This is an optimization exercise on Yosys and OpenROAD, whose aim is small area, not a production implementation.
RTL that was checked went through simulation tests only; none was proved equivalent to the original.
Some runs may be left out. An edit can pass the tests and still lose a function that they never use.
Function not checked in runs 8, 9 and 11: the RTL went through the layout flow alone.

### flow/constraint.sdc
create_clock -name core_clock -period 13.0 [get_ports {i_clk}]
set_input_delay 2.6000 -clock core_clock [delete_from_list [all_inputs] [get_ports {i_clk}]]
set_output_delay 2.6000 -clock core_clock [all_outputs]
set_load 0.01 [all_outputs]
### flow/config.mk
export PLATFORM = sky130hd
export DESIGN_NAME = hart
export DESIGN_NICKNAME = hart
export VERILOG_FILES = /design/flow/design.v
export SDC_FILE = /design/flow/constraint.sdc
export NUM_CORES = 8
export LEC_CHECK = 0
export ABC_AREA = 1
export CAP_MARGIN = 20
export CORE_MARGIN = 2
export CORE_UTILIZATION = 40
export SETUP_SLACK_MARGIN = 0.5
export SLEW_MARGIN = 20
### flow/run.sh
#!/bin/bash
# synth_recipe.tcl (not shown) runs the flow's synth.tcl, then flattens the netlist and writes it again
# the make line also repeats each setting of config.mk as NAME=value (left out here)
make -C /OpenROAD-flow-scripts/flow DESIGN_CONFIG=/design/flow/config.mk WORK_HOME=/design/flow/orfs CLKGATE_MAP_FILE= SYNTH_SCRIPT=/design/flow/synth_recipe.tcl finish
### flow/design.v
module hart #(
    parameter RESET_ADDR = 32'h00000000
) (
    input  wire        i_clk,
    input  wire        i_rst,
    output wire [31:0] o_imem_raddr,
    input  wire [31:0] i_imem_rdata,
    output wire [31:0] o_dmem_addr,
    output wire        o_dmem_ren,
    output wire        o_dmem_wen,
    output wire [31:0] o_dmem_wdata,
    output wire [ 3:0] o_dmem_mask,
    input  wire [31:0] i_dmem_rdata,
    output wire        o_retire_valid,
    output wire [31:0] o_retire_inst,
    output wire        o_retire_trap,
    output wire        o_retire_halt,
    output wire [ 4:0] o_retire_rs1_raddr,
    output wire [ 4:0] o_retire_rs2_raddr,
    output wire [31:0] o_retire_rs1_rdata,
    output wire [31:0] o_retire_rs2_rdata,
    output wire [ 4:0] o_retire_rd_waddr,
    output wire [31:0] o_retire_rd_wdata,
    output wire [31:0] o_retire_pc,
    output wire [31:0] o_retire_next_pc
);
    localparam [2:0] S_CLR  = 3'd0,    
                     S_FST  = 3'd1,    
                     S_MAIN = 3'd2,
                     S_X0   = 3'd3,
                     S_X1   = 3'd4,
                     S_X2   = 3'd5,
                     S_F    = 3'd6;
    localparam [2:0] P_RS2  = 3'd7;    
    reg  [4:0] t;
    reg  [2:0] st;
    wire       t0  = (t == 5'd0);
    wire       t31 = (t == 5'd31);
    wire [31:0] inst = i_imem_rdata;
    wire [6:0]  opc  = inst[6:0];
    wire [2:0]  f3   = inst[14:12];
    wire [6:0]  f7   = inst[31:25];
    wire [4:0]  rd   = inst[11:7];
    wire [4:0]  rs1  = inst[19:15];
    wire [4:0]  rs2  = inst[24:20];
    wire op_lui   = (opc == 7'b0110111);
    wire op_auipc = (opc == 7'b0010111);
    wire op_jal   = (opc == 7'b1101111);
    wire op_jalr  = (opc == 7'b1100111);
    wire op_br    = (opc == 7'b1100011);
    wire op_load  = (opc == 7'b0000011);
    wire op_store = (opc == 7'b0100011);
    wire op_imm   = (opc == 7'b0010011);
    wire op_reg   = (opc == 7'b0110011);
    wire f7_zero  = (f7 == 7'b0000000);
    wire f7_alt   = (f7 == 7'b0100000);
    wire is_lui   = op_lui;
    wire is_auipc = op_auipc;
    wire is_jal   = op_jal;
    wire is_jalr  = op_jalr & (f3 == 3'b000);
    wire is_br    = op_br & (f3[2:1] != 2'b01);
    wire is_load  = op_load & (f3[1:0] != 2'b11) & ~(f3[2] & f3[1]);
    wire is_store = op_store & ~f3[2] & (f3[1:0] != 2'b11);
    wire is_opi   = op_imm & ((f3[1:0] != 2'b01) | (f3 == 3'b001 & f7_zero) |
                              (f3 == 3'b101 & (f7_zero | f7_alt)));
    wire is_opr   = op_reg & (f7_zero | (f7_alt & (f3 == 3'b000 | f3 == 3'b101)));
    wire is_ebrk  = (inst == 32'h00100073);
    wire is_alu   = is_opi | is_opr;
    wire legal    = is_lui | is_auipc | is_jal | is_jalr | is_br | is_load |
                    is_store | is_alu | is_ebrk;
    wire is_shift = is_alu & (f3[1:0] == 2'b01);
    wire is_slt   = is_alu & (f3[2:1] == 2'b01);
    wire sh_right = f3[2];
    wire sh_arith = inst[30];
    wire is_sub   = is_opr & (f3 == 3'b000) & inst[30];
    wire use_rs1  = ~(is_lui | is_auipc | is_jal);
    wire use_rs2  = is_opr | is_store | is_br;
    wire wr_rd    = is_alu | is_load | is_lui | is_auipc | is_jal | is_jalr;
    wire [2:0] ep = (st == S_FST) ? (use_rs2 ? P_RS2 : S_MAIN) : st;
    wire p_clr  = (st == S_CLR);
    wire p_rs2  = (ep == P_RS2);
    wire p_main = (ep == S_MAIN);
    wire p_x0   = (ep == S_X0);
    wire p_x1   = (ep == S_X1);
    wire p_x2   = (ep == S_X2);
    wire p_f    = (ep == S_F);
    wire p_sh   = p_x0 | p_x1 | p_x2;
    wire fin = (p_main & ~(is_slt | is_shift | is_load | is_store | is_br)) |
               (p_x0 & (is_slt | is_load | is_br)) |
               (p_x2 & sh_right) |
               p_f;
    reg  [31:0] op1, op2, res, npc;
    reg  [29:0] pc;
    wire        op1_in, op2_in, res_in, npc_in;
    wire [31:0] rf_lsb;
    wire        rf_bit = rf_lsb[p_rs2 ? rs2 : rs1];
    wire        we_rd;
    wire        wbit = ~p_clr & res_in;
    assign rf_lsb[0] = 1'b0;
    genvar r;
    generate
        for (r = 1; r < 32; r = r + 1) begin : g_rf
            reg  [31:0] q;
            wire we = p_clr | (we_rd & (rd == r));
            always @(posedge i_clk)
                q <= {we ? wbit : q[0], q[31:1]};
            assign rf_lsb[r] = q[0];
        end
    endgenerate
    reg imm_t;
    always @(*) begin
        imm_t = inst[31];
        if (op_lui | op_auipc) begin                  
            imm_t = (t < 5'd12) ? 1'b0 : inst[t];
        end else if (op_jal) begin                    
            if (t == 5'd0)       imm_t = 1'b0;
            else if (t <= 5'd10) imm_t = inst[20 + t];
            else if (t == 5'd11) imm_t = inst[20];
            else if (t <= 5'd19) imm_t = inst[t];
            else                 imm_t = inst[31];
        end else if (op_br) begin                     
            if (t == 5'd0)       imm_t = 1'b0;
            else if (t <= 5'd4)  imm_t = inst[7 + t];
            else if (t <= 5'd10) imm_t = inst[20 + t];
            else if (t == 5'd11) imm_t = inst[7];
            else                 imm_t = inst[31];
        end else if (op_store) begin                  
            if (t <= 5'd4)       imm_t = inst[7 + t];
            else if (t <= 5'd10) imm_t = inst[20 + t];
            else                 imm_t = inst[31];
        end else begin                                
            if (t <= 5'd10)      imm_t = inst[20 + t];
            else                 imm_t = inst[31];
        end
    end
    wire four_t = (t == 5'd2);
    reg  c;           
    reg  tk;          
    reg  aux;         
    reg  off0, off1;  
    reg  [1:0] dg;    
    reg  nc;          
    wire a_alu = is_lui ? 1'b0 : (is_auipc | is_jal | is_jalr) ? npc[0] : rf_bit;
    wire b_alu = (is_jal | is_jalr) ? four_t :
                 is_shift           ? 1'b0 :
                 (is_opr | is_br)   ? op2[0] : imm_t;
    wire binv  = is_sub | is_slt | is_br;
    wire bb    = b_alu ^ binv;
    wire cin   = t0 ? binv : c;
    wire sum   = a_alu ^ bb ^ cin;
    wire cout  = (a_alu & bb) | (a_alu & cin) | (bb & cin);
    reg  alu_out;
    always @(*) begin
        alu_out = sum;
        if (is_alu)
            case (f3)
                3'b100:  alu_out = a_alu ^ b_alu;
                3'b110:  alu_out = a_alu | b_alu;
                3'b111:  alu_out = a_alu & b_alu;
                default: alu_out = sum;
            endcase
    end
    wire cmp_signed = is_br ? ~f3[1] : ~f3[0];
    wire lt     = ~cout ^ (cmp_signed & (a_alu ^ b_alu));
    wire eq_all = tk & ~(a_alu ^ b_alu);
    wire taken  = f3[2] ? (lt ^ f3[0]) : (eq_all ^ f3[0]);
    wire [4:0] shamt = is_opr ? op2[5:1] : rs2;
    wire [1:0] dg_next = p_main ? shamt[1:0] : p_x0 ? shamt[3:2] : {1'b0, shamt[4]};
    reg sh_bit;
    always @(*) begin
        sh_bit = res[0];
        if (sh_right) begin
            if (p_x0)
                case (dg)
                    2'd1: sh_bit = (t <= 5'd30) ? res[1] : (sh_arith & aux);
                    2'd2: sh_bit = (t <= 5'd29) ? res[2] : (sh_arith & aux);
                    2'd3: sh_bit = (t <= 5'd28) ? res[3] : (sh_arith & aux);
                    default: sh_bit = res[0];
                endcase
            else if (p_x1)
                case (dg)
                    2'd1: sh_bit = (t <= 5'd27) ? res[4]  : (sh_arith & aux);
                    2'd2: sh_bit = (t <= 5'd23) ? res[8]  : (sh_arith & aux);
                    2'd3: sh_bit = (t <= 5'd19) ? res[12] : (sh_arith & aux);
                    default: sh_bit = res[0];
                endcase
            else
                sh_bit = dg[0] ? ((t <= 5'd15) ? res[16] : (sh_arith & aux)) : res[0];
        end else begin
            if (p_x0)
                case (dg)
                    2'd1: sh_bit = (t >= 5'd1) & op1[31];
                    2'd2: sh_bit = (t >= 5'd2) & op1[30];
                    2'd3: sh_bit = (t >= 5'd3) & op1[29];
                    default: sh_bit = res[0];
                endcase
            else if (p_x1)
                case (dg)
                    2'd1: sh_bit = (t >= 5'd4)  & op1[28];
                    2'd2: sh_bit = (t >= 5'd8)  & op1[24];
                    2'd3: sh_bit = (t >= 5'd12) & op1[20];
                    default: sh_bit = res[0];
                endcase
            else
                sh_bit = dg[0] ? ((t >= 5'd16) & op1[16]) : res[0];
        end
    end
    wire mis = (f3[1:0] == 2'b01 & off0) | (f3[1:0] == 2'b10 & (off0 | off1));
    wire mem_trap = (is_load | is_store) & mis;
    reg  ld_tap, st_tap;
    always @(*) begin
        case ({off1, off0})
            2'd0: begin ld_tap = res[0];  st_tap = op2[0];  end
            2'd1: begin ld_tap = res[8];  st_tap = op2[24]; end
            2'd2: begin ld_tap = res[16]; st_tap = op2[16]; end
            default: begin ld_tap = res[24]; st_tap = op2[8]; end
        endcase
    end
    wire ld_in  = f3[1] | (f3[0] ? ~t[4] : (t[4:3] == 2'b00));
    wire ld_bit = ld_in ? ld_tap : (~f3[2] & aux);
    wire st_bit = (t[4:3] == 2'b00) ? op2[0] : st_tap;
    assign res_in = p_main ? alu_out :
                    p_x0 ? (is_slt ? (t0 & c) : is_load ? ld_bit : sh_bit) :
                    (p_x1 | p_x2) ? sh_bit :
                    res[0];
    assign op1_in = p_main ? (is_store ? st_bit : (use_rs1 & rf_bit)) :
                    p_f ? rf_bit :
                    (p_sh & is_shift & ~sh_right) ? res[0] :
                    op1[0];
    assign op2_in = p_rs2 ? rf_bit : (use_rs2 & op2[0]);
    wire redir = is_jal | is_jalr | (is_br & tk);
    wire a_n   = is_jalr ? rf_bit : npc[0];
    wire b_n   = redir ? imm_t : four_t;
    wire cin_n = ~t0 & nc;
    wire sum_n = a_n ^ b_n ^ cin_n;
    wire cout_n = (a_n & b_n) | (a_n & cin_n) | (b_n & cin_n);
    wire [31:0] reset_addr = RESET_ADDR;
    assign npc_in = p_clr ? reset_addr[t] :
                    fin ? (sum_n & ~(t0 & is_jalr)) :
                    npc[0];
    assign we_rd = fin & wr_rd & ~mem_trap;
    wire ld_cap = t31 & p_main & is_load;
    always @(posedge i_clk) begin
        op1 <= {op1_in, op1[31:1]};
        op2 <= {op2_in, op2[31:1]};
        npc <= {npc_in, npc[31:1]};
        res <= ld_cap ? i_dmem_rdata : {res_in, res[31:1]};
        c   <= (t31 & p_main) ? lt : cout;
        nc  <= cout_n;
        if (p_main)
            tk <= t31 ? taken : ((t0 | tk) & ~(a_alu ^ b_alu));
        if (p_main)
            aux <= rf_bit;
        else if (p_x0 & is_load & ld_in)
            aux <= ld_tap;
        if (p_main & t0)
            off0 <= alu_out;
        if (p_main & (t == 5'd1))
            off1 <= alu_out;
        if (t31 & (p_main | p_x0 | p_x1))
            dg <= dg_next;
        if (t31 & (fin | p_clr))
            pc <= {npc_in, npc[31:3]};
    end
    always @(posedge i_clk) begin
        if (i_rst) begin
            t  <= 5'd0;
            st <= S_CLR;
        end else begin
            t <= t + 5'd1;
            if (t31) begin
                if (p_clr | fin)
                    st <= S_FST;
                else if (p_rs2)
                    st <= S_MAIN;
                else if (p_main)
                    st <= is_store ? S_F : S_X0;
                else if (p_x0)
                    st <= S_X1;
                else if (p_x1)
                    st <= S_X2;
                else
                    st <= S_F;
            end
        end
    end
    assign o_imem_raddr       = {pc, 2'b00};
    assign o_retire_pc        = {pc, 2'b00};
    assign o_retire_inst      = inst;
    assign o_retire_valid     = t31 & fin & ~p_clr;
    assign o_retire_trap      = ~legal | mem_trap | (redir & npc[2]);
    assign o_retire_halt      = is_ebrk;
    assign o_retire_rs1_raddr = use_rs1 ? rs1 : 5'd0;
    assign o_retire_rs2_raddr = use_rs2 ? rs2 : 5'd0;
    assign o_retire_rd_waddr  = wr_rd ? rd : 5'd0;
    assign o_retire_rs1_rdata = {op1_in, op1[31:1]};
    assign o_retire_rs2_rdata = {op2_in, op2[31:1]};
    assign o_retire_rd_wdata  = {res_in, res[31:1]};
    assign o_retire_next_pc   = {npc_in, npc[31:1]};
    assign o_dmem_addr  = {res_in, res[31:3], 2'b00};
    assign o_dmem_wdata = {op1_in, op1[31:1]};
    assign o_dmem_ren   = t31 & p_main & is_load & ~mis;
    assign o_dmem_wen   = t31 & p_main & is_store & ~mis;
    assign o_dmem_mask  = (f3[1:0] == 2'b00) ? (4'b0001 << {off1, off0}) :
                          (f3[1:0] == 2'b01) ? (off1 ? 4'b1100 : 4'b0011) :
                                               4'b1111;
endmodule
`default_nettype wire
Fig. 1: run 1, signal routing as the flow saved it
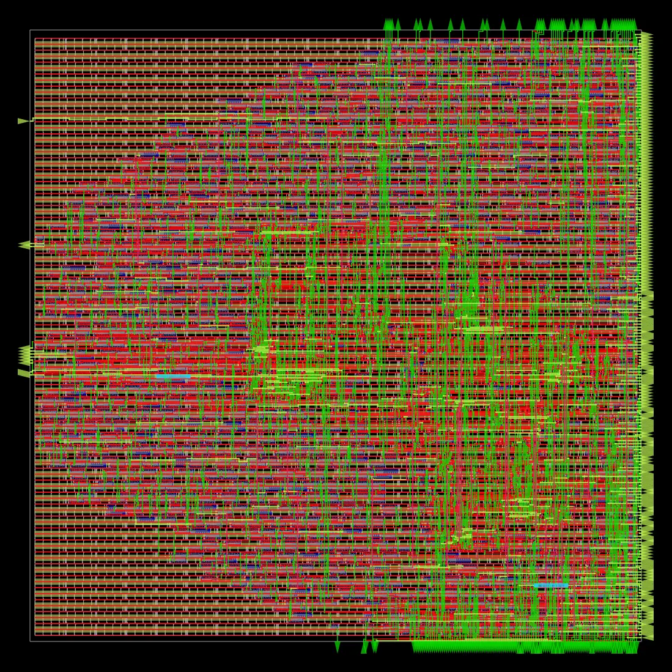
GRT Util Overall: 16.58%
highest metal used: met5
detailed-route wire length: 64,940 um

Fig. 2: run 1, port wiring
Drawn at 2 px/um.
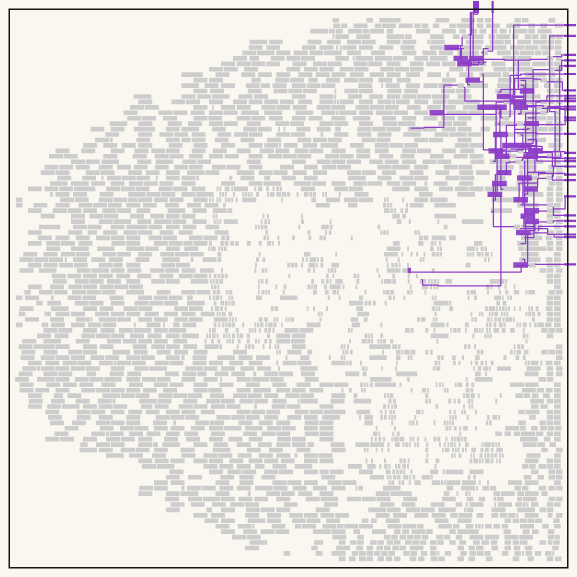
[o_retire_next_pc] purple | direction: output | edge: 28 right, 4 top | end cells: 32 | buffers: 32 | wire: 2,060 um

==> metrics.yaml, run 1 <==
setup_path:
  critPathLaunch: "i_imem_rdata[31]"
  r2r-start: "t[0]"
  cp.depth: 26
  worstSetupEndpoint: "o_dmem_addr[31]"
  crit_fanout: 33
clocking:
  cts_buffer_depth: 3
  clk_latency_ns: 0.68
  numCtsBuffers: 104
  cts_resized: 0
  clock_sinks: 1166
  post_cts_buffers: 0
  clkTransAtPathRegs_ns: 0.06
floorplan:
  die-height_um: 278.5
  die_w_um: 278.5
  rows: 100
  start_util_pct: 40.42
finish:
  largest_cell_class: "sequential cells"
  multi_input_area_share_pct: 10.46
  inverters: 130
  largest_reg_flops: 992
  diodes: 1
  seq_share_pct: 64.69
  drive_gt1_share_pct: 9.792
  top_register: "g_rf.q"
  fillCellCount: 6420
logic_synthesis:
  synth_adder_area_share_pct: 0.4649
  synth_simple_gate_area_share_pct: 8.198
  synthXorXnorAreaFrac_pct: 0.02906
  ys_ff_latch: 1166
  synth.most_common_cell: "dfxtp_1"
  ys_seq_area_share_pct: 78.64
  synth.area.top_cells: "dfxtp_1, buf_4, edfxtp_1, nand2_1, nor2_1"
  ys_top_cells_by_count: "dfxtp_1, buf_4, nand2_1"
  syn-cell-area_sq_um: 30140
  synth-edff-count: 36
  synth_flop_cell: "dfxtp_1"
place:
  gp_congestion: 0.8599
  dpl_cell_area_sq_um: 33010
outcome:
  status: "no timing/DRC/antenna violations"
global_route:
  busiest_layer: "met2"
  grt_use_met1_pct: 21.36
  use_met2_pct: 26.41
sta:
  period_share_pct: 79.49
  tightest_slew_ns: 1.105
  final_hold_viol_count: 0
  grt_setup_unrepaired: "false"
  setup_tns_ns: 0
routing:
  drt-pass1-iter-count: 5
  wl_per_cell_um: 18.22
  dr_wl_met2_um: 29280
  viasPerCell: 4.381
  route.detailed.drc: 0
worst_hold_path:
  hold_path.class: "flip-flop to flip-flop"
job:
  max_cap_viol_count: 0
Fig. 3: run 1, wiring heat map
Drawn at 1.5 px/um. 28 x 28 tiles, from dark purple (low) to yellow (high), scaled to the fullest tile. Values are wire area over tile area, all layers added.
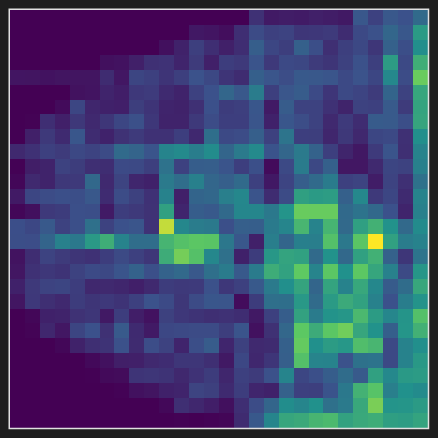
fullest tile: 0.56
nearly empty tiles: 14%
tiles over half the peak: 13%

Fig. 4: run 1, routing congestion
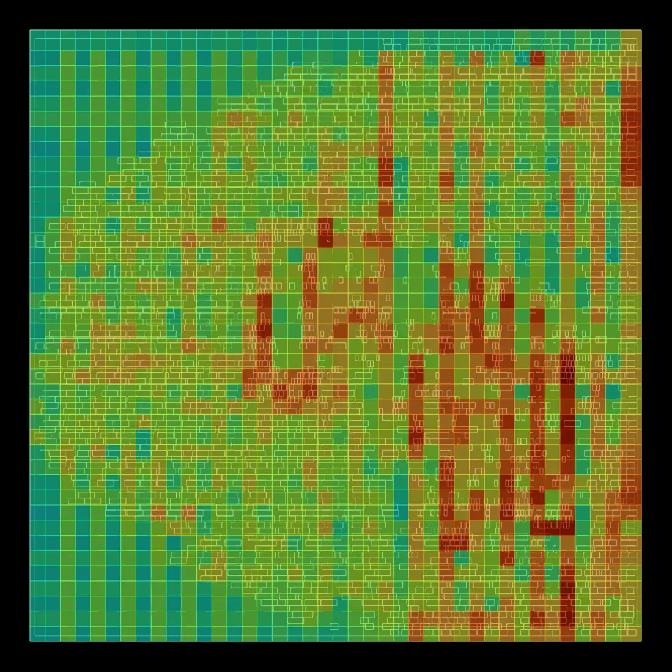
met3 Usage GRT: 4.332%
fin util: 49.14%

Fig. 5: run 1, the metal 2 layer
Drawn at 1.5 px/um.
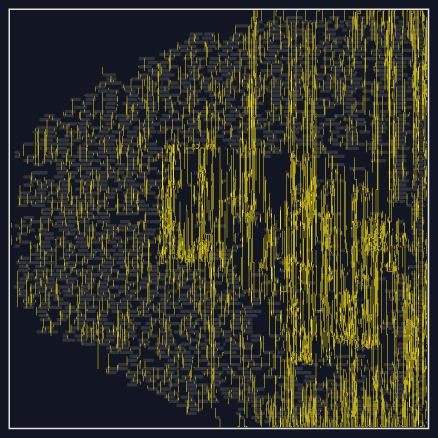

==> run 2, diff against run 1 <==
==> flow/flow/run.sh (new file) <==
#!/bin/bash
# Standard ORFS layout, with the port buffers made of the smallest buffer.
export BUFFER_PORTS_ARGS="-buffer_cell sky130_fd_sc_hd__buf_1"

bash standard.sh > standard.log 2>&1
==> flow/standard.sh (new file) <==
#!/bin/bash
# synth_recipe.tcl (not shown) runs the flow's synth.tcl, then flattens the netlist and writes it again
# the make line also repeats each setting of config.mk as NAME=value (left out here)
make -C /OpenROAD-flow-scripts/flow DESIGN_CONFIG=/design/flow/config.mk WORK_HOME=/design/flow/orfs CLKGATE_MAP_FILE= SYNTH_SCRIPT=/design/flow/synth_recipe.tcl "${@:-finish}"
--- a/flow/config.mk
+++ b/flow/config.mk
@@ -10,4 +10,5 @@
 export CORE_MARGIN = 2
 export CORE_UTILIZATION = 40
+export CTS_BUF_LIST = sky130_fd_sc_hd__clkbuf_2
 export SETUP_SLACK_MARGIN = 0.5
 export SLEW_MARGIN = 20
removed: flow/run.sh
Fig. 6: run 2, the metal 2 layer
Drawn at 1.5 px/um.
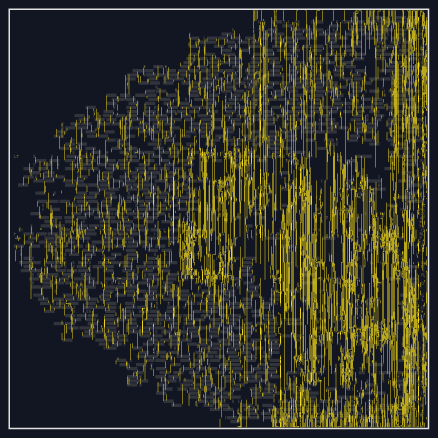
main direction: vertical
share of all routed wire: 47%

Fig. 7: run 2, signal routing as the flow saved it
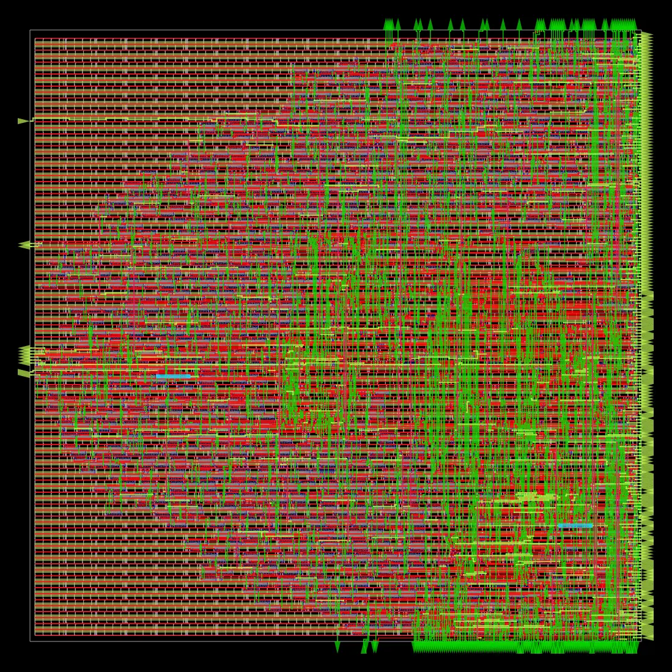
metal3 WL: 3809 um
mean routed wirelength per cell: 17.04 um

==> run 2 against run 1 <==
- wire length rose by 0.83%
- global-route usage rose by 0.30 points
- setup slack improved by 0.80 ns
- clock skew increased by 0.094 ns
- non-clock buffer count shrank 2
- synthesized cell count stayed put
- cell area decreased by 9.9%
- sequential share of layout area rose by 7.1 points
- utilization fell by 4.9 points
- critical endpoint unchanged
- highest routed layer unchanged
==> metrics.yaml, run 2 <==
outcome:
  status: "no timing/DRC/antenna violations"
global_route:
  busiest_layer: "met2"
  grt_use_total_pct: 16.88
  grt_use_met1_pct: 20.83
clocking:
  cts_buffer_depth: 4
  clock_sinks: 1166
  clk_latency_ns: 1.39
  cts_resized: 0
  numCtsBuffers: 283
logic_synthesis:
  ys_seq_area_share_pct: 78.64
  synth.most_common_cell: "dfxtp_1"
  synthXorXnorAreaFrac_pct: 0.02906
floorplan:
  die-height_um: 278.5
  start_util_pct: 40.42
  die_w_um: 278.5
finish:
  fin_util_pct: 44.27
  seq_share_pct: 71.79
  diodes: 7
  largest_cell_class: "sequential cells"
  top_register: "g_rf.q"
  inverters: 130
worst_hold_path:
  hold_path.class: "flip-flop to flip-flop"
sta:
  tightest_slew_ns: 1.010
  setup_tns_ns: 0
routing:
  drt-pass1-iter-count: 5
  dr_wl_met2_um: 30910
  top_layer: "met5"
  viasPerCell: 4.342
setup_path:
  worstSetupEndpoint: "o_dmem_addr[31]"
  cp.depth: 24
job:
  max_cap_viol_count: 0
Fig. 8: run 2, clock network drawn from the DEF
Drawn at 1.5 px/um.
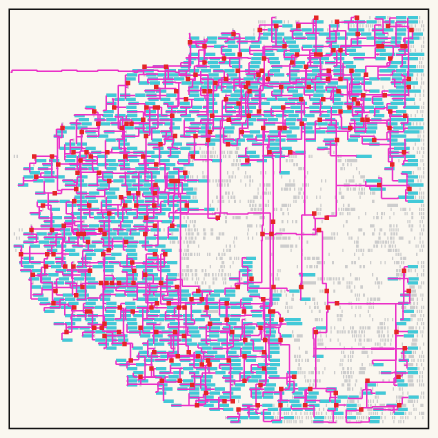
[flip-flops] cyan | count: 1,166
[clock drivers] red | count: 283
[clock wires] magenta | length: 13,000 um
routed clock nets: 284
flops lie: all over the die

==> run 3, diff against run 2 <==
--- a/flow/config.mk
+++ b/flow/config.mk
@@ -10,5 +10,5 @@
 export CORE_MARGIN = 2
 export CORE_UTILIZATION = 40
-export CTS_BUF_LIST = sky130_fd_sc_hd__clkbuf_2
+export CTS_BUF_LIST = sky130_fd_sc_hd__clkbuf_4
 export SETUP_SLACK_MARGIN = 0.5
 export SLEW_MARGIN = 20
Fig. 9: run 3, port wiring
Drawn at 2 px/um.
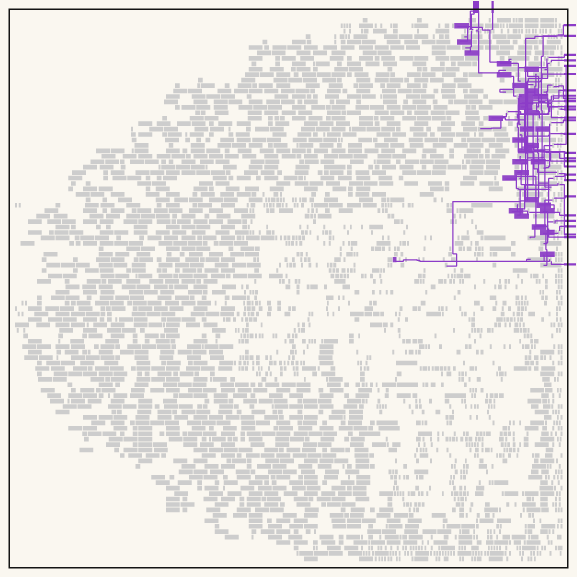
[o_retire_next_pc] purple | direction: output | edge: 28 right, 4 top | end cells: 32 | buffers: 32 | wire: 1,810 um

Fig. 10: run 3, the metal 2 layer
Drawn at 1.5 px/um.
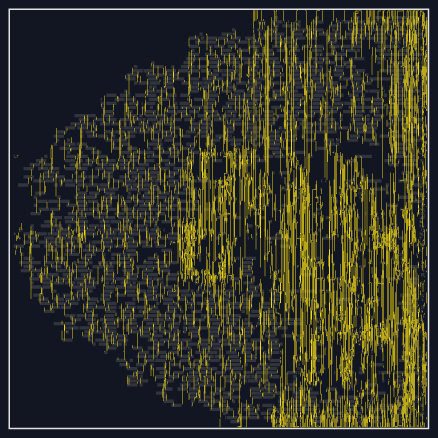
share of all routed wire: 47%
nets with wire on the layer: 2,471
main direction: vertical
longest straight run: 124 um

Fig. 11: run 3, routing congestion
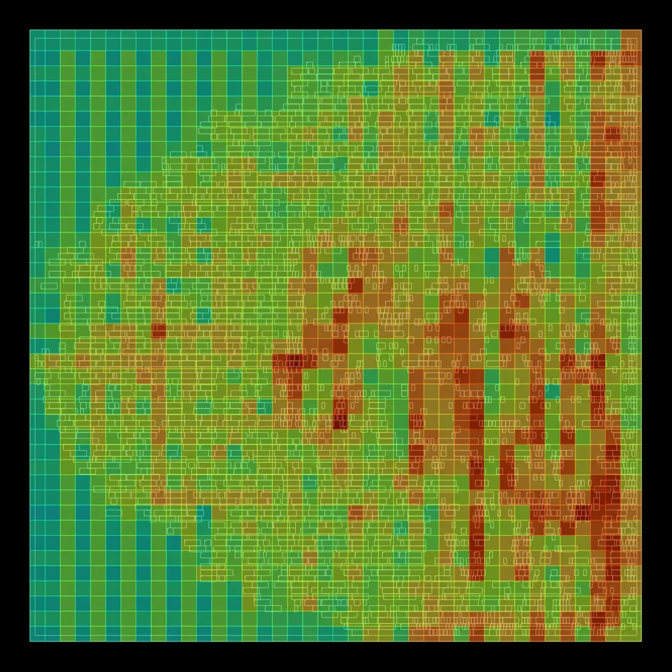
mean routed wirelength per cell: 16.96 um
met3 Usage GRT: 4.995%
met2 GRT Util: 27.11%

==> run 3 against run 2 <==
- still clean
- highest routed layer unchanged
- critical path type unchanged
- synthesized cell count unchanged
- setup slack got worse by 0.022 ns
==> metrics.yaml, run 3 <==
setup_path:
  r2r-start: "t[0]"
  crit_fanout: 33
finish:
  fillCellCount: 6783
  diodes: 6
  largest_reg_flops: 992
  largest_cell_class: "sequential cells"
  seq_share_pct: 69.51
  inverters: 130
clocking:
  clock_sinks: 1166
  cts_buffer_depth: 4
  cts_resized: 0
  clk_latency_ns: 1.06
  clkTransAtPathRegs_ns: 0.07
logic_synthesis:
  synth-edff-count: 36
  ys_top_cells_by_count: "dfxtp_1, buf_4, nand2_1"
  synth.area.top_cells: "dfxtp_1, buf_4, edfxtp_1, nand2_1, nor2_1"
  synth_flop_cell: "dfxtp_1"
  syn-cell-area_sq_um: 30140
global_route:
  grt_use_met1_pct: 20.79
  grt_use_total_pct: 16.87
floorplan:
  die_w_um: 278.5
routing:
  wl_met3_um: 3927
  dr_wl_met2_um: 30590
  top_layer: "met5"
  viasPerCell: 4.352
sta:
  grt_setup_unrepaired: "false"
  tightest_slew_ns: 1.091
  period_share_pct: 73.50
outcome:
  status: "no timing/DRC/antenna violations"
job:
  max_cap_viol_count: 0
place:
  gp_congestion: 0.8769
==> run 4, diff against run 3 <==
==> flow/flow/run.sh (replaced) <==
#!/bin/bash
# Standard ORFS layout, with the port buffers made of the smallest buffer
# and a clock tree without dummy loads.
export BUFFER_PORTS_ARGS="-buffer_cell sky130_fd_sc_hd__buf_1"
export CTS_ARGS="-sink_clustering_enable -repair_clock_nets -buf_list {sky130_fd_sc_hd__clkbuf_4 sky130_fd_sc_hd__clkbuf_8} -dont_use_dummy_load"
bash standard.sh > standard.log 2>&1
--- a/flow/config.mk
+++ b/flow/config.mk
@@ -10,5 +10,4 @@
 export CORE_MARGIN = 2
 export CORE_UTILIZATION = 40
-export CTS_BUF_LIST = sky130_fd_sc_hd__clkbuf_4
 export SETUP_SLACK_MARGIN = 0.5
 export SLEW_MARGIN = 20
==> run 4 against run 3 <==
- critical path depth grew 1
- first-iteration DRC count shrank 6.7%
- synthesized cell count is the same
- cell area shrank 3.3%
- final cell count shrank 7.9%
- count of clock-buffer cells in the layout shrank 249
- register-to-register slack gained 0.03 ns
- via count shrank 5.9%
- largest cell class unchanged
- highest routed layer is now met4
==> metrics.yaml, run 4 <==
outcome:
  status: "no timing/DRC/antenna violations"
global_route:
  grt_use_met1_pct: 20.61
  grtUsageMet3_pct: 4.256
  use_met2_pct: 26.50
place:
  gp_congestion: 0.8769
  dpl_cell_area_sq_um: 30670
routing:
  viasPerCell: 4.448
  wl_um: 63620
  wl_met3_um: 3775
  wl_per_cell_um: 17.99
  dr_wl_met2_um: 29360
sta:
  grt_setup_unrepaired: "false"
  period_share_pct: 73.33
  final_hold_viol_count: 0
  finalSetupViolCount: 0
clocking:
  clock_sinks: 1166
  numCtsBuffers: 166
  post_cts_buffers: 0
  clkTransAtPathRegs_ns: 0.06
  cts_tree: "built"
  clk_latency_ns: 0.77
  cts_buffer_depth: 3
  cts_resized: 0
logic_synthesis:
  synthXorXnorAreaFrac_pct: 0.02906
  synth_flop_cell: "dfxtp_1"
  ys_top_cells_by_count: "dfxtp_1, buf_4, nand2_1"
  synth-edff-count: 36
  ys_seq_area_share_pct: 78.64
  ys_ff_latch: 1166
  synth.most_common_cell: "dfxtp_1"
  syn-cell-area_sq_um: 30140
  synth_simple_gate_area_share_pct: 8.198
  synth_adder_area_share_pct: 0.4649
finish:
  diodes: 2
  largest_reg_flops: 992
  top_register: "g_rf.q"
  inverters: 130
  fillCellCount: 6755
  seq_share_pct: 71.92
  multi_input_area_share_pct: 11.62
setup_path:
  crit_fanout: 33
  r2r-start: "t[0]"
  critPathLaunch: "i_imem_rdata[14]"
  worstSetupEndpoint: "o_dmem_addr[31]"
  slowest_stage: "buf_1"
  cp.depth: 25
floorplan:
  die_w_um: 278.5
  start_util_pct: 40.42
  die-height_um: 278.5
  rows: 100
job:
  max_cap_viol_count: 0
worst_hold_path:
  hold_path.class: "flip-flop to flip-flop"
Fig. 12: run 4, routing congestion
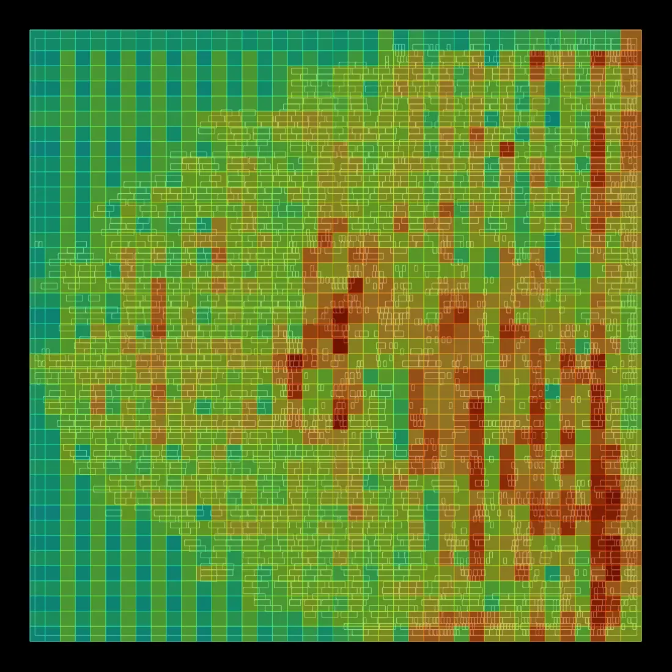
GRT Util Overall: 16.34%
fin util: 44.20%

Fig. 13: run 4, port wiring
Drawn at 2 px/um.
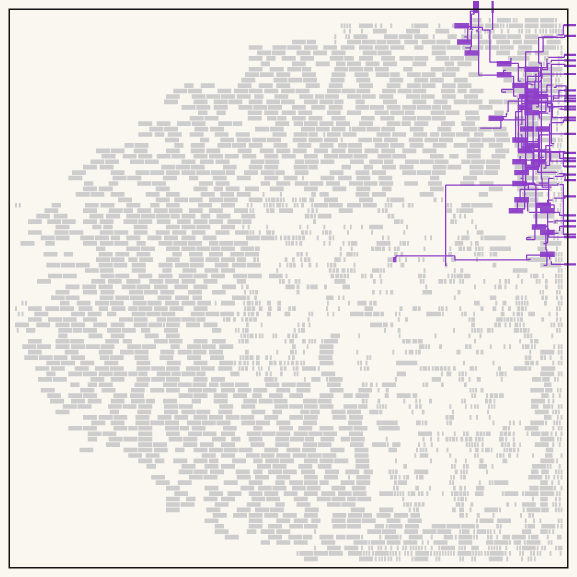
[o_retire_next_pc] purple | direction: output | edge: 28 right, 4 top | end cells: 32 | buffers: 32 | wire: 1,760 um

Fig. 14: run 4, wiring heat map
Drawn at 1.5 px/um. 28 x 28 tiles, from dark purple (low) to yellow (high), scaled to the fullest tile. Values are wire area over tile area, all layers added.
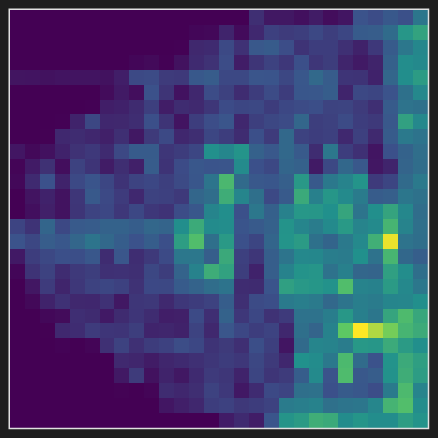
emptiest ninth of the die: upper left
tiles over half the peak: 9.2%
fullest tile: 0.58
nearly empty tiles: 17%
mean over tiles: 0.13
densest ninth of the die: lower right

Fig. 15: run 4, the metal 2 layer
Drawn at 1.5 px/um.
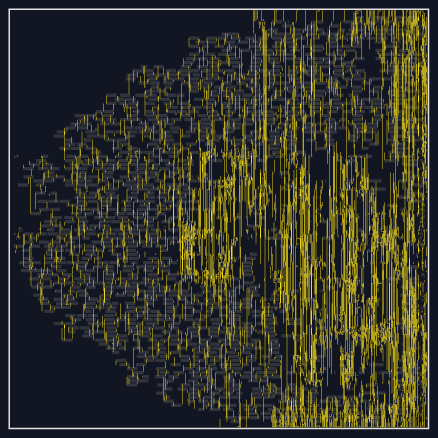

==> run 5, diff against run 4 <==
==> flow/flow/run.sh (replaced) <==
#!/bin/bash
# Standard ORFS layout, with the port buffers made of the smallest buffer
# and a clock tree without dummy loads.
export BUFFER_PORTS_ARGS="-buffer_cell sky130_fd_sc_hd__buf_1"
export CTS_ARGS="-sink_clustering_enable -repair_clock_nets -buf_list sky130_fd_sc_hd__clkbuf_8 -dont_use_dummy_load -sink_clustering_size 20 -sink_clustering_max_diameter 45"
bash standard.sh > standard.log 2>&1
Fig. 16: run 5, the metal 2 layer
Drawn at 1.5 px/um.
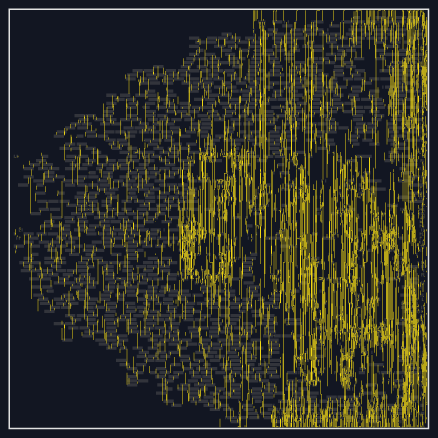
longest straight run: 119 um
nets with wire on the layer: 2,271
share of all routed wire: 46%
main direction: vertical

Fig. 17: run 5, clock network drawn from the DEF
Drawn at 1.5 px/um.
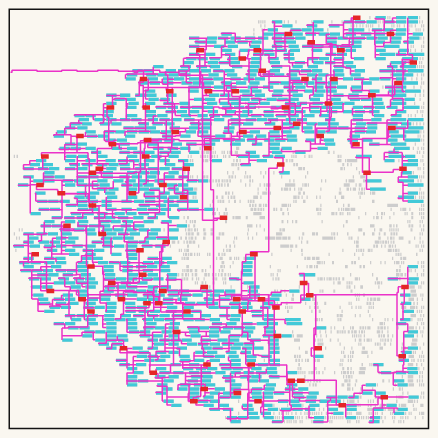
[clock drivers] red | count: 89
[flip-flops] cyan | count: 1,166
[clock wires] magenta | length: 10,500 um
routed clock nets: 90

Fig. 18: run 5, routing congestion
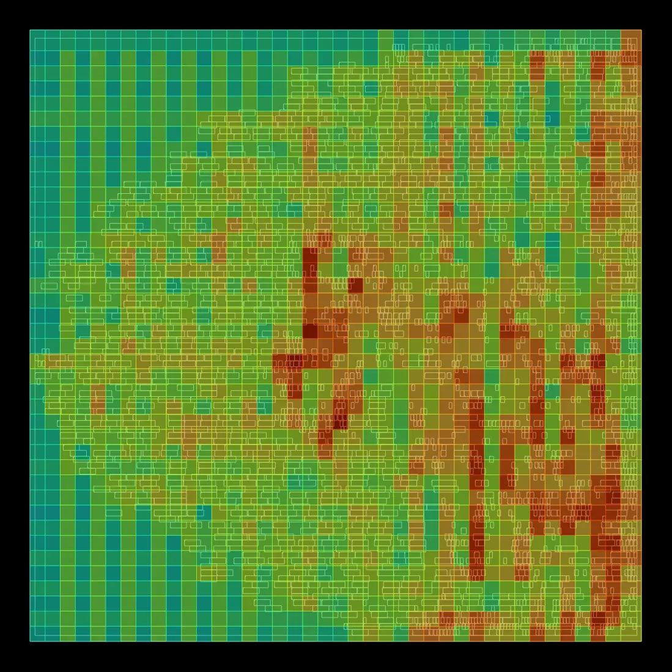
global routing usage on met1: 20.84%
GRT Util Overall: 15.93%
GRT Max-Usage Layer: met2
met2 GRT Util: 26.02%

==> run 5 against run 4 <==
- via count shrank 2.4%
- flip-flop and latch count is the same
- register-to-register slack gained 0.07 ns
- critical path depth shrank 1
- first-iteration DRC count grew 5.6%
- setup slack lost 0.0077 ns
- still clean
==> metrics.yaml, run 5 <==
outcome:
  status: "no timing/DRC/antenna violations"
sta:
  period_share_pct: 73.39
  final_hold_viol_count: 0
  grt_setup_unrepaired: "false"
clocking:
  numCtsBuffers: 89
  clock_sinks: 1166
  post_cts_buffers: 0
  cts_tree: "built"
  cts_resized: 0
  clk_latency_ns: 0.72
floorplan:
  die-height_um: 278.5
  die_w_um: 278.5
  rows: 100
finish:
  drive_gt1_share_pct: 6.509
  diodes: 1
  multi_input_area_share_pct: 12.01
  seq_share_pct: 74.31
  fin_util_pct: 42.77
  top_register: "g_rf.q"
  largest_cell_class: "sequential cells"
logic_synthesis:
  ys_seq_area_share_pct: 78.64
  synthXorXnorAreaFrac_pct: 0.02906
  syn-cell-area_sq_um: 30140
  synth.area.top_cells: "dfxtp_1, buf_4, edfxtp_1, nand2_1, nor2_1"
  synth_adder_area_share_pct: 0.4649
routing:
  wl_um: 62550
  route.detailed.drc: 0
  drt-pass1-iter-count: 5
  top_layer: "met5"
  wl_met3_um: 3389
  viasPerCell: 4.437
  wl_per_cell_um: 18.08
place:
  gp_congestion: 0.8769
  dpl_cell_area_sq_um: 30670
setup_path:
  r2r-start: "t[0]"
  critPathLaunch: "i_imem_rdata[11]"
worst_hold_path:
  hold_path.class: "flip-flop to flip-flop"
global_route:
  grtUsageMet3_pct: 3.282
Fig. 19: run 5, port wiring
Drawn at 2 px/um.
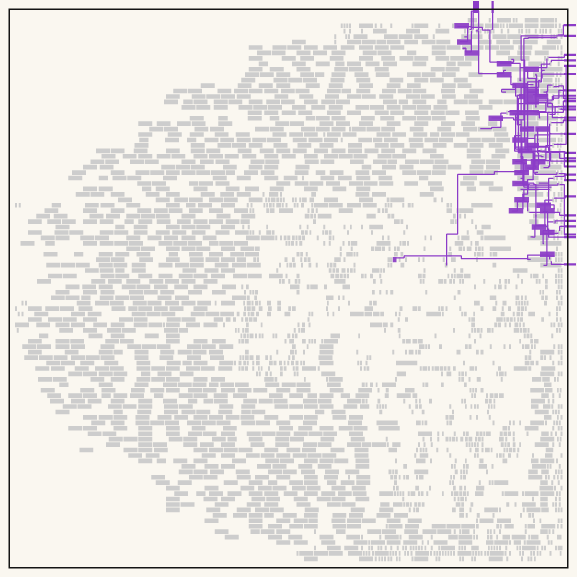

==> run 6, diff against run 5 <==
==> flow/flow/run.sh (replaced) <==
#!/bin/bash
# Standard ORFS layout, with the port buffers made of the smallest buffer
# and a clock tree without dummy loads.
export BUFFER_PORTS_ARGS="-buffer_cell sky130_fd_sc_hd__buf_1"
export CTS_ARGS="-sink_clustering_enable -repair_clock_nets -buf_list sky130_fd_sc_hd__clkbuf_16 -dont_use_dummy_load -sink_clustering_size 32 -sink_clustering_max_diameter 60"
bash standard.sh > standard.log 2>&1
Fig. 20: run 6, port wiring
Drawn at 2 px/um.
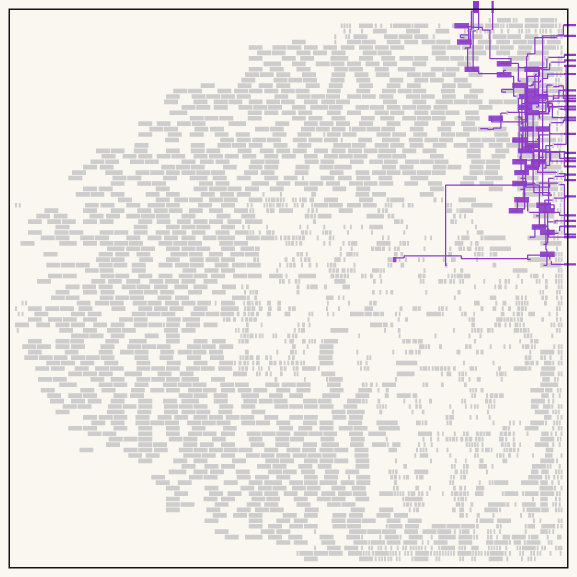
[o_retire_next_pc] purple | direction: output | edge: 28 right, 4 top | end cells: 32 | buffers: 32 | wire: 1,770 um

Fig. 21: run 6, wiring heat map
Drawn at 1.5 px/um. 28 x 28 tiles, from dark purple (low) to yellow (high), scaled to the fullest tile. Values are wire area over tile area, all layers added.
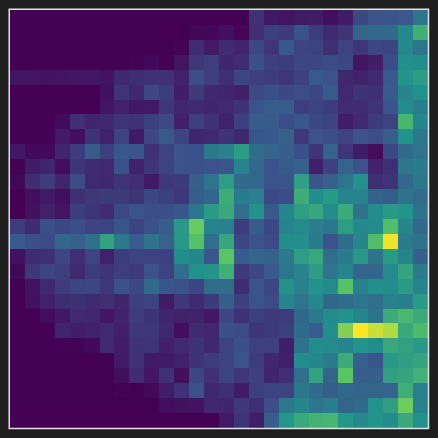
fullest tile: 0.56
nearly empty tiles: 17%
tiles over half the peak: 10%
emptiest ninth of the die: upper left
densest ninth of the die: lower right

==> run 6 against run 5 <==
- clock skew is 0.0035 ns higher
- count of clock-buffer cells in the layout is 31 lower
- first-iteration DRC count is 7.3% higher
- sequential share of layout area is 0.54 points lower
- critical path type unchanged
- largest cell class unchanged
- global-route usage is 0.27 points lower
- still clean
- synthesized cell count stayed put
- critical endpoint unchanged
- fmax is 0.12% lower
==> metrics.yaml, run 6 <==
global_route:
  use_met2_pct: 25.82
  grt_use_met1_pct: 20.72
  grt_use_total_pct: 15.66
  grtUsageMet3_pct: 2.384
logic_synthesis:
  synth_simple_gate_area_share_pct: 8.198
  ys_seq_area_share_pct: 78.64
  ys_top_cells_by_count: "dfxtp_1, buf_4, nand2_1"
  synth.most_common_cell: "dfxtp_1"
  synth_adder_area_share_pct: 0.4649
  synth-edff-count: 36
floorplan:
  die_w_um: 278.5
  die-height_um: 278.5
place:
  dpl_cell_area_sq_um: 30670
clocking:
  clkTransAtPathRegs_ns: 0.10
  clock_sinks: 1166
  post_cts_buffers: 0
finish:
  largest_cell_class: "sequential cells"
  top_register: "g_rf.q"
routing:
  drt-pass1-iter-count: 7
  wl_um: 61790
  route.detailed.drc: 0
setup_path:
  r2r-start: "t[0]"
sta:
  finalSetupViolCount: 0
  grt_setup_unrepaired: "false"
outcome:
  status: "no timing/DRC/antenna violations"
Fig. 22: run 6, signal routing as the flow saved it
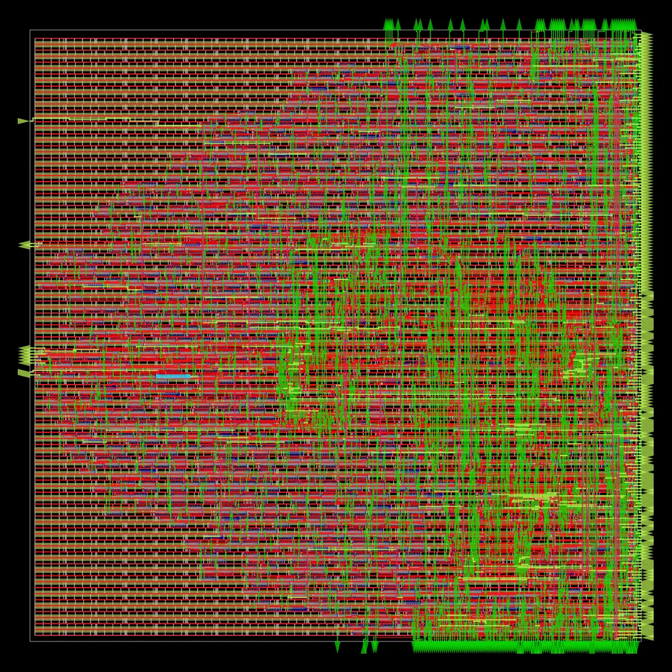
met2 WL: 28,510 um
Vias: 15,240

==> run 7, diff against run 6 <==
==> flow/flow/run.sh (replaced) <==
#!/bin/bash
# Standard ORFS layout, with the port buffers made of the smallest buffer
# and a clock tree without dummy loads.
export BUFFER_PORTS_ARGS="-buffer_cell sky130_fd_sc_hd__buf_1"
export CTS_ARGS="-sink_clustering_enable -repair_clock_nets -buf_list sky130_fd_sc_hd__clkbuf_8 -dont_use_dummy_load -sink_clustering_size 18 -sink_clustering_max_diameter 60"
bash standard.sh > standard.log 2>&1
Fig. 23: run 7, signal routing as the flow saved it
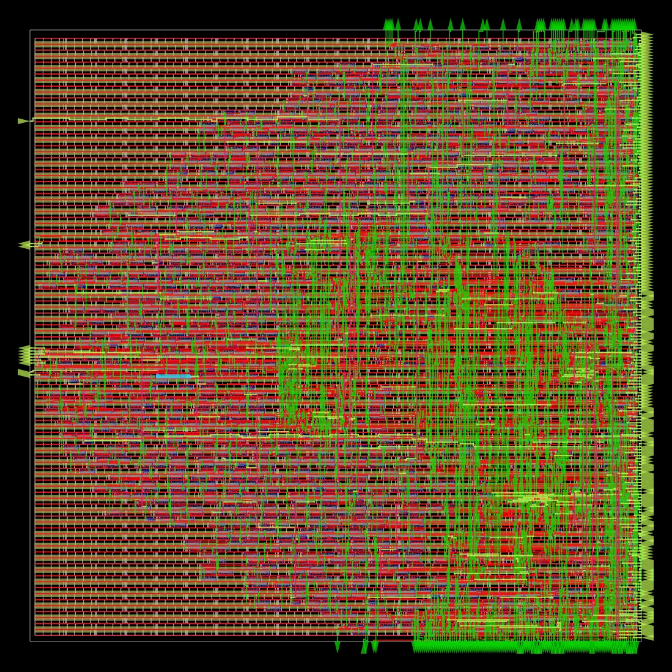
GRT Util Overall: 15.91%
met2 WL: 28,940 um
M1 WL: 28,030 um

Fig. 24: run 7, port wiring
Drawn at 2 px/um.
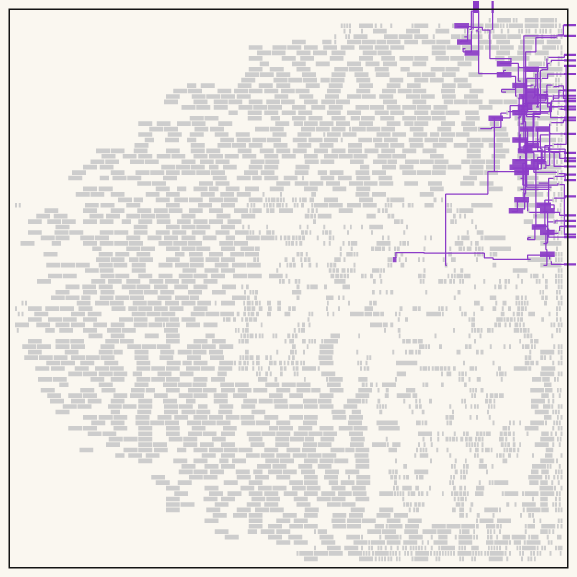
[o_retire_next_pc] purple | direction: output | edge: 28 right, 4 top | end cells: 32 | buffers: 32 | wire: 1,800 um

==> run 7 against run 6 <==
- count of clock-buffer cells in the layout grew 23
- die area unchanged
- wire length increased by 1.1%
- synthesized cell count unchanged
- non-clock buffer count is the same
- flip-flop and latch count did not move
- clock skew is 0.0015 ns higher
- via count rose by 0.24%
==> metrics.yaml, run 7 <==
outcome:
  status: "no timing/DRC/antenna violations"
finish:
  top_register: "g_rf.q"
  drive_gt1_share_pct: 6.207
  fillCellCount: 6868
  seq_share_pct: 74.56
  diodes: 2
  fin_util_pct: 42.63
  largest_reg_flops: 992
clocking:
  clkTransAtPathRegs_ns: 0.10
  clk_latency_ns: 0.71
  numCtsBuffers: 81
global_route:
  use_met2_pct: 26.28
  grt_use_met1_pct: 20.86
  grtUsageMet3_pct: 3.056
routing:
  route.detailed.drc: 0
  num_vias: 15270
  wl_um: 62470
  drt-pass1-iter-count: 5
  top_layer: "met5"
job:
  max_cap_viol_count: 0
logic_synthesis:
  synth_adder_area_share_pct: 0.4649
  synthXorXnorAreaFrac_pct: 0.02906
  synth.most_common_cell: "dfxtp_1"
  synth_simple_gate_area_share_pct: 8.198
floorplan:
  die_w_um: 278.5
  rows: 100
  start_util_pct: 40.42
setup_path:
  crit_fanout: 33
  r2r-start: "t[0]"
  critPathLaunch: "i_imem_rdata[11]"
sta:
  period_share_pct: 73.44
  grt_setup_unrepaired: "false"
Fig. 25: run 7, the metal 2 layer
Drawn at 1.5 px/um.
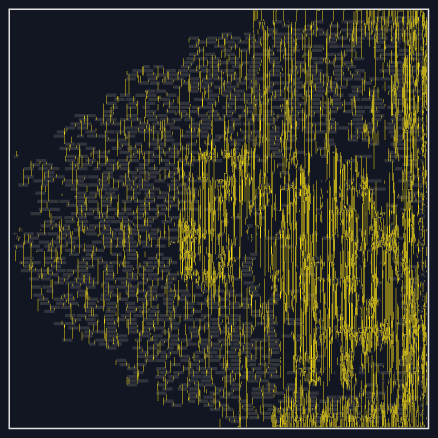
share of all routed wire: 46%
main direction: vertical

==> run 8, diff against run 7 <==
--- a/flow/design.v
+++ b/flow/design.v
@@ -98,12 +98,21 @@
     wire        wbit = ~p_clr & res_in;
     assign rf_lsb[0] = 1'b0;
+    wire [3:0] dhi;
+    wire [7:0] dlo;
     genvar r;
     generate
+        for (r = 0; r < 4; r = r + 1) begin : g_dhi
+            assign dhi[r] = p_clr | (rd[4:3] == r);
+        end
+        for (r = 0; r < 8; r = r + 1) begin : g_dlo
+            assign dlo[r] = p_clr | (we_rd & (rd[2:0] == r));
+        end
         for (r = 1; r < 32; r = r + 1) begin : g_rf
-            reg  [31:0] q;
-            wire we = p_clr | (we_rd & (rd == r));
-            always @(posedge i_clk)
-                q <= {we ? wbit : q[0], q[31:1]};
-            assign rf_lsb[r] = q[0];
+            rf_ring u_ring (
+                .clk  (i_clk),
+                .sel_n(~(dhi[r >> 3] & dlo[r & 7])),
+                .w    (wbit),
+                .q0   (rf_lsb[r])
+            );
         end
     endgenerate
@@ -307,2 +316,13 @@
 endmodule
 `default_nettype wire
+module rf_ring (
+    input  wire clk,
+    input  wire sel_n,
+    input  wire w,
+    output wire q0
+);
+    reg [31:0] q;
+    always @(posedge clk)
+        q <= {sel_n ? q[0] : w, q[31:1]};
+    assign q0 = q[0];
+endmodule
--- a/flow/config.mk
+++ b/flow/config.mk
@@ -12,2 +12,4 @@
 export SETUP_SLACK_MARGIN = 0.5
 export SLEW_MARGIN = 20
+export SYNTH_HIERARCHICAL = 1
+export SYNTH_MINIMUM_KEEP_SIZE = 0
==> run 8 against run 7 <==
- hold slack got worse by 0.0088 ns
- critical endpoint unchanged
- first-iteration DRC count rose by 1.7%
- setup slack got worse by 0.10 ns
- final cell count fell by 0.12%
==> metrics.yaml, run 8 <==
outcome:
  status: "no timing/DRC/antenna violations"
finish:
  multi_input_area_share_pct: 11.62
  drive_gt1_share_pct: 6.866
  largest_reg_flops: 992
  inverters: 144
  top_register: "g_rf.u_ring.q"
  seq_share_pct: 74.75
  fillCellCount: 6891
  diodes: 3
  fin_util_pct: 42.66
logic_synthesis:
  ys_ff_latch: 1166
  synthXorXnorAreaFrac_pct: 0.02922
  synth-edff-count: 36
  ys_seq_area_share_pct: 79.08
  syn-cell-area_sq_um: 29970
  ys_top_cells_by_count: "dfxtp_1, nand2_1, buf_4"
  synth_adder_area_share_pct: 0.4675
  synth_flop_cell: "dfxtp_1"
  synth.most_common_cell: "dfxtp_1"
  synth.area.top_cells: "dfxtp_1, buf_4, edfxtp_1, nand2_1, inv_1"
routing:
  route.detailed.drc: 0
  viasPerCell: 4.374
  drt-pass1-iter-count: 5
  top_layer: "met5"
  wl_um: 64950
  ant_nets: 0
  wl_met3_um: 3385
floorplan:
  rows: 100
  start_util_pct: 40.33
clocking:
  cts_tree: "built"
  cts_buffer_depth: 3
  post_cts_buffers: 0
  clock_sinks: 1166
  numCtsBuffers: 81
  clkTransAtPathRegs_ns: 0.10
  cts_resized: 0
  clk_latency_ns: 0.68
global_route:
  busiest_layer: "met2"
  grtUsageMet3_pct: 3.318
  grt_use_met1_pct: 20.55
sta:
  finalSetupViolCount: 0
  setup_tns_ns: 0
  tightest_slew_ns: 0.9522
  final_hold_viol_count: 0
  grt_setup_unrepaired: "false"
place:
  pre_cts_ws_ns: 3.349
  gp_congestion: 0.9272
  dpl_cell_area_sq_um: 30590
setup_path:
  worstSetupEndpoint: "o_dmem_addr[31]"
  cp.depth: 26
  r2r-start: "t[4]"
  critPathLaunch: "i_imem_rdata[14]"
  crit_fanout: 14
job:
  max_cap_viol_count: 0
Fig. 26: run 8, the metal 2 layer
Drawn at 1.5 px/um.
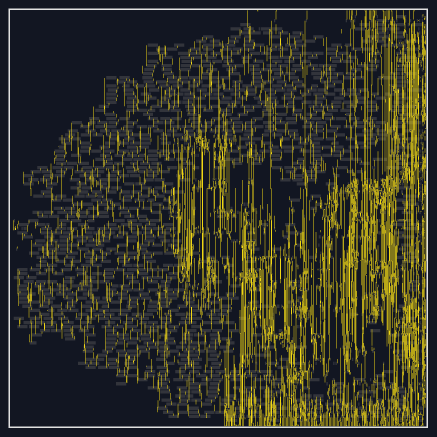
share of all routed wire: 46%
main direction: vertical
nets with wire on the layer: 2,222
longest straight run: 156 um

Fig. 27: run 8, signal routing as the flow saved it
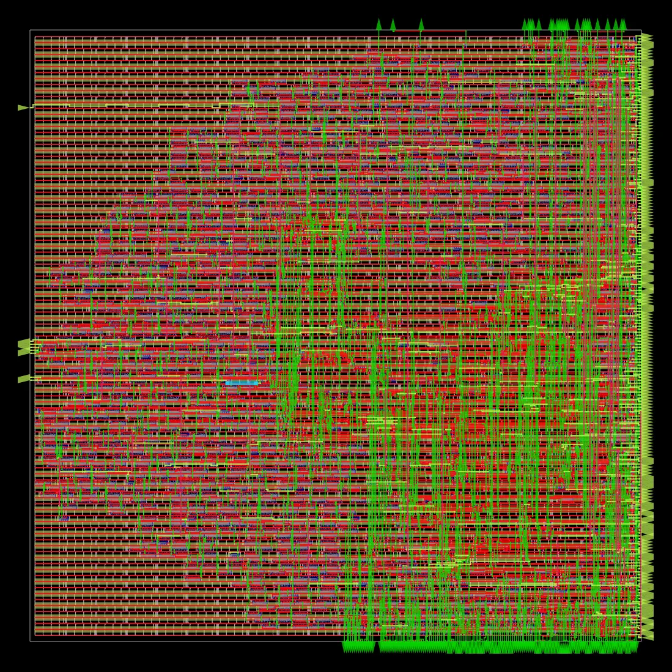
GRT Util Overall: 16.51%
mean routed wirelength per cell: 18.84 um
Vias: 15,080
M1 WL: 28,160 um

Fig. 28: run 8, clock network drawn from the DEF
Drawn at 1.5 px/um.
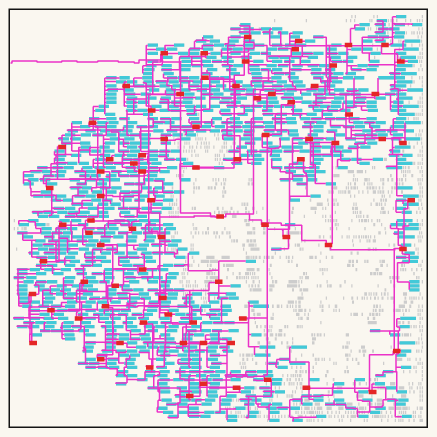
[flip-flops] cyan | count: 1,166
[clock wires] magenta | length: 10,700 um
[clock drivers] red | count: 81
routed clock nets: 82

==> run 9, diff against run 8 <==
--- a/flow/design.v
+++ b/flow/design.v
@@ -98,49 +98,26 @@
     wire        wbit = ~p_clr & res_in;
     assign rf_lsb[0] = 1'b0;
-    wire [3:0] dhi;
-    wire [7:0] dlo;
     genvar r;
     generate
-        for (r = 0; r < 4; r = r + 1) begin : g_dhi
-            assign dhi[r] = p_clr | (rd[4:3] == r);
-        end
-        for (r = 0; r < 8; r = r + 1) begin : g_dlo
-            assign dlo[r] = p_clr | (we_rd & (rd[2:0] == r));
-        end
         for (r = 1; r < 32; r = r + 1) begin : g_rf
-            rf_ring u_ring (
-                .clk  (i_clk),
-                .sel_n(~(dhi[r >> 3] & dlo[r & 7])),
-                .w    (wbit),
-                .q0   (rf_lsb[r])
-            );
+            reg  [31:0] q;
+            wire we = p_clr | (we_rd & (rd == r));
+            always @(posedge i_clk)
+                q <= {we ? wbit : q[0], q[31:1]};
+            assign rf_lsb[r] = q[0];
         end
     endgenerate
-    reg imm_t;
-    always @(*) begin
-        imm_t = inst[31];
-        if (op_lui | op_auipc) begin                  
-            imm_t = (t < 5'd12) ? 1'b0 : inst[t];
-        end else if (op_jal) begin                    
-            if (t == 5'd0)       imm_t = 1'b0;
-            else if (t <= 5'd10) imm_t = inst[20 + t];
-            else if (t == 5'd11) imm_t = inst[20];
-            else if (t <= 5'd19) imm_t = inst[t];
-            else                 imm_t = inst[31];
-        end else if (op_br) begin                     
-            if (t == 5'd0)       imm_t = 1'b0;
-            else if (t <= 5'd4)  imm_t = inst[7 + t];
-            else if (t <= 5'd10) imm_t = inst[20 + t];
-            else if (t == 5'd11) imm_t = inst[7];
-            else                 imm_t = inst[31];
-        end else if (op_store) begin                  
-            if (t <= 5'd4)       imm_t = inst[7 + t];
-            else if (t <= 5'd10) imm_t = inst[20 + t];
-            else                 imm_t = inst[31];
-        end else begin                                
-            if (t <= 5'd10)      imm_t = inst[20 + t];
-            else                 imm_t = inst[31];
-        end
-    end
+    wire [31:0] mv = {inst[31:12], inst[31:20]};
+    wire m = mv[t];
+    wire [7:0] lv = {3'b000, inst[11:7]};
+    wire l = lv[t[2:0]];
+    wire ge12 = (t >= 5'd12);
+    wire le4  = (t <= 5'd4);
+    wire t11  = (t == 5'd11);
+    wire tz   = (t == 5'd0);
+    wire imm_t = f_u ? (ge12 & m) :
+                   f_j ? (tz ? 1'b0 : t11 ? inst[20] : t[4] & (t[3] | t[2]) ? inst[31] : m) :
+                   (f_s | f_b) ? ((f_b & tz) ? 1'b0 : le4 ? l : (f_b & t11) ? inst[7] : ge12 ? inst[31] : m) :
+                   (ge12 ? inst[31] : m);
     wire four_t = (t == 5'd2);
     reg  c;           
@@ -316,13 +293,2 @@
 endmodule
 `default_nettype wire
-module rf_ring (
-    input  wire clk,
-    input  wire sel_n,
-    input  wire w,
-    output wire q0
-);
-    reg [31:0] q;
-    always @(posedge clk)
-        q <= {sel_n ? q[0] : w, q[31:1]};
-    assign q0 = q[0];
-endmodule
--- a/flow/config.mk
+++ b/flow/config.mk
@@ -12,4 +12,2 @@
 export SETUP_SLACK_MARGIN = 0.5
 export SLEW_MARGIN = 20
-export SYNTH_HIERARCHICAL = 1
-export SYNTH_MINIMUM_KEEP_SIZE = 0
Fig. 29: run 9, signal routing as the flow saved it
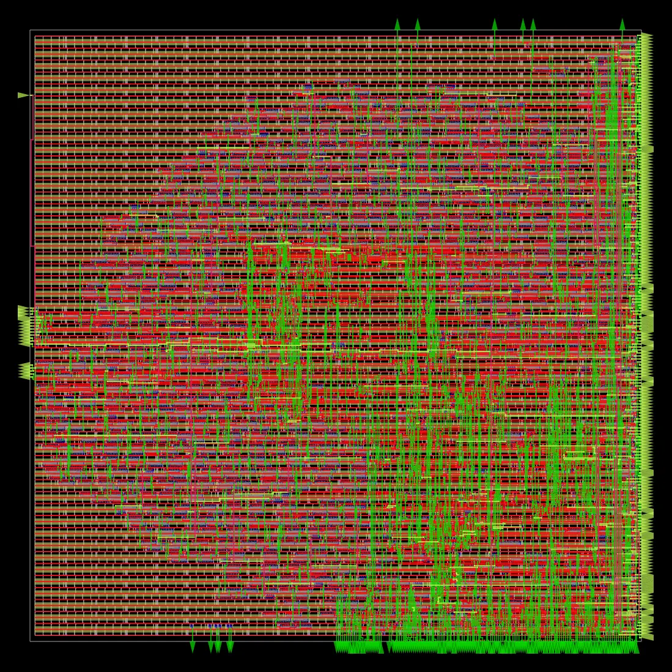
Vias: 14,540
highest metal used: met4
metal3 WL: 2684 um
met2 WL: 25,700 um

Fig. 30: run 9, routing congestion
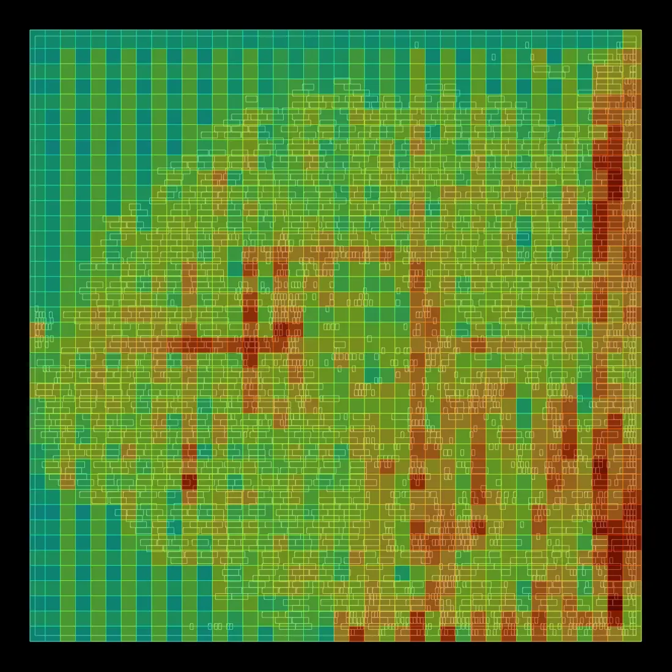
mean routed wirelength per cell: 17.00 um
fin util: 42.52%
met2 GRT Util: 23.25%

==> run 9 against run 8 <==
- critical path depth shrank 1
- critical path type unchanged
- highest routed layer is now met4
- final cell count down 1.3%
- utilization fell by 0.15 points
- synthesized area shrank 0.17%
==> metrics.yaml, run 9 <==
clocking:
  cts_tree: "built"
  numCtsBuffers: 79
  post_cts_buffers: 0
  cts_buffer_depth: 3
  clkTransAtPathRegs_ns: 0.10
  clk_latency_ns: 0.68
  clock_sinks: 1166
  cts_resized: 0
logic_synthesis:
  synth_adder_area_share_pct: 0.4683
  synth-edff-count: 36
  synth_flop_cell: "dfxtp_1"
  ys_seq_area_share_pct: 79.21
  synth.most_common_cell: "dfxtp_1"
finish:
  largest_reg_flops: 992
  top_register: "g_rf.q"
  multi_input_area_share_pct: 10.98
  largest_cell_class: "sequential cells"
  inverters: 172
  diodes: 2
outcome:
  status: "no timing/DRC/antenna violations"
setup_path:
  r2r-start: "st[0]"
  worstSetupEndpoint: "o_dmem_addr[31]"
  critPathLaunch: "i_imem_rdata[14]"
floorplan:
  rows: 100
sta:
  tightest_slew_ns: 1.020
routing:
  wl_um: 57870
  ant_nets: 0
global_route:
  grtUsageMet3_pct: 3.049
  busiest_layer: "met2"
place:
  dpl_cell_area_sq_um: 30450
Fig. 31: run 9, port wiring
Drawn at 2 px/um.
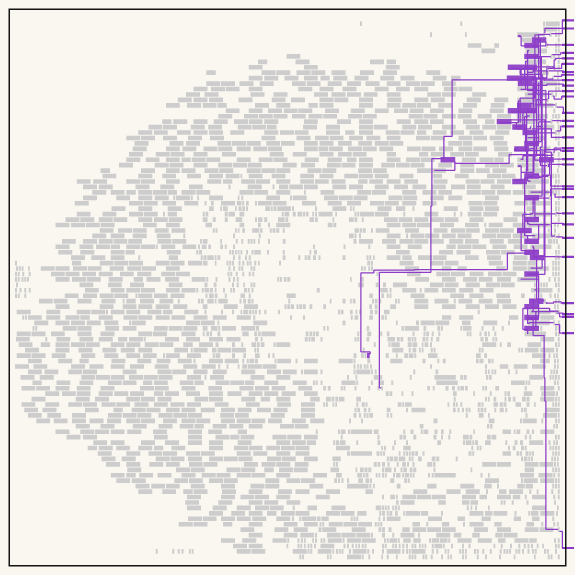
[o_retire_next_pc] purple | direction: output | edge: right | end cells: 32 | buffers: 32 | wire: 2,280 um

==> run 10, diff against run 9 <==
--- a/flow/design.v
+++ b/flow/design.v
@@ -108,4 +108,8 @@
         end
     endgenerate
+    wire f_u = op_lui | op_auipc;
+    wire f_j = op_jal;
+    wire f_b = op_br;
+    wire f_s = op_store;
     wire [31:0] mv = {inst[31:12], inst[31:20]};
     wire m = mv[t];
==> run 10 against run 9 <==
- setup slack improved by 0.25 ns
- first-iteration DRC count down 20%
- critical path depth shrank 4
- register-to-register slack got worse by 0.09 ns
- global-route usage grew 1.4 points
- hold slack got worse by 0.035 ns
==> metrics.yaml, run 10 <==
outcome:
  status: "no timing/DRC/antenna violations"
clocking:
  clkTransAtPathRegs_ns: 0.09
  cts_tree: "built"
  clk_latency_ns: 0.70
  post_cts_buffers: 0
setup_path:
  r2r-start: "st[2]"
  cp.depth: 21
sta:
  tightest_slew_ns: 1.045
  finalSetupViolCount: 0
  final_hold_viol_count: 0
  grt_setup_unrepaired: "false"
finish:
  seq_share_pct: 74.97
  multi_input_area_share_pct: 11.02
  largest_reg_flops: 992
  fin_util_pct: 42.61
  fillCellCount: 6917
worst_hold_path:
  hold_path.class: "flip-flop to flip-flop"
logic_synthesis:
  synth_simple_gate_area_share_pct: 8.107
  syn-cell-area_sq_um: 29860
  synth.area.top_cells: "dfxtp_1, buf_4, nand2_1, edfxtp_1, inv_1"
  synth-edff-count: 36
  synthXorXnorAreaFrac_pct: 0.02933
routing:
  viasPerCell: 4.343
  route.detailed.drc: 0
place:
  gp_congestion: 1.016
  dpl_cell_area_sq_um: 30480
floorplan:
  start_util_pct: 40.25
job:
  max_cap_viol_count: 0
Fig. 32: run 10, wiring heat map
Drawn at 1.5 px/um. 28 x 28 tiles, from dark purple (low) to yellow (high), scaled to the fullest tile. Values are wire area over tile area, all layers added.
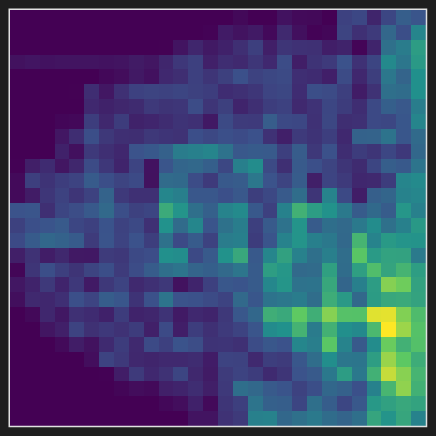
tiles over half the peak: 11%
nearly empty tiles: 15%
mean over tiles: 0.13
emptiest ninth of the die: upper left
fullest tile: 0.58
densest ninth of the die: lower right

Fig. 33: run 10, signal routing as the flow saved it
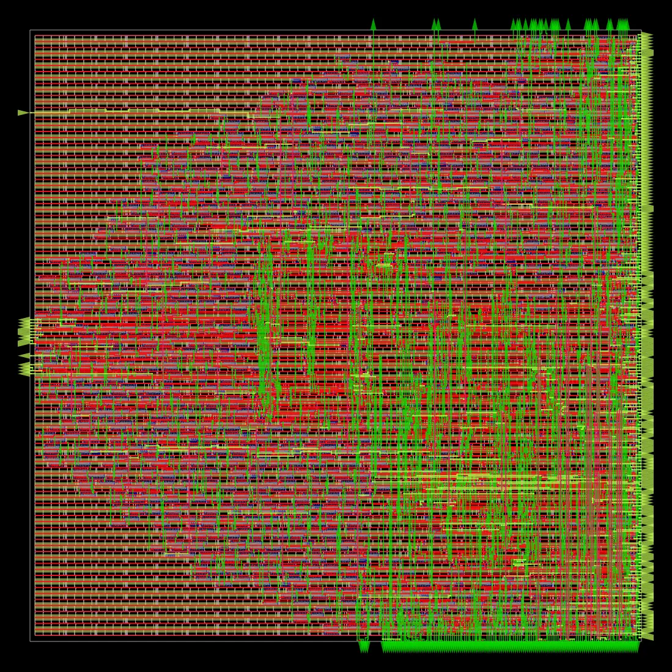
GRT Util Overall: 16.27%
M1 WL: 28,150 um
metal3 WL: 3305 um
mean routed wirelength per cell: 18.18 um

Fig. 34: run 10, clock network drawn from the DEF
Drawn at 1.5 px/um.
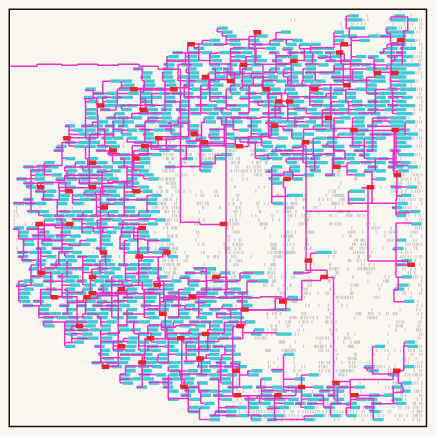
[flip-flops] cyan | count: 1,166
[clock drivers] red | count: 82
[clock wires] magenta | length: 10,700 um
routed clock nets: 83

==> run 11, diff against run 10 <==
--- a/flow/design.v
+++ b/flow/design.v
@@ -94,34 +94,30 @@
     wire        op1_in, op2_in, res_in, npc_in;
     wire [31:0] rf_lsb;
-    wire        rf_bit = rf_lsb[p_rs2 ? rs2 : rs1];
+    wire        rf_bit;
+    hart_rdmux u_rd (.lsb(rf_lsb), .sel(p_rs2 ? rs2 : rs1), .bit_o(rf_bit));
     wire        we_rd;
     wire        wbit = ~p_clr & res_in;
     assign rf_lsb[0] = 1'b0;
+    wire [3:0] dhi;
+    wire [7:0] dlo;
     genvar r;
     generate
+        for (r = 0; r < 4; r = r + 1) begin : g_dhi
+            assign dhi[r] = p_clr | (rd[4:3] == r);
+        end
+        for (r = 0; r < 8; r = r + 1) begin : g_dlo
+            assign dlo[r] = p_clr | (we_rd & (rd[2:0] == r));
+        end
         for (r = 1; r < 32; r = r + 1) begin : g_rf
-            reg  [31:0] q;
-            wire we = p_clr | (we_rd & (rd == r));
-            always @(posedge i_clk)
-                q <= {we ? wbit : q[0], q[31:1]};
-            assign rf_lsb[r] = q[0];
+            rf_ring u_ring (
+                .clk  (i_clk),
+                .sel_n(~(dhi[r >> 3] & dlo[r & 7])),
+                .w    (wbit),
+                .q0   (rf_lsb[r])
+            );
         end
     endgenerate
-    wire f_u = op_lui | op_auipc;
-    wire f_j = op_jal;
-    wire f_b = op_br;
-    wire f_s = op_store;
-    wire [31:0] mv = {inst[31:12], inst[31:20]};
-    wire m = mv[t];
-    wire [7:0] lv = {3'b000, inst[11:7]};
-    wire l = lv[t[2:0]];
-    wire ge12 = (t >= 5'd12);
-    wire le4  = (t <= 5'd4);
-    wire t11  = (t == 5'd11);
-    wire tz   = (t == 5'd0);
-    wire imm_t = f_u ? (ge12 & m) :
-                   f_j ? (tz ? 1'b0 : t11 ? inst[20] : t[4] & (t[3] | t[2]) ? inst[31] : m) :
-                   (f_s | f_b) ? ((f_b & tz) ? 1'b0 : le4 ? l : (f_b & t11) ? inst[7] : ge12 ? inst[31] : m) :
-                   (ge12 ? inst[31] : m);
+    wire imm_t;
+    hart_imm u_imm (.inst(inst), .t(t), .imm_t(imm_t));
     wire four_t = (t == 5'd2);
     reg  c;           
@@ -157,43 +153,6 @@
     wire [4:0] shamt = is_opr ? op2[5:1] : rs2;
     wire [1:0] dg_next = p_main ? shamt[1:0] : p_x0 ? shamt[3:2] : {1'b0, shamt[4]};
-    reg sh_bit;
-    always @(*) begin
-        sh_bit = res[0];
-        if (sh_right) begin
-            if (p_x0)
-                case (dg)
-                    2'd1: sh_bit = (t <= 5'd30) ? res[1] : (sh_arith & aux);
-                    2'd2: sh_bit = (t <= 5'd29) ? res[2] : (sh_arith & aux);
-                    2'd3: sh_bit = (t <= 5'd28) ? res[3] : (sh_arith & aux);
-                    default: sh_bit = res[0];
-                endcase
-            else if (p_x1)
-                case (dg)
-                    2'd1: sh_bit = (t <= 5'd27) ? res[4]  : (sh_arith & aux);
-                    2'd2: sh_bit = (t <= 5'd23) ? res[8]  : (sh_arith & aux);
-                    2'd3: sh_bit = (t <= 5'd19) ? res[12] : (sh_arith & aux);
-                    default: sh_bit = res[0];
-                endcase
-            else
-                sh_bit = dg[0] ? ((t <= 5'd15) ? res[16] : (sh_arith & aux)) : res[0];
-        end else begin
-            if (p_x0)
-                case (dg)
-                    2'd1: sh_bit = (t >= 5'd1) & op1[31];
-                    2'd2: sh_bit = (t >= 5'd2) & op1[30];
-                    2'd3: sh_bit = (t >= 5'd3) & op1[29];
-                    default: sh_bit = res[0];
-                endcase
-            else if (p_x1)
-                case (dg)
-                    2'd1: sh_bit = (t >= 5'd4)  & op1[28];
-                    2'd2: sh_bit = (t >= 5'd8)  & op1[24];
-                    2'd3: sh_bit = (t >= 5'd12) & op1[20];
-                    default: sh_bit = res[0];
-                endcase
-            else
-                sh_bit = dg[0] ? ((t >= 5'd16) & op1[16]) : res[0];
-        end
-    end
+    wire sh_bit;
+    hart_shift u_sh (.t(t), .res(res), .op1(op1), .dg(dg), .p_x0(p_x0), .p_x1(p_x1), .sh_right(sh_right), .sh_arith(sh_arith), .aux(aux), .sh_bit(sh_bit));
     wire mis = (f3[1:0] == 2'b01 & off0) | (f3[1:0] == 2'b10 & (off0 | off1));
     wire mem_trap = (is_load | is_store) & mis;
@@ -297,2 +256,78 @@
 endmodule
 `default_nettype wire
+module rf_ring (
+    input  wire clk,
+    input  wire sel_n,
+    input  wire w,
+    output wire q0
+);
+    reg [31:0] q;
+    always @(posedge clk)
+        q <= {sel_n ? q[0] : w, q[31:1]};
+    assign q0 = q[0];
+endmodule
+module hart_imm (input wire [31:0] inst, input wire [4:0] t, output wire imm_t);
+    wire [6:0] opc = inst[6:0];
+    wire f_u = (opc[6:0] == 7'b0110111) | (opc[6:0] == 7'b0010111);
+    wire f_j = (opc == 7'b1101111);
+    wire f_b = (opc == 7'b1100011);
+    wire f_s = (opc == 7'b0100011);
+    wire [31:0] mv = {inst[31:12], inst[31:20]};
+    wire m = mv[t];
+    wire [7:0] lv = {3'b000, inst[11:7]};
+    wire l = lv[t[2:0]];
+    wire ge12 = (t >= 5'd12);
+    wire le4  = (t <= 5'd4);
+    wire t11  = (t == 5'd11);
+    wire tz   = (t == 5'd0);
+    assign imm_t = f_u ? (ge12 & m) :
+                   f_j ? (tz ? 1'b0 : t11 ? inst[20] : t[4] & (t[3] | t[2]) ? inst[31] : m) :
+                   (f_s | f_b) ? ((f_b & tz) ? 1'b0 : le4 ? l : (f_b & t11) ? inst[7] : ge12 ? inst[31] : m) :
+                   (ge12 ? inst[31] : m);
+endmodule
+module hart_shift (input wire [4:0] t, input wire [31:0] res, input wire [31:0] op1,
+                   input wire [1:0] dg, input wire p_x0, input wire p_x1,
+                   input wire sh_right, input wire sh_arith, input wire aux,
+                   output reg sh_bit);
+    always @(*) begin
+        sh_bit = res[0];
+        if (sh_right) begin
+            if (p_x0)
+                case (dg)
+                    2'd1: sh_bit = (t <= 5'd30) ? res[1] : (sh_arith & aux);
+                    2'd2: sh_bit = (t <= 5'd29) ? res[2] : (sh_arith & aux);
+                    2'd3: sh_bit = (t <= 5'd28) ? res[3] : (sh_arith & aux);
+                    default: sh_bit = res[0];
+                endcase
+            else if (p_x1)
+                case (dg)
+                    2'd1: sh_bit = (t <= 5'd27) ? res[4]  : (sh_arith & aux);
+                    2'd2: sh_bit = (t <= 5'd23) ? res[8]  : (sh_arith & aux);
+                    2'd3: sh_bit = (t <= 5'd19) ? res[12] : (sh_arith & aux);
+                    default: sh_bit = res[0];
+                endcase
+            else
+                sh_bit = dg[0] ? ((t <= 5'd15) ? res[16] : (sh_arith & aux)) : res[0];
+        end else begin
+            if (p_x0)
+                case (dg)
+                    2'd1: sh_bit = (t >= 5'd1) & op1[31];
+                    2'd2: sh_bit = (t >= 5'd2) & op1[30];
+                    2'd3: sh_bit = (t >= 5'd3) & op1[29];
+                    default: sh_bit = res[0];
+                endcase
+            else if (p_x1)
+                case (dg)
+                    2'd1: sh_bit = (t >= 5'd4)  & op1[28];
+                    2'd2: sh_bit = (t >= 5'd8)  & op1[24];
+                    2'd3: sh_bit = (t >= 5'd12) & op1[20];
+                    default: sh_bit = res[0];
+                endcase
+            else
+                sh_bit = dg[0] ? ((t >= 5'd16) & op1[16]) : res[0];
+        end
+    end
+endmodule
+module hart_rdmux (input wire [31:0] lsb, input wire [4:0] sel, output wire bit_o);
+    assign bit_o = lsb[sel];
+endmodule
--- a/flow/config.mk
+++ b/flow/config.mk
@@ -12,2 +12,4 @@
 export SETUP_SLACK_MARGIN = 0.5
 export SLEW_MARGIN = 20
+export SYNTH_HIERARCHICAL = 1
+export SYNTH_MINIMUM_KEEP_SIZE = 0
Fig. 35: run 11, routing congestion
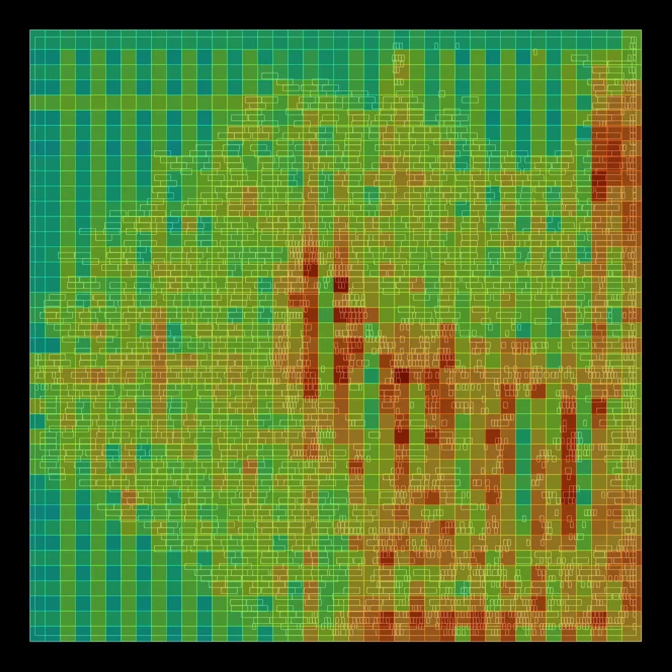
global routing usage on met1: 20.31%
mean routed wirelength per cell: 16.93 um
GRT Util Overall: 15.28%

Fig. 36: run 11, clock network drawn from the DEF
Drawn at 1.5 px/um.
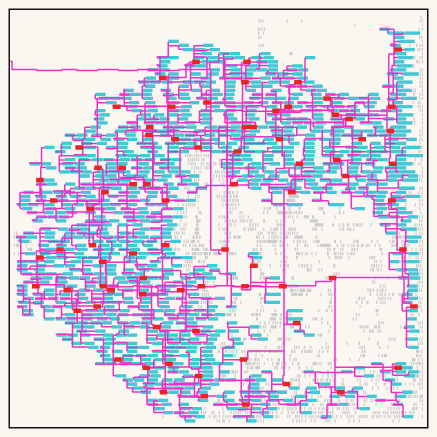
[flip-flops] cyan | count: 1,166
[clock wires] magenta | length: 10,300 um
[clock drivers] red | count: 79
routed clock nets: 80
flops lie: all over the die

Fig. 37: run 11, wiring heat map
Drawn at 1.5 px/um. 28 x 28 tiles, from dark purple (low) to yellow (high), scaled to the fullest tile. Values are wire area over tile area, all layers added.
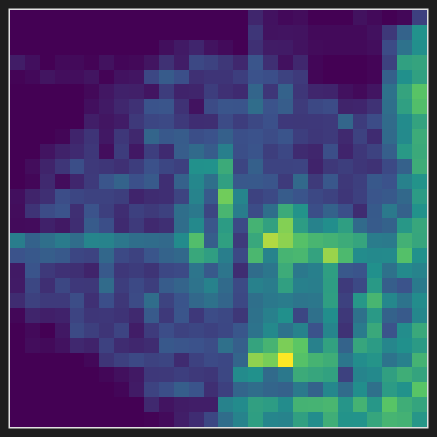
fullest tile: 0.50
emptiest ninth of the die: upper left
mean over tiles: 0.12
densest ninth of the die: lower right

==> run 11 against run 10 <==
- fmax decreased by 5.7%
- hold slack improved by 0.015 ns
- non-clock buffer count increased by 2
- cell area increased by 0.38%
- register-to-register slack got worse by 0.40 ns
- final cell count increased by 1.6%
- die area increased by 0.52%
- synthesized area increased by 0.52%
- count of clock-buffer cells in the layout decreased by 3
- critical path type unchanged
==> metrics.yaml, run 11 <==
clocking:
  cts_buffer_depth: 3
  post_cts_buffers: 0
  cts_resized: 0
  clk_latency_ns: 0.70
  clock_sinks: 1166
  numCtsBuffers: 79
sta:
  final_hold_viol_count: 0
  tightest_slew_ns: 1.050
  grt_setup_unrepaired: "false"
routing:
  wl_met1_um: 27940
  num_vias: 15040
  top_layer: "met4"
  wl_met3_um: 2804
  ant_nets: 0
  dr_wl_met2_um: 27510
  wl_um: 59790
logic_synthesis:
  ys_seq_area_share_pct: 78.96
  syn-cell-area_sq_um: 30020
  ys_ff_latch: 1166
setup_path:
  critPathLaunch: "i_imem_rdata[13]"
  cp.depth: 32
place:
  gp_congestion: 0.8811
job:
  max_cap_viol_count: 0
outcome:
  status: "no timing/DRC/antenna violations"
floorplan:
  start_util_pct: 40.39
  die_w_um: 277.9
global_route:
  busiest_layer: "met2"
worst_hold_path:
  hold_path.class: "flip-flop to flip-flop"
finish:
  top_register: "g_rf.u_ring.q"
  fillCellCount: 6892
  fin_util_pct: 42.70
Fig. 38: run 11, port wiring
Drawn at 2 px/um.
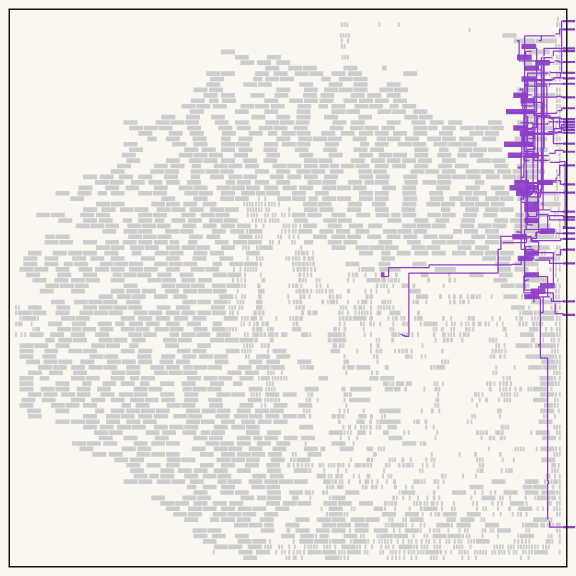

--- run 12 (changed files replaced; the others as in run 11) ---
==> flow/design.v <==
module hart #(
    parameter RESET_ADDR = 32'h00000000
) (
    input  wire        i_clk,
    input  wire        i_rst,
    output wire [31:0] o_imem_raddr,
    input  wire [31:0] i_imem_rdata,
    output wire [31:0] o_dmem_addr,
    output wire        o_dmem_ren,
    output wire        o_dmem_wen,
    output wire [31:0] o_dmem_wdata,
    output wire [ 3:0] o_dmem_mask,
    input  wire [31:0] i_dmem_rdata,
    output wire        o_retire_valid,
    output wire [31:0] o_retire_inst,
    output wire        o_retire_trap,
    output wire        o_retire_halt,
    output wire [ 4:0] o_retire_rs1_raddr,
    output wire [ 4:0] o_retire_rs2_raddr,
    output wire [31:0] o_retire_rs1_rdata,
    output wire [31:0] o_retire_rs2_rdata,
    output wire [ 4:0] o_retire_rd_waddr,
    output wire [31:0] o_retire_rd_wdata,
    output wire [31:0] o_retire_pc,
    output wire [31:0] o_retire_next_pc
);
    localparam [2:0] S_CLR  = 3'd0,    
                     S_FST  = 3'd1,    
                     S_MAIN = 3'd2,
                     S_X0   = 3'd3,
                     S_X1   = 3'd4,
                     S_X2   = 3'd5,
                     S_F    = 3'd6;
    localparam [2:0] P_RS2  = 3'd7;    
    reg  [4:0] t;
    reg  [2:0] st;
    wire       t0  = (t == 5'd0);
    wire       t31 = (t == 5'd31);
    wire [31:0] inst = i_imem_rdata;
    wire [6:0]  opc  = inst[6:0];
    wire [2:0]  f3   = inst[14:12];
    wire [6:0]  f7   = inst[31:25];
    wire [4:0]  rd   = inst[11:7];
    wire [4:0]  rs1  = inst[19:15];
    wire [4:0]  rs2  = inst[24:20];
    wire op_lui   = (opc == 7'b0110111);
    wire op_auipc = (opc == 7'b0010111);
    wire op_jal   = (opc == 7'b1101111);
    wire op_jalr  = (opc == 7'b1100111);
    wire op_br    = (opc == 7'b1100011);
    wire op_load  = (opc == 7'b0000011);
    wire op_store = (opc == 7'b0100011);
    wire op_imm   = (opc == 7'b0010011);
    wire op_reg   = (opc == 7'b0110011);
    wire f7_zero  = (f7 == 7'b0000000);
    wire f7_alt   = (f7 == 7'b0100000);
    wire is_lui   = op_lui;
    wire is_auipc = op_auipc;
    wire is_jal   = op_jal;
    wire is_jalr  = op_jalr & (f3 == 3'b000);
    wire is_br    = op_br & (f3[2:1] != 2'b01);
    wire is_load  = op_load & (f3[1:0] != 2'b11) & ~(f3[2] & f3[1]);
    wire is_store = op_store & ~f3[2] & (f3[1:0] != 2'b11);
    wire is_opi   = op_imm & ((f3[1:0] != 2'b01) | (f3 == 3'b001 & f7_zero) |
                              (f3 == 3'b101 & (f7_zero | f7_alt)));
    wire is_opr   = op_reg & (f7_zero | (f7_alt & (f3 == 3'b000 | f3 == 3'b101)));
    wire is_ebrk  = (inst == 32'h00100073);
    wire is_alu   = is_opi | is_opr;
    wire legal    = is_lui | is_auipc | is_jal | is_jalr | is_br | is_load |
                    is_store | is_alu | is_ebrk;
    wire is_shift = is_alu & (f3[1:0] == 2'b01);
    wire is_slt   = is_alu & (f3[2:1] == 2'b01);
    wire sh_right = f3[2];
    wire sh_arith = inst[30];
    wire is_sub   = is_opr & (f3 == 3'b000) & inst[30];
    wire use_rs1  = ~(is_lui | is_auipc | is_jal);
    wire use_rs2  = is_opr | is_store | is_br;
    wire wr_rd    = is_alu | is_load | is_lui | is_auipc | is_jal | is_jalr;
    wire [2:0] ep = (st == S_FST) ? (use_rs2 ? P_RS2 : S_MAIN) : st;
    wire p_clr  = (st == S_CLR);
    wire p_rs2  = (ep == P_RS2);
    wire p_main = (ep == S_MAIN);
    wire p_x0   = (ep == S_X0);
    wire p_x1   = (ep == S_X1);
    wire p_x2   = (ep == S_X2);
    wire p_f    = (ep == S_F);
    wire p_sh   = p_x0 | p_x1 | p_x2;
    wire fin = (p_main & ~(is_slt | is_shift | is_load | is_store | is_br)) |
               (p_x0 & (is_slt | is_load | is_br)) |
               (p_x2 & sh_right) |
               p_f;
    reg  [31:0] op1, op2, res, npc;
    reg  [29:0] pc;
    wire        op1_in, op2_in, res_in, npc_in;
    wire [31:0] rf_lsb;
    wire        rf_bit = rf_lsb[p_rs2 ? rs2 : rs1];
    wire        we_rd;
    wire        wbit = ~p_clr & res_in;
    assign rf_lsb[0] = 1'b0;
    genvar r;
    generate
        for (r = 1; r < 32; r = r + 1) begin : g_rf
            reg  [31:0] q;
            wire we = p_clr | (we_rd & (rd == r));
            always @(posedge i_clk)
                q <= {we ? wbit : q[0], q[31:1]};
            assign rf_lsb[r] = q[0];
        end
    endgenerate
    wire f_u = op_lui | op_auipc;
    wire f_j = op_jal;
    wire f_b = op_br;
    wire f_s = op_store;
    wire [31:0] mv = {inst[31:12], inst[31:20]};
    wire m = mv[t];
    wire [7:0] lv = {3'b000, inst[11:7]};
    wire l = lv[t[2:0]];
    wire ge12 = (t >= 5'd12);
    wire le4  = (t <= 5'd4);
    wire t11  = (t == 5'd11);
    wire tz   = (t == 5'd0);
    wire imm_t = f_u ? (ge12 & m) :
                   f_j ? (tz ? 1'b0 : t11 ? inst[20] : t[4] & (t[3] | t[2]) ? inst[31] : m) :
                   (f_s | f_b) ? ((f_b & tz) ? 1'b0 : le4 ? l : (f_b & t11) ? inst[7] : ge12 ? inst[31] : m) :
                   (ge12 ? inst[31] : m);
    wire four_t = (t == 5'd2);
    reg  c;           
    reg  tk;          
    reg  aux;         
    reg  off0, off1;  
    reg  [1:0] dg;    
    reg  nc;          
    wire a_alu = is_lui ? 1'b0 : (is_auipc | is_jal | is_jalr) ? npc[0] : rf_bit;
    wire b_alu = (is_jal | is_jalr) ? four_t :
                 is_shift           ? 1'b0 :
                 (is_opr | is_br)   ? op2[0] : imm_t;
    wire binv  = is_sub | is_slt | is_br;
    wire bb    = b_alu ^ binv;
    wire cin   = t0 ? binv : c;
    wire sum   = a_alu ^ bb ^ cin;
    wire cout  = (a_alu & bb) | (a_alu & cin) | (bb & cin);
    reg  alu_out;
    always @(*) begin
        alu_out = sum;
        if (is_alu)
            case (f3)
                3'b100:  alu_out = a_alu ^ b_alu;
                3'b110:  alu_out = a_alu | b_alu;
                3'b111:  alu_out = a_alu & b_alu;
                default: alu_out = sum;
            endcase
    end
    wire cmp_signed = is_br ? ~f3[1] : ~f3[0];
    wire lt     = ~cout ^ (cmp_signed & (a_alu ^ b_alu));
    wire eq_all = tk & ~(a_alu ^ b_alu);
    wire taken  = f3[2] ? (lt ^ f3[0]) : (eq_all ^ f3[0]);
    wire [4:0] shamt = is_opr ? op2[5:1] : rs2;
    wire [1:0] dg_next = p_main ? shamt[1:0] : p_x0 ? shamt[3:2] : {1'b0, shamt[4]};
    reg sh_bit;
    always @(*) begin
        sh_bit = res[0];
        if (sh_right) begin
            if (p_x0)
                case (dg)
                    2'd1: sh_bit = (t <= 5'd30) ? res[1] : (sh_arith & aux);
                    2'd2: sh_bit = (t <= 5'd29) ? res[2] : (sh_arith & aux);
                    2'd3: sh_bit = (t <= 5'd28) ? res[3] : (sh_arith & aux);
                    default: sh_bit = res[0];
                endcase
            else if (p_x1)
                case (dg)
                    2'd1: sh_bit = (t <= 5'd27) ? res[4]  : (sh_arith & aux);
                    2'd2: sh_bit = (t <= 5'd23) ? res[8]  : (sh_arith & aux);
                    2'd3: sh_bit = (t <= 5'd19) ? res[12] : (sh_arith & aux);
                    default: sh_bit = res[0];
                endcase
            else
                sh_bit = dg[0] ? ((t <= 5'd15) ? res[16] : (sh_arith & aux)) : res[0];
        end else begin
            if (p_x0)
                case (dg)
                    2'd1: sh_bit = (t >= 5'd1) & op1[31];
                    2'd2: sh_bit = (t >= 5'd2) & op1[30];
                    2'd3: sh_bit = (t >= 5'd3) & op1[29];
                    default: sh_bit = res[0];
                endcase
            else if (p_x1)
                case (dg)
                    2'd1: sh_bit = (t >= 5'd4)  & op1[28];
                    2'd2: sh_bit = (t >= 5'd8)  & op1[24];
                    2'd3: sh_bit = (t >= 5'd12) & op1[20];
                    default: sh_bit = res[0];
                endcase
            else
                sh_bit = dg[0] ? ((t >= 5'd16) & op1[16]) : res[0];
        end
    end
    wire mis = (f3[1:0] == 2'b01 & off0) | (f3[1:0] == 2'b10 & (off0 | off1));
    wire mem_trap = (is_load | is_store) & mis;
    reg  ld_tap, st_tap;
    always @(*) begin
        case ({off1, off0})
            2'd0: begin ld_tap = res[0];  st_tap = op2[0];  end
            2'd1: begin ld_tap = res[8];  st_tap = op2[24]; end
            2'd2: begin ld_tap = res[16]; st_tap = op2[16]; end
            default: begin ld_tap = res[24]; st_tap = op2[8]; end
        endcase
    end
    wire ld_in  = f3[1] | (f3[0] ? ~t[4] : (t[4:3] == 2'b00));
    wire ld_bit = ld_in ? ld_tap : (~f3[2] & aux);
    wire st_bit = (t[4:3] == 2'b00) ? op2[0] : st_tap;
    assign res_in = p_main ? alu_out :
                    p_x0 ? (is_slt ? (t0 & c) : is_load ? ld_bit : sh_bit) :
                    (p_x1 | p_x2) ? sh_bit :
                    res[0];
    assign op1_in = p_main ? (is_store ? st_bit : (use_rs1 & rf_bit)) :
                    p_f ? rf_bit :
                    (p_sh & is_shift & ~sh_right) ? res[0] :
                    op1[0];
    assign op2_in = p_rs2 ? rf_bit : (use_rs2 & op2[0]);
    wire redir = is_jal | is_jalr | (is_br & tk);
    wire a_n   = is_jalr ? rf_bit : npc[0];
    wire b_n   = redir ? imm_t : four_t;
    wire cin_n = ~t0 & nc;
    wire sum_n = a_n ^ b_n ^ cin_n;
    wire cout_n = (a_n & b_n) | (a_n & cin_n) | (b_n & cin_n);
    wire [31:0] reset_addr = RESET_ADDR;
    assign npc_in = p_clr ? reset_addr[t] :
                    fin ? (sum_n & ~(t0 & is_jalr)) :
                    npc[0];
    assign we_rd = fin & wr_rd & ~mem_trap;
    wire ld_cap = t31 & p_main & is_load;
    always @(posedge i_clk) begin
        op1 <= {op1_in, op1[31:1]};
        op2 <= {op2_in, op2[31:1]};
        npc <= {npc_in, npc[31:1]};
        res <= ld_cap ? i_dmem_rdata : {res_in, res[31:1]};
        c   <= (t31 & p_main) ? lt : cout;
        nc  <= cout_n;
        if (p_main)
            tk <= t31 ? taken : ((t0 | tk) & ~(a_alu ^ b_alu));
        if (p_main)
            aux <= rf_bit;
        else if (p_x0 & is_load & ld_in)
            aux <= ld_tap;
        if (p_main & t0)
            off0 <= alu_out;
        if (p_main & (t == 5'd1))
            off1 <= alu_out;
        if (t31 & (p_main | p_x0 | p_x1))
            dg <= dg_next;
        if (t31 & (fin | p_clr))
            pc <= {npc_in, npc[31:3]};
    end
    always @(posedge i_clk) begin
        if (i_rst) begin
            t  <= 5'd0;
            st <= S_CLR;
        end else begin
            t <= t + 5'd1;
            if (t31) begin
                if (p_clr | fin)
                    st <= S_FST;
                else if (p_rs2)
                    st <= S_MAIN;
                else if (p_main)
                    st <= is_store ? S_F : S_X0;
                else if (p_x0)
                    st <= S_X1;
                else if (p_x1)
                    st <= S_X2;
                else
                    st <= S_F;
            end
        end
    end
    assign o_imem_raddr       = {pc, 2'b00};
    assign o_retire_pc        = {pc, 2'b00};
    assign o_retire_inst      = inst;
    assign o_retire_valid     = t31 & fin & ~p_clr;
    assign o_retire_trap      = ~legal | mem_trap | (redir & npc[2]);
    assign o_retire_halt      = is_ebrk;
    assign o_retire_rs1_raddr = use_rs1 ? rs1 : 5'd0;
    assign o_retire_rs2_raddr = use_rs2 ? rs2 : 5'd0;
    assign o_retire_rd_waddr  = wr_rd ? rd : 5'd0;
    assign o_retire_rs1_rdata = {op1_in, op1[31:1]};
    assign o_retire_rs2_rdata = {op2_in, op2[31:1]};
    assign o_retire_rd_wdata  = {res_in, res[31:1]};
    assign o_retire_next_pc   = {npc_in, npc[31:1]};
    assign o_dmem_addr  = {res_in, res[31:3], 2'b00};
    assign o_dmem_wdata = {op1_in, op1[31:1]};
    assign o_dmem_ren   = t31 & p_main & is_load & ~mis;
    assign o_dmem_wen   = t31 & p_main & is_store & ~mis;
    assign o_dmem_mask  = (f3[1:0] == 2'b00) ? (4'b0001 << {off1, off0}) :
                          (f3[1:0] == 2'b01) ? (off1 ? 4'b1100 : 4'b0011) :
                                               4'b1111;
endmodule
`default_nettype wire
==> flow/flow/run.sh <==
#!/bin/bash
# Layout flow: the standard flow, with three changes:
#  1. after the standard synthesis, the combinational logic is mapped again
#     by ABC for area (amap); the flip-flops are kept as they are, with
#     their names and cell types;
#  2. the port buffers are the smallest buffer (buf_1);
#  3. a clock tree of clkbuf_8 without dummy loads.
set -euo pipefail
here=$(pwd)
R=$here/orfs/results/sky130hd/hart/base
LIB=$FLOW_HOME/platforms/sky130hd/lib/sky130_fd_sc_hd__tt_025C_1v80.lib

# 1. standard synthesis, up to the Yosys netlist
bash standard.sh $R/1_2_yosys.v > synth.log 2>&1
cp $R/1_2_yosys.v $here/standard_synth.v

# 2. remap the combinational logic
DU=$(sed 's/^/-dont_use /' flow/dont_use.txt | tr '\n' ' ')
SEQ=$(grep -o '^ *sky130_fd_sc_hd__[a-z0-9_]*' standard_synth.v | sort -u | grep -E '__(df|edf|sdf|dl|conb)' | tr '\n' ' ')
cat > remap.ys <<EOY
read_liberty -ignore_miss_func $LIB
read_verilog $here/standard_synth.v
hierarchy -top hart
blackbox $SEQ
flatten
opt_clean -purge
abc -liberty $LIB $DU -script +strash;dch,-f;amap,-F,20,-A,20,-E,1;topo
opt_clean -purge
splitnets
opt_clean -purge
hilomap -singleton -hicell sky130_fd_sc_hd__conb_1 HI -locell sky130_fd_sc_hd__conb_1 LO
insbuf -buf sky130_fd_sc_hd__buf_4 A X
opt_clean -purge
stat -liberty $LIB
write_verilog -noattr -nohex -nodec $here/remap_all.v
EOY
yosys -s remap.ys > remap.log 2>&1
python3 flow/remap.py remap_all.v $R/1_2_yosys.v

# 3. the rest of the standard flow
export BUFFER_PORTS_ARGS="-buffer_cell sky130_fd_sc_hd__buf_1"
export CTS_ARGS="-sink_clustering_enable -repair_clock_nets -buf_list sky130_fd_sc_hd__clkbuf_8 -dont_use_dummy_load -sink_clustering_size 18 -sink_clustering_max_diameter 60"
bash standard.sh > layout.log 2>&1
==> flow/flow/dont_use.txt <==
sky130_fd_sc_hd__lpflow_bleeder_1
sky130_fd_sc_hd__lpflow_clkbufkapwr_1
sky130_fd_sc_hd__lpflow_clkbufkapwr_16
sky130_fd_sc_hd__lpflow_clkbufkapwr_2
sky130_fd_sc_hd__lpflow_clkbufkapwr_4
sky130_fd_sc_hd__lpflow_clkbufkapwr_8
sky130_fd_sc_hd__lpflow_clkinvkapwr_1
sky130_fd_sc_hd__lpflow_clkinvkapwr_16
sky130_fd_sc_hd__lpflow_clkinvkapwr_2
sky130_fd_sc_hd__lpflow_clkinvkapwr_4
sky130_fd_sc_hd__lpflow_clkinvkapwr_8
sky130_fd_sc_hd__lpflow_decapkapwr_12
sky130_fd_sc_hd__lpflow_decapkapwr_3
sky130_fd_sc_hd__lpflow_decapkapwr_4
sky130_fd_sc_hd__lpflow_decapkapwr_6
sky130_fd_sc_hd__lpflow_decapkapwr_8
sky130_fd_sc_hd__lpflow_inputiso0n_1
sky130_fd_sc_hd__lpflow_inputiso0p_1
sky130_fd_sc_hd__lpflow_inputiso1n_1
sky130_fd_sc_hd__lpflow_inputiso1p_1
sky130_fd_sc_hd__lpflow_inputisolatch_1
sky130_fd_sc_hd__lpflow_isobufsrc_1
sky130_fd_sc_hd__lpflow_isobufsrc_16
sky130_fd_sc_hd__lpflow_isobufsrc_2
sky130_fd_sc_hd__lpflow_isobufsrc_4
sky130_fd_sc_hd__lpflow_isobufsrc_8
sky130_fd_sc_hd__lpflow_isobufsrckapwr_16
sky130_fd_sc_hd__lpflow_lsbuf_lh_hl_isowell_tap_1
sky130_fd_sc_hd__lpflow_lsbuf_lh_hl_isowell_tap_2
sky130_fd_sc_hd__lpflow_lsbuf_lh_hl_isowell_tap_4
sky130_fd_sc_hd__lpflow_lsbuf_lh_isowell_4
sky130_fd_sc_hd__lpflow_lsbuf_lh_isowell_tap_1
sky130_fd_sc_hd__lpflow_lsbuf_lh_isowell_tap_2
sky130_fd_sc_hd__lpflow_lsbuf_lh_isowell_tap_4
sky130_fd_sc_hd__probe_p_8
sky130_fd_sc_hd__probec_p_8
==> flow/flow/remap.py <==
#!/usr/bin/env python3
# Keep only module hart from a Yosys netlist that also holds the cell models.
import re, sys
src = open(sys.argv[1]).read()
m = re.search(r'^module hart\s*\(.*?^endmodule\s*$', src, re.M | re.S)
open(sys.argv[2], 'w').write(m.group(0) + '\n')
==> flow/config.mk <==
export PLATFORM = sky130hd
export DESIGN_NAME = hart
export DESIGN_NICKNAME = hart
export VERILOG_FILES = /design/flow/design.v
export SDC_FILE = /design/flow/constraint.sdc
export NUM_CORES = 8
export LEC_CHECK = 0
export ABC_AREA = 1
export CAP_MARGIN = 0
export CORE_MARGIN = 2
export CORE_UTILIZATION = 40
export SETUP_SLACK_MARGIN = 0.5
export SLEW_MARGIN = 0
Fig. 39: run 12, port wiring
Drawn at 2 px/um.
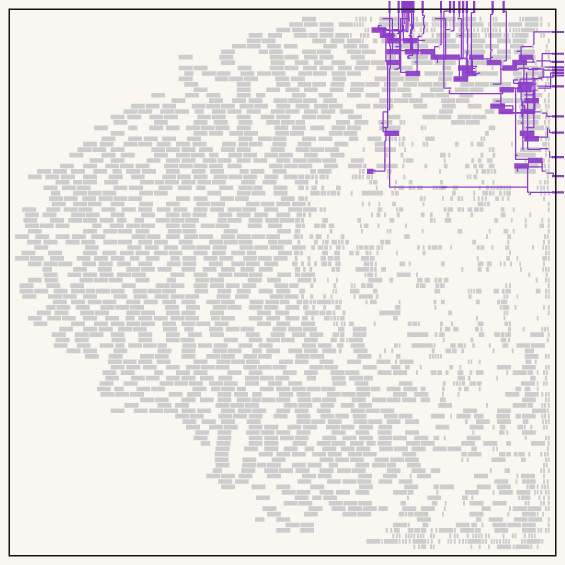
[o_retire_next_pc] purple | direction: output | edge: 19 top, 13 right | end cells: 32 | buffers: 32 | wire: 1,510 um

Fig. 40: run 12, wiring heat map
Drawn at 1.5 px/um. 27 x 27 tiles, from dark purple (low) to yellow (high), scaled to the fullest tile. Values are wire area over tile area, all layers added.
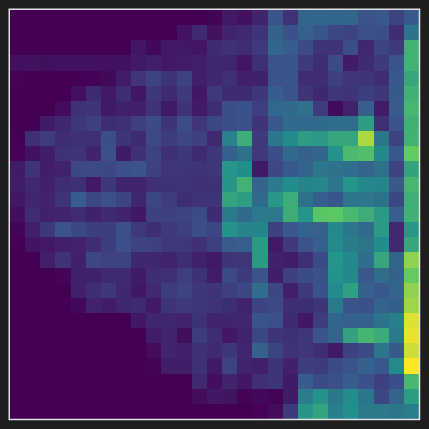
densest ninth of the die: middle right
nearly empty tiles: 20%
mean over tiles: 0.13
emptiest ninth of the die: lower left
fullest tile: 0.64
tiles over half the peak: 8.6%

Fig. 41: run 12, signal routing as the flow saved it
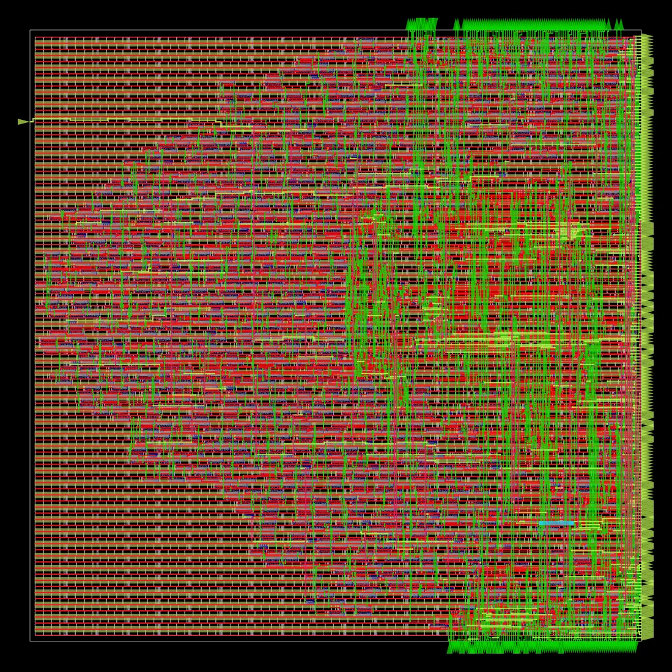
Vias: 13,760
met2 WL: 26,130 um
mean routed wirelength per cell: 18.32 um

==> run 12 against run 11 <==
- non-clock buffer count increased by 6
- die area decreased by 3.9%
- first-iteration DRC count is 26% lower
- setup slack got worse by 1.7 ns
- register-to-register slack got worse by 1.2 ns
- cell area is 3.7% lower
- global-route usage fell by 0.22 points
- hold slack gained 0.024 ns
- critical path depth decreased by 5
- clock skew down 0.018 ns
- wire length down 4.9%
- fmax is 15% lower
- highest routed layer is now met5
==> metrics.yaml, run 12 <==
worst_hold_path:
  hold_path.class: "flip-flop to flip-flop"
  min_to: "g_rf[19].q[14]"
setup_path:
  slowest_stage: "o22ai_1"
  cp.depth: 27
  critPathLaunch: "i_imem_rdata[3]"
  r2r-start: "t[0]"
  worstSetupEndpoint: "o_dmem_addr[31]"
  crit_fanout: 28
finish:
  diodes: 3
  drive_gt1_share_pct: 4.881
  largest_cell_class: "sequential cells"
  inverters: 87
  top_register: "g_rf.q"
  fin_util_pct: 42.83
  fillCellCount: 6530
  multi_input_area_share_pct: 8.883
sta:
  period_share_pct: 91.27
  tightest_slew_ns: 1.012
  grt_setup_unrepaired: "false"
  setup_tns_ns: 0
  finalSetupViolCount: 0
clocking:
  post_cts_buffers: 0
  clock_sinks: 1166
  cts_tree: "built"
  numCtsBuffers: 79
  cts_resized: 0
  cts_buffer_depth: 3
  htree_num_levels: 3
  clk_latency_ns: 0.63
  clkTransAtPathRegs_ns: 0.09
routing:
  route.detailed.drc: 0
  drt-pass1-iter-count: 7
  wl_met3_um: 3242
  wl_um: 56880
  top_layer: "met5"
  viasPerCell: 4.434
global_route:
  busiest_layer: "met2"
  grt_use_total_pct: 15.06
  grtUsageMet3_pct: 3.447
  use_met2_pct: 24.37
  grt_use_met1_pct: 18.30
place:
  gp_congestion: 0.9358
  dpl_cell_area_sq_um: 29450
floorplan:
  die-height_um: 272.5
  start_util_pct: 40.40
  die_w_um: 272.5
logic_synthesis:
  syn-cell-area_sq_um: 28830
outcome:
  status: "no timing/DRC/antenna violations"
job:
  max_cap_viol_count: 0
==> run 13, diff against run 12 <==
--- a/flow/config.mk
+++ b/flow/config.mk
@@ -7,7 +7,7 @@
 export LEC_CHECK = 0
 export ABC_AREA = 1
-export CAP_MARGIN = 0
+export CAP_MARGIN = 20
 export CORE_MARGIN = 2
 export CORE_UTILIZATION = 40
 export SETUP_SLACK_MARGIN = 0.5
-export SLEW_MARGIN = 0
+export SLEW_MARGIN = 20
==> run 13 against run 12 <==
- still clean on timing, DRC and antenna
- register-to-register slack barely moved
- flip-flop and latch count stayed put
- critical path depth stayed put
- fmax is the same
- hold slack unchanged
- first-iteration DRC count did not move
- critical path type unchanged
- critical endpoint unchanged
- highest routed layer unchanged
==> metrics.yaml, run 13 <==
outcome:
  status: "no timing/DRC/antenna violations"
finish:
  inverters: 87
  seq_share_pct: 77.54
  fin_util_pct: 42.83
  drive_gt1_share_pct: 4.881
  multi_input_area_share_pct: 8.883
  largest_reg_flops: 992
routing:
  route.detailed.drc: 0
  dr_wl_met2_um: 26130
  wl_met3_um: 3242
  num_vias: 13760
  wl_met1_um: 24100
  ant_nets: 0
global_route:
  busiest_layer: "met2"
place:
  dpl_cell_area_sq_um: 29450
  pre_cts_ws_ns: 0.6550
clocking:
  clkTransAtPathRegs_ns: 0.09
  numCtsBuffers: 79
  clk_latency_ns: 0.63
  clock_sinks: 1166
  cts_tree: "built"
setup_path:
  cp.depth: 27
sta:
  setup_tns_ns: 0
  period_share_pct: 91.27
  final_hold_viol_count: 0
  tightest_slew_ns: 1.012
floorplan:
  die_w_um: 272.5
logic_synthesis:
  syn-cell-area_sq_um: 28830
Fig. 42: run 13, clock network drawn from the DEF
Drawn at 1.5 px/um.
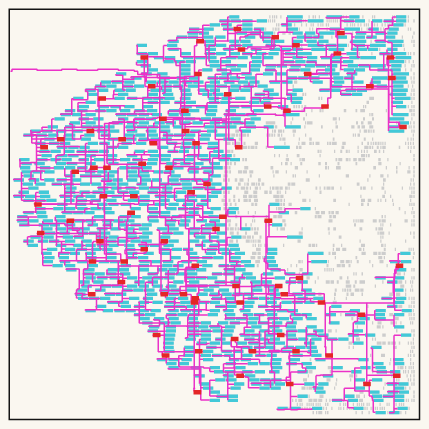
[clock drivers] red | count: 79
[clock wires] magenta | length: 10,200 um
[flip-flops] cyan | count: 1,166
flops lie: all over the die

Fig. 43: run 13, the metal 2 layer
Drawn at 1.5 px/um.
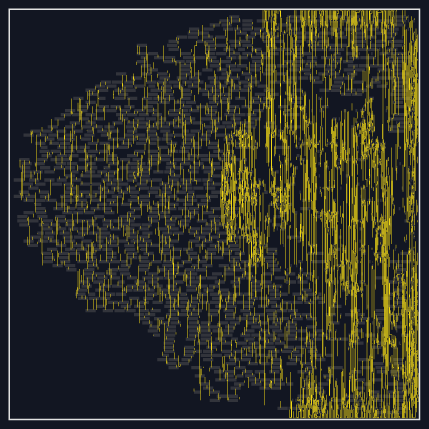
share of all routed wire: 46%
wire length on this layer: 26.1 mm
nets with wire on the layer: 2,026
main direction: vertical

Fig. 44: run 13, routing congestion
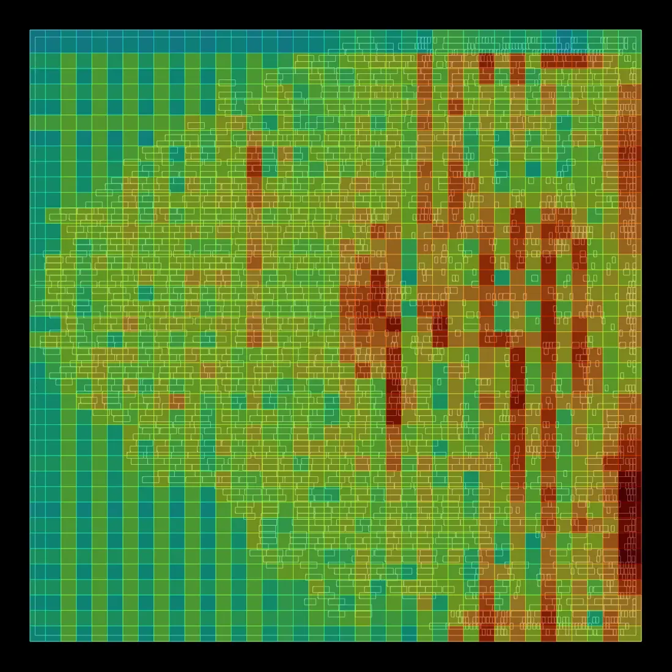
met3 Usage GRT: 3.447%
GRT Util Overall: 15.06%

==> run 14, diff against run 13 <==
--- a/flow/flow/run.sh
+++ b/flow/flow/run.sh
@@ -40,4 +40,4 @@
 # 3. the rest of the standard flow
 export BUFFER_PORTS_ARGS="-buffer_cell sky130_fd_sc_hd__buf_1"
-export CTS_ARGS="-sink_clustering_enable -repair_clock_nets -buf_list sky130_fd_sc_hd__clkbuf_8 -dont_use_dummy_load -sink_clustering_size 18 -sink_clustering_max_diameter 60"
+export CTS_ARGS="-sink_clustering_enable -repair_clock_nets -buf_list sky130_fd_sc_hd__clkbuf_8 -dont_use_dummy_load -sink_clustering_size 22 -sink_clustering_max_diameter 70"
 bash standard.sh > layout.log 2>&1
Fig. 45: run 14, wiring heat map
Drawn at 1.5 px/um. 27 x 27 tiles, from dark purple (low) to yellow (high), scaled to the fullest tile. Values are wire area over tile area, all layers added.
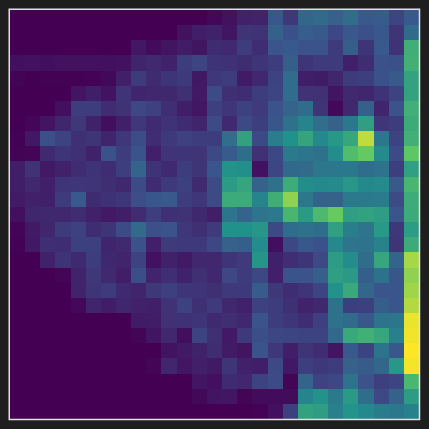
tiles over half the peak: 9.3%
emptiest ninth of the die: lower left
mean over tiles: 0.13
nearly empty tiles: 20%
fullest tile: 0.63

Fig. 46: run 14, the metal 2 layer
Drawn at 1.5 px/um.
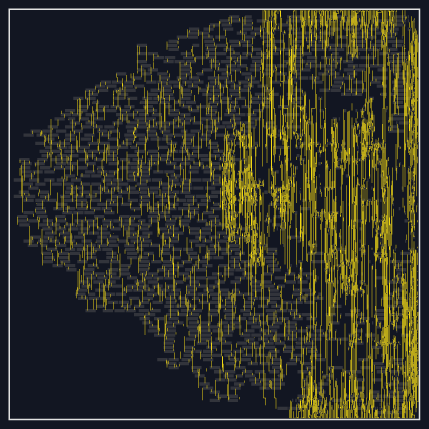
longest straight run: 110 um
share of all routed wire: 47%
nets with wire on the layer: 2,010
main direction: vertical
wire length on this layer: 26.4 mm

==> run 14 against run 13 <==
- global-route usage decreased by 0.23 points
- synthesized cell count unchanged
- die area unchanged
- synthesized area unchanged
- register-to-register slack improved by 0.06 ns
- setup slack improved by 0.072 ns
==> metrics.yaml, run 14 <==
setup_path:
  slowest_stage: "o22ai_1"
  cp.depth: 27
  crit_fanout: 28
  r2r-start: "t[0]"
  critPathLaunch: "i_imem_rdata[3]"
clocking:
  post_cts_buffers: 0
  clock_sinks: 1166
  clkTransAtPathRegs_ns: 0.11
  numCtsBuffers: 61
  cts_resized: 0
  clk_latency_ns: 0.72
  cts_buffer_depth: 3
  htree_num_levels: 2
  cts_tree: "built"
routing:
  top_layer: "met5"
  num_vias: 13720
  wl_met1_um: 23830
  ant_nets: 0
  wl_um: 56560
  viasPerCell: 4.444
  route.detailed.drc: 0
  dr_wl_met2_um: 26360
global_route:
  busiest_layer: "met2"
  grt_use_total_pct: 14.83
  use_met2_pct: 24.45
  grt_use_met1_pct: 18.26
  grtUsageMet3_pct: 2.900
sta:
  final_hold_viol_count: 0
  finalSetupViolCount: 0
  setup_tns_ns: 0
  period_share_pct: 90.72
  tightest_slew_ns: 0.9937
finish:
  diodes: 4
  fillCellCount: 6540
  fin_util_pct: 42.49
  inverters: 87
  drive_gt1_share_pct: 4.079
  seq_share_pct: 78.17
  multi_input_area_share_pct: 8.954
  top_register: "g_rf.q"
place:
  gp_congestion: 0.9358
  dpl_cell_area_sq_um: 29450
  pre_cts_ws_ns: 0.6550
floorplan:
  start_util_pct: 40.40
  rows: 98
  die-height_um: 272.5
worst_hold_path:
  hold_path.class: "flip-flop to flip-flop"
logic_synthesis:
  syn-cell-area_sq_um: 28830
outcome:
  status: "no timing/DRC/antenna violations"
Fig. 47: run 14, port wiring
Drawn at 2 px/um.
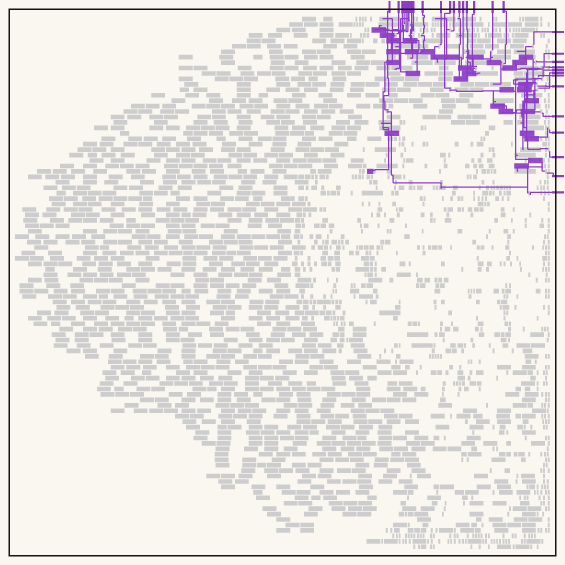
[o_retire_next_pc] purple | direction: output | edge: 19 top, 13 right | end cells: 32 | buffers: 32 | wire: 1,510 um


==> notes/layouts.md <==
Pictures saved along the way, in no particular order.

Clock network drawn from the DEF.
Drawn at 1.5 px/um.
image #1
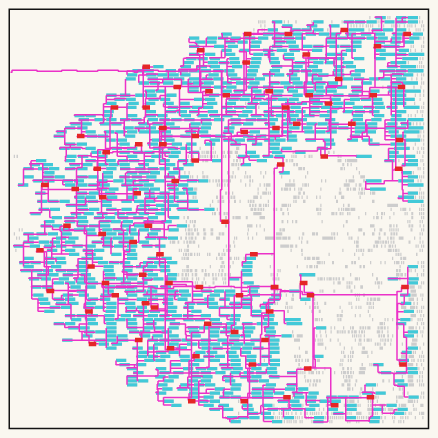
image #2
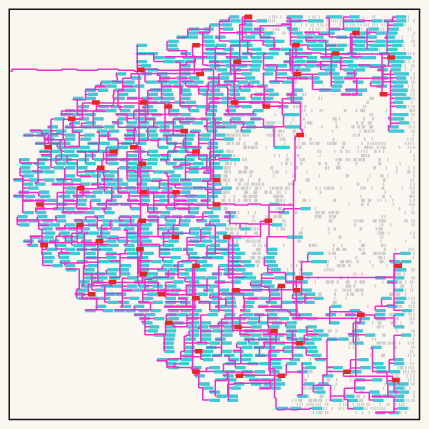
image #2: run 14
image #1: run 7

-- static timing again, ports no longer ideal --
The results above use ideal ports. As a check the final layouts listed here were re-extracted and re-timed, cells and wires unchanged. Step 1: set_driving_cell puts a clkbuf_16 on i_clk and a buf_2 on each other input, an assumption about the parent block. Step 2, shift: input delay + t, output delay - t, t = (earliest + latest rising clock arrival at the registers) / 2. This alone moves slack from input paths to output paths. Three values: ideal, step 1, step 2; two values: the first two.
| run | t, ns | slack for setup (ns) | cell pins on the clock port's net |
|---|---|---|---|
| run 1 | 0.713 | 2.666 / 2.617 / 2.617 | 1 |
| run 2 | 1.345 | 3.467 / 3.438 / 3.438 | 1 |
| run 3 | 1.056 | 3.445 / 3.416 / 3.416 | 1 |
| run 4 | 0.784 | 3.467 / 3.439 / 3.439 | 1 |
| run 5 | 0.720 | 3.459 / 3.430 / 3.430 | 1 |
| run 6 | 0.658 | 3.448 / 3.418 / 3.418 | 1 |
| run 7 | 0.706 | 3.452 / 3.423 / 3.423 | 1 |
| run 8 | 0.697 | 3.348 / 3.318 / 3.318 | 1 |
| run 9 | 0.701 | 3.191 / 3.168 / 3.168 | 1 |
| run 10 | 0.722 | 3.438 / 3.323 / 3.323 | 1 |
| run 11 | 0.717 | 2.859 / 2.782 / 2.782 | 1 |
| run 12 | 0.682 | 1.134 / 1.114 / 1.114 | 1 |
| run 13 | 0.682 | 1.134 / 1.114 / 1.114 | 1 |
| run 14 | 0.725 | 1.206 / 1.186 / 1.186 | 1 |
After both steps every run listed still meets setup and hold. For run 10, which loses most, drivers alone change the setup slack by -0.115 ns; drivers and shift together by -0.115 ns.
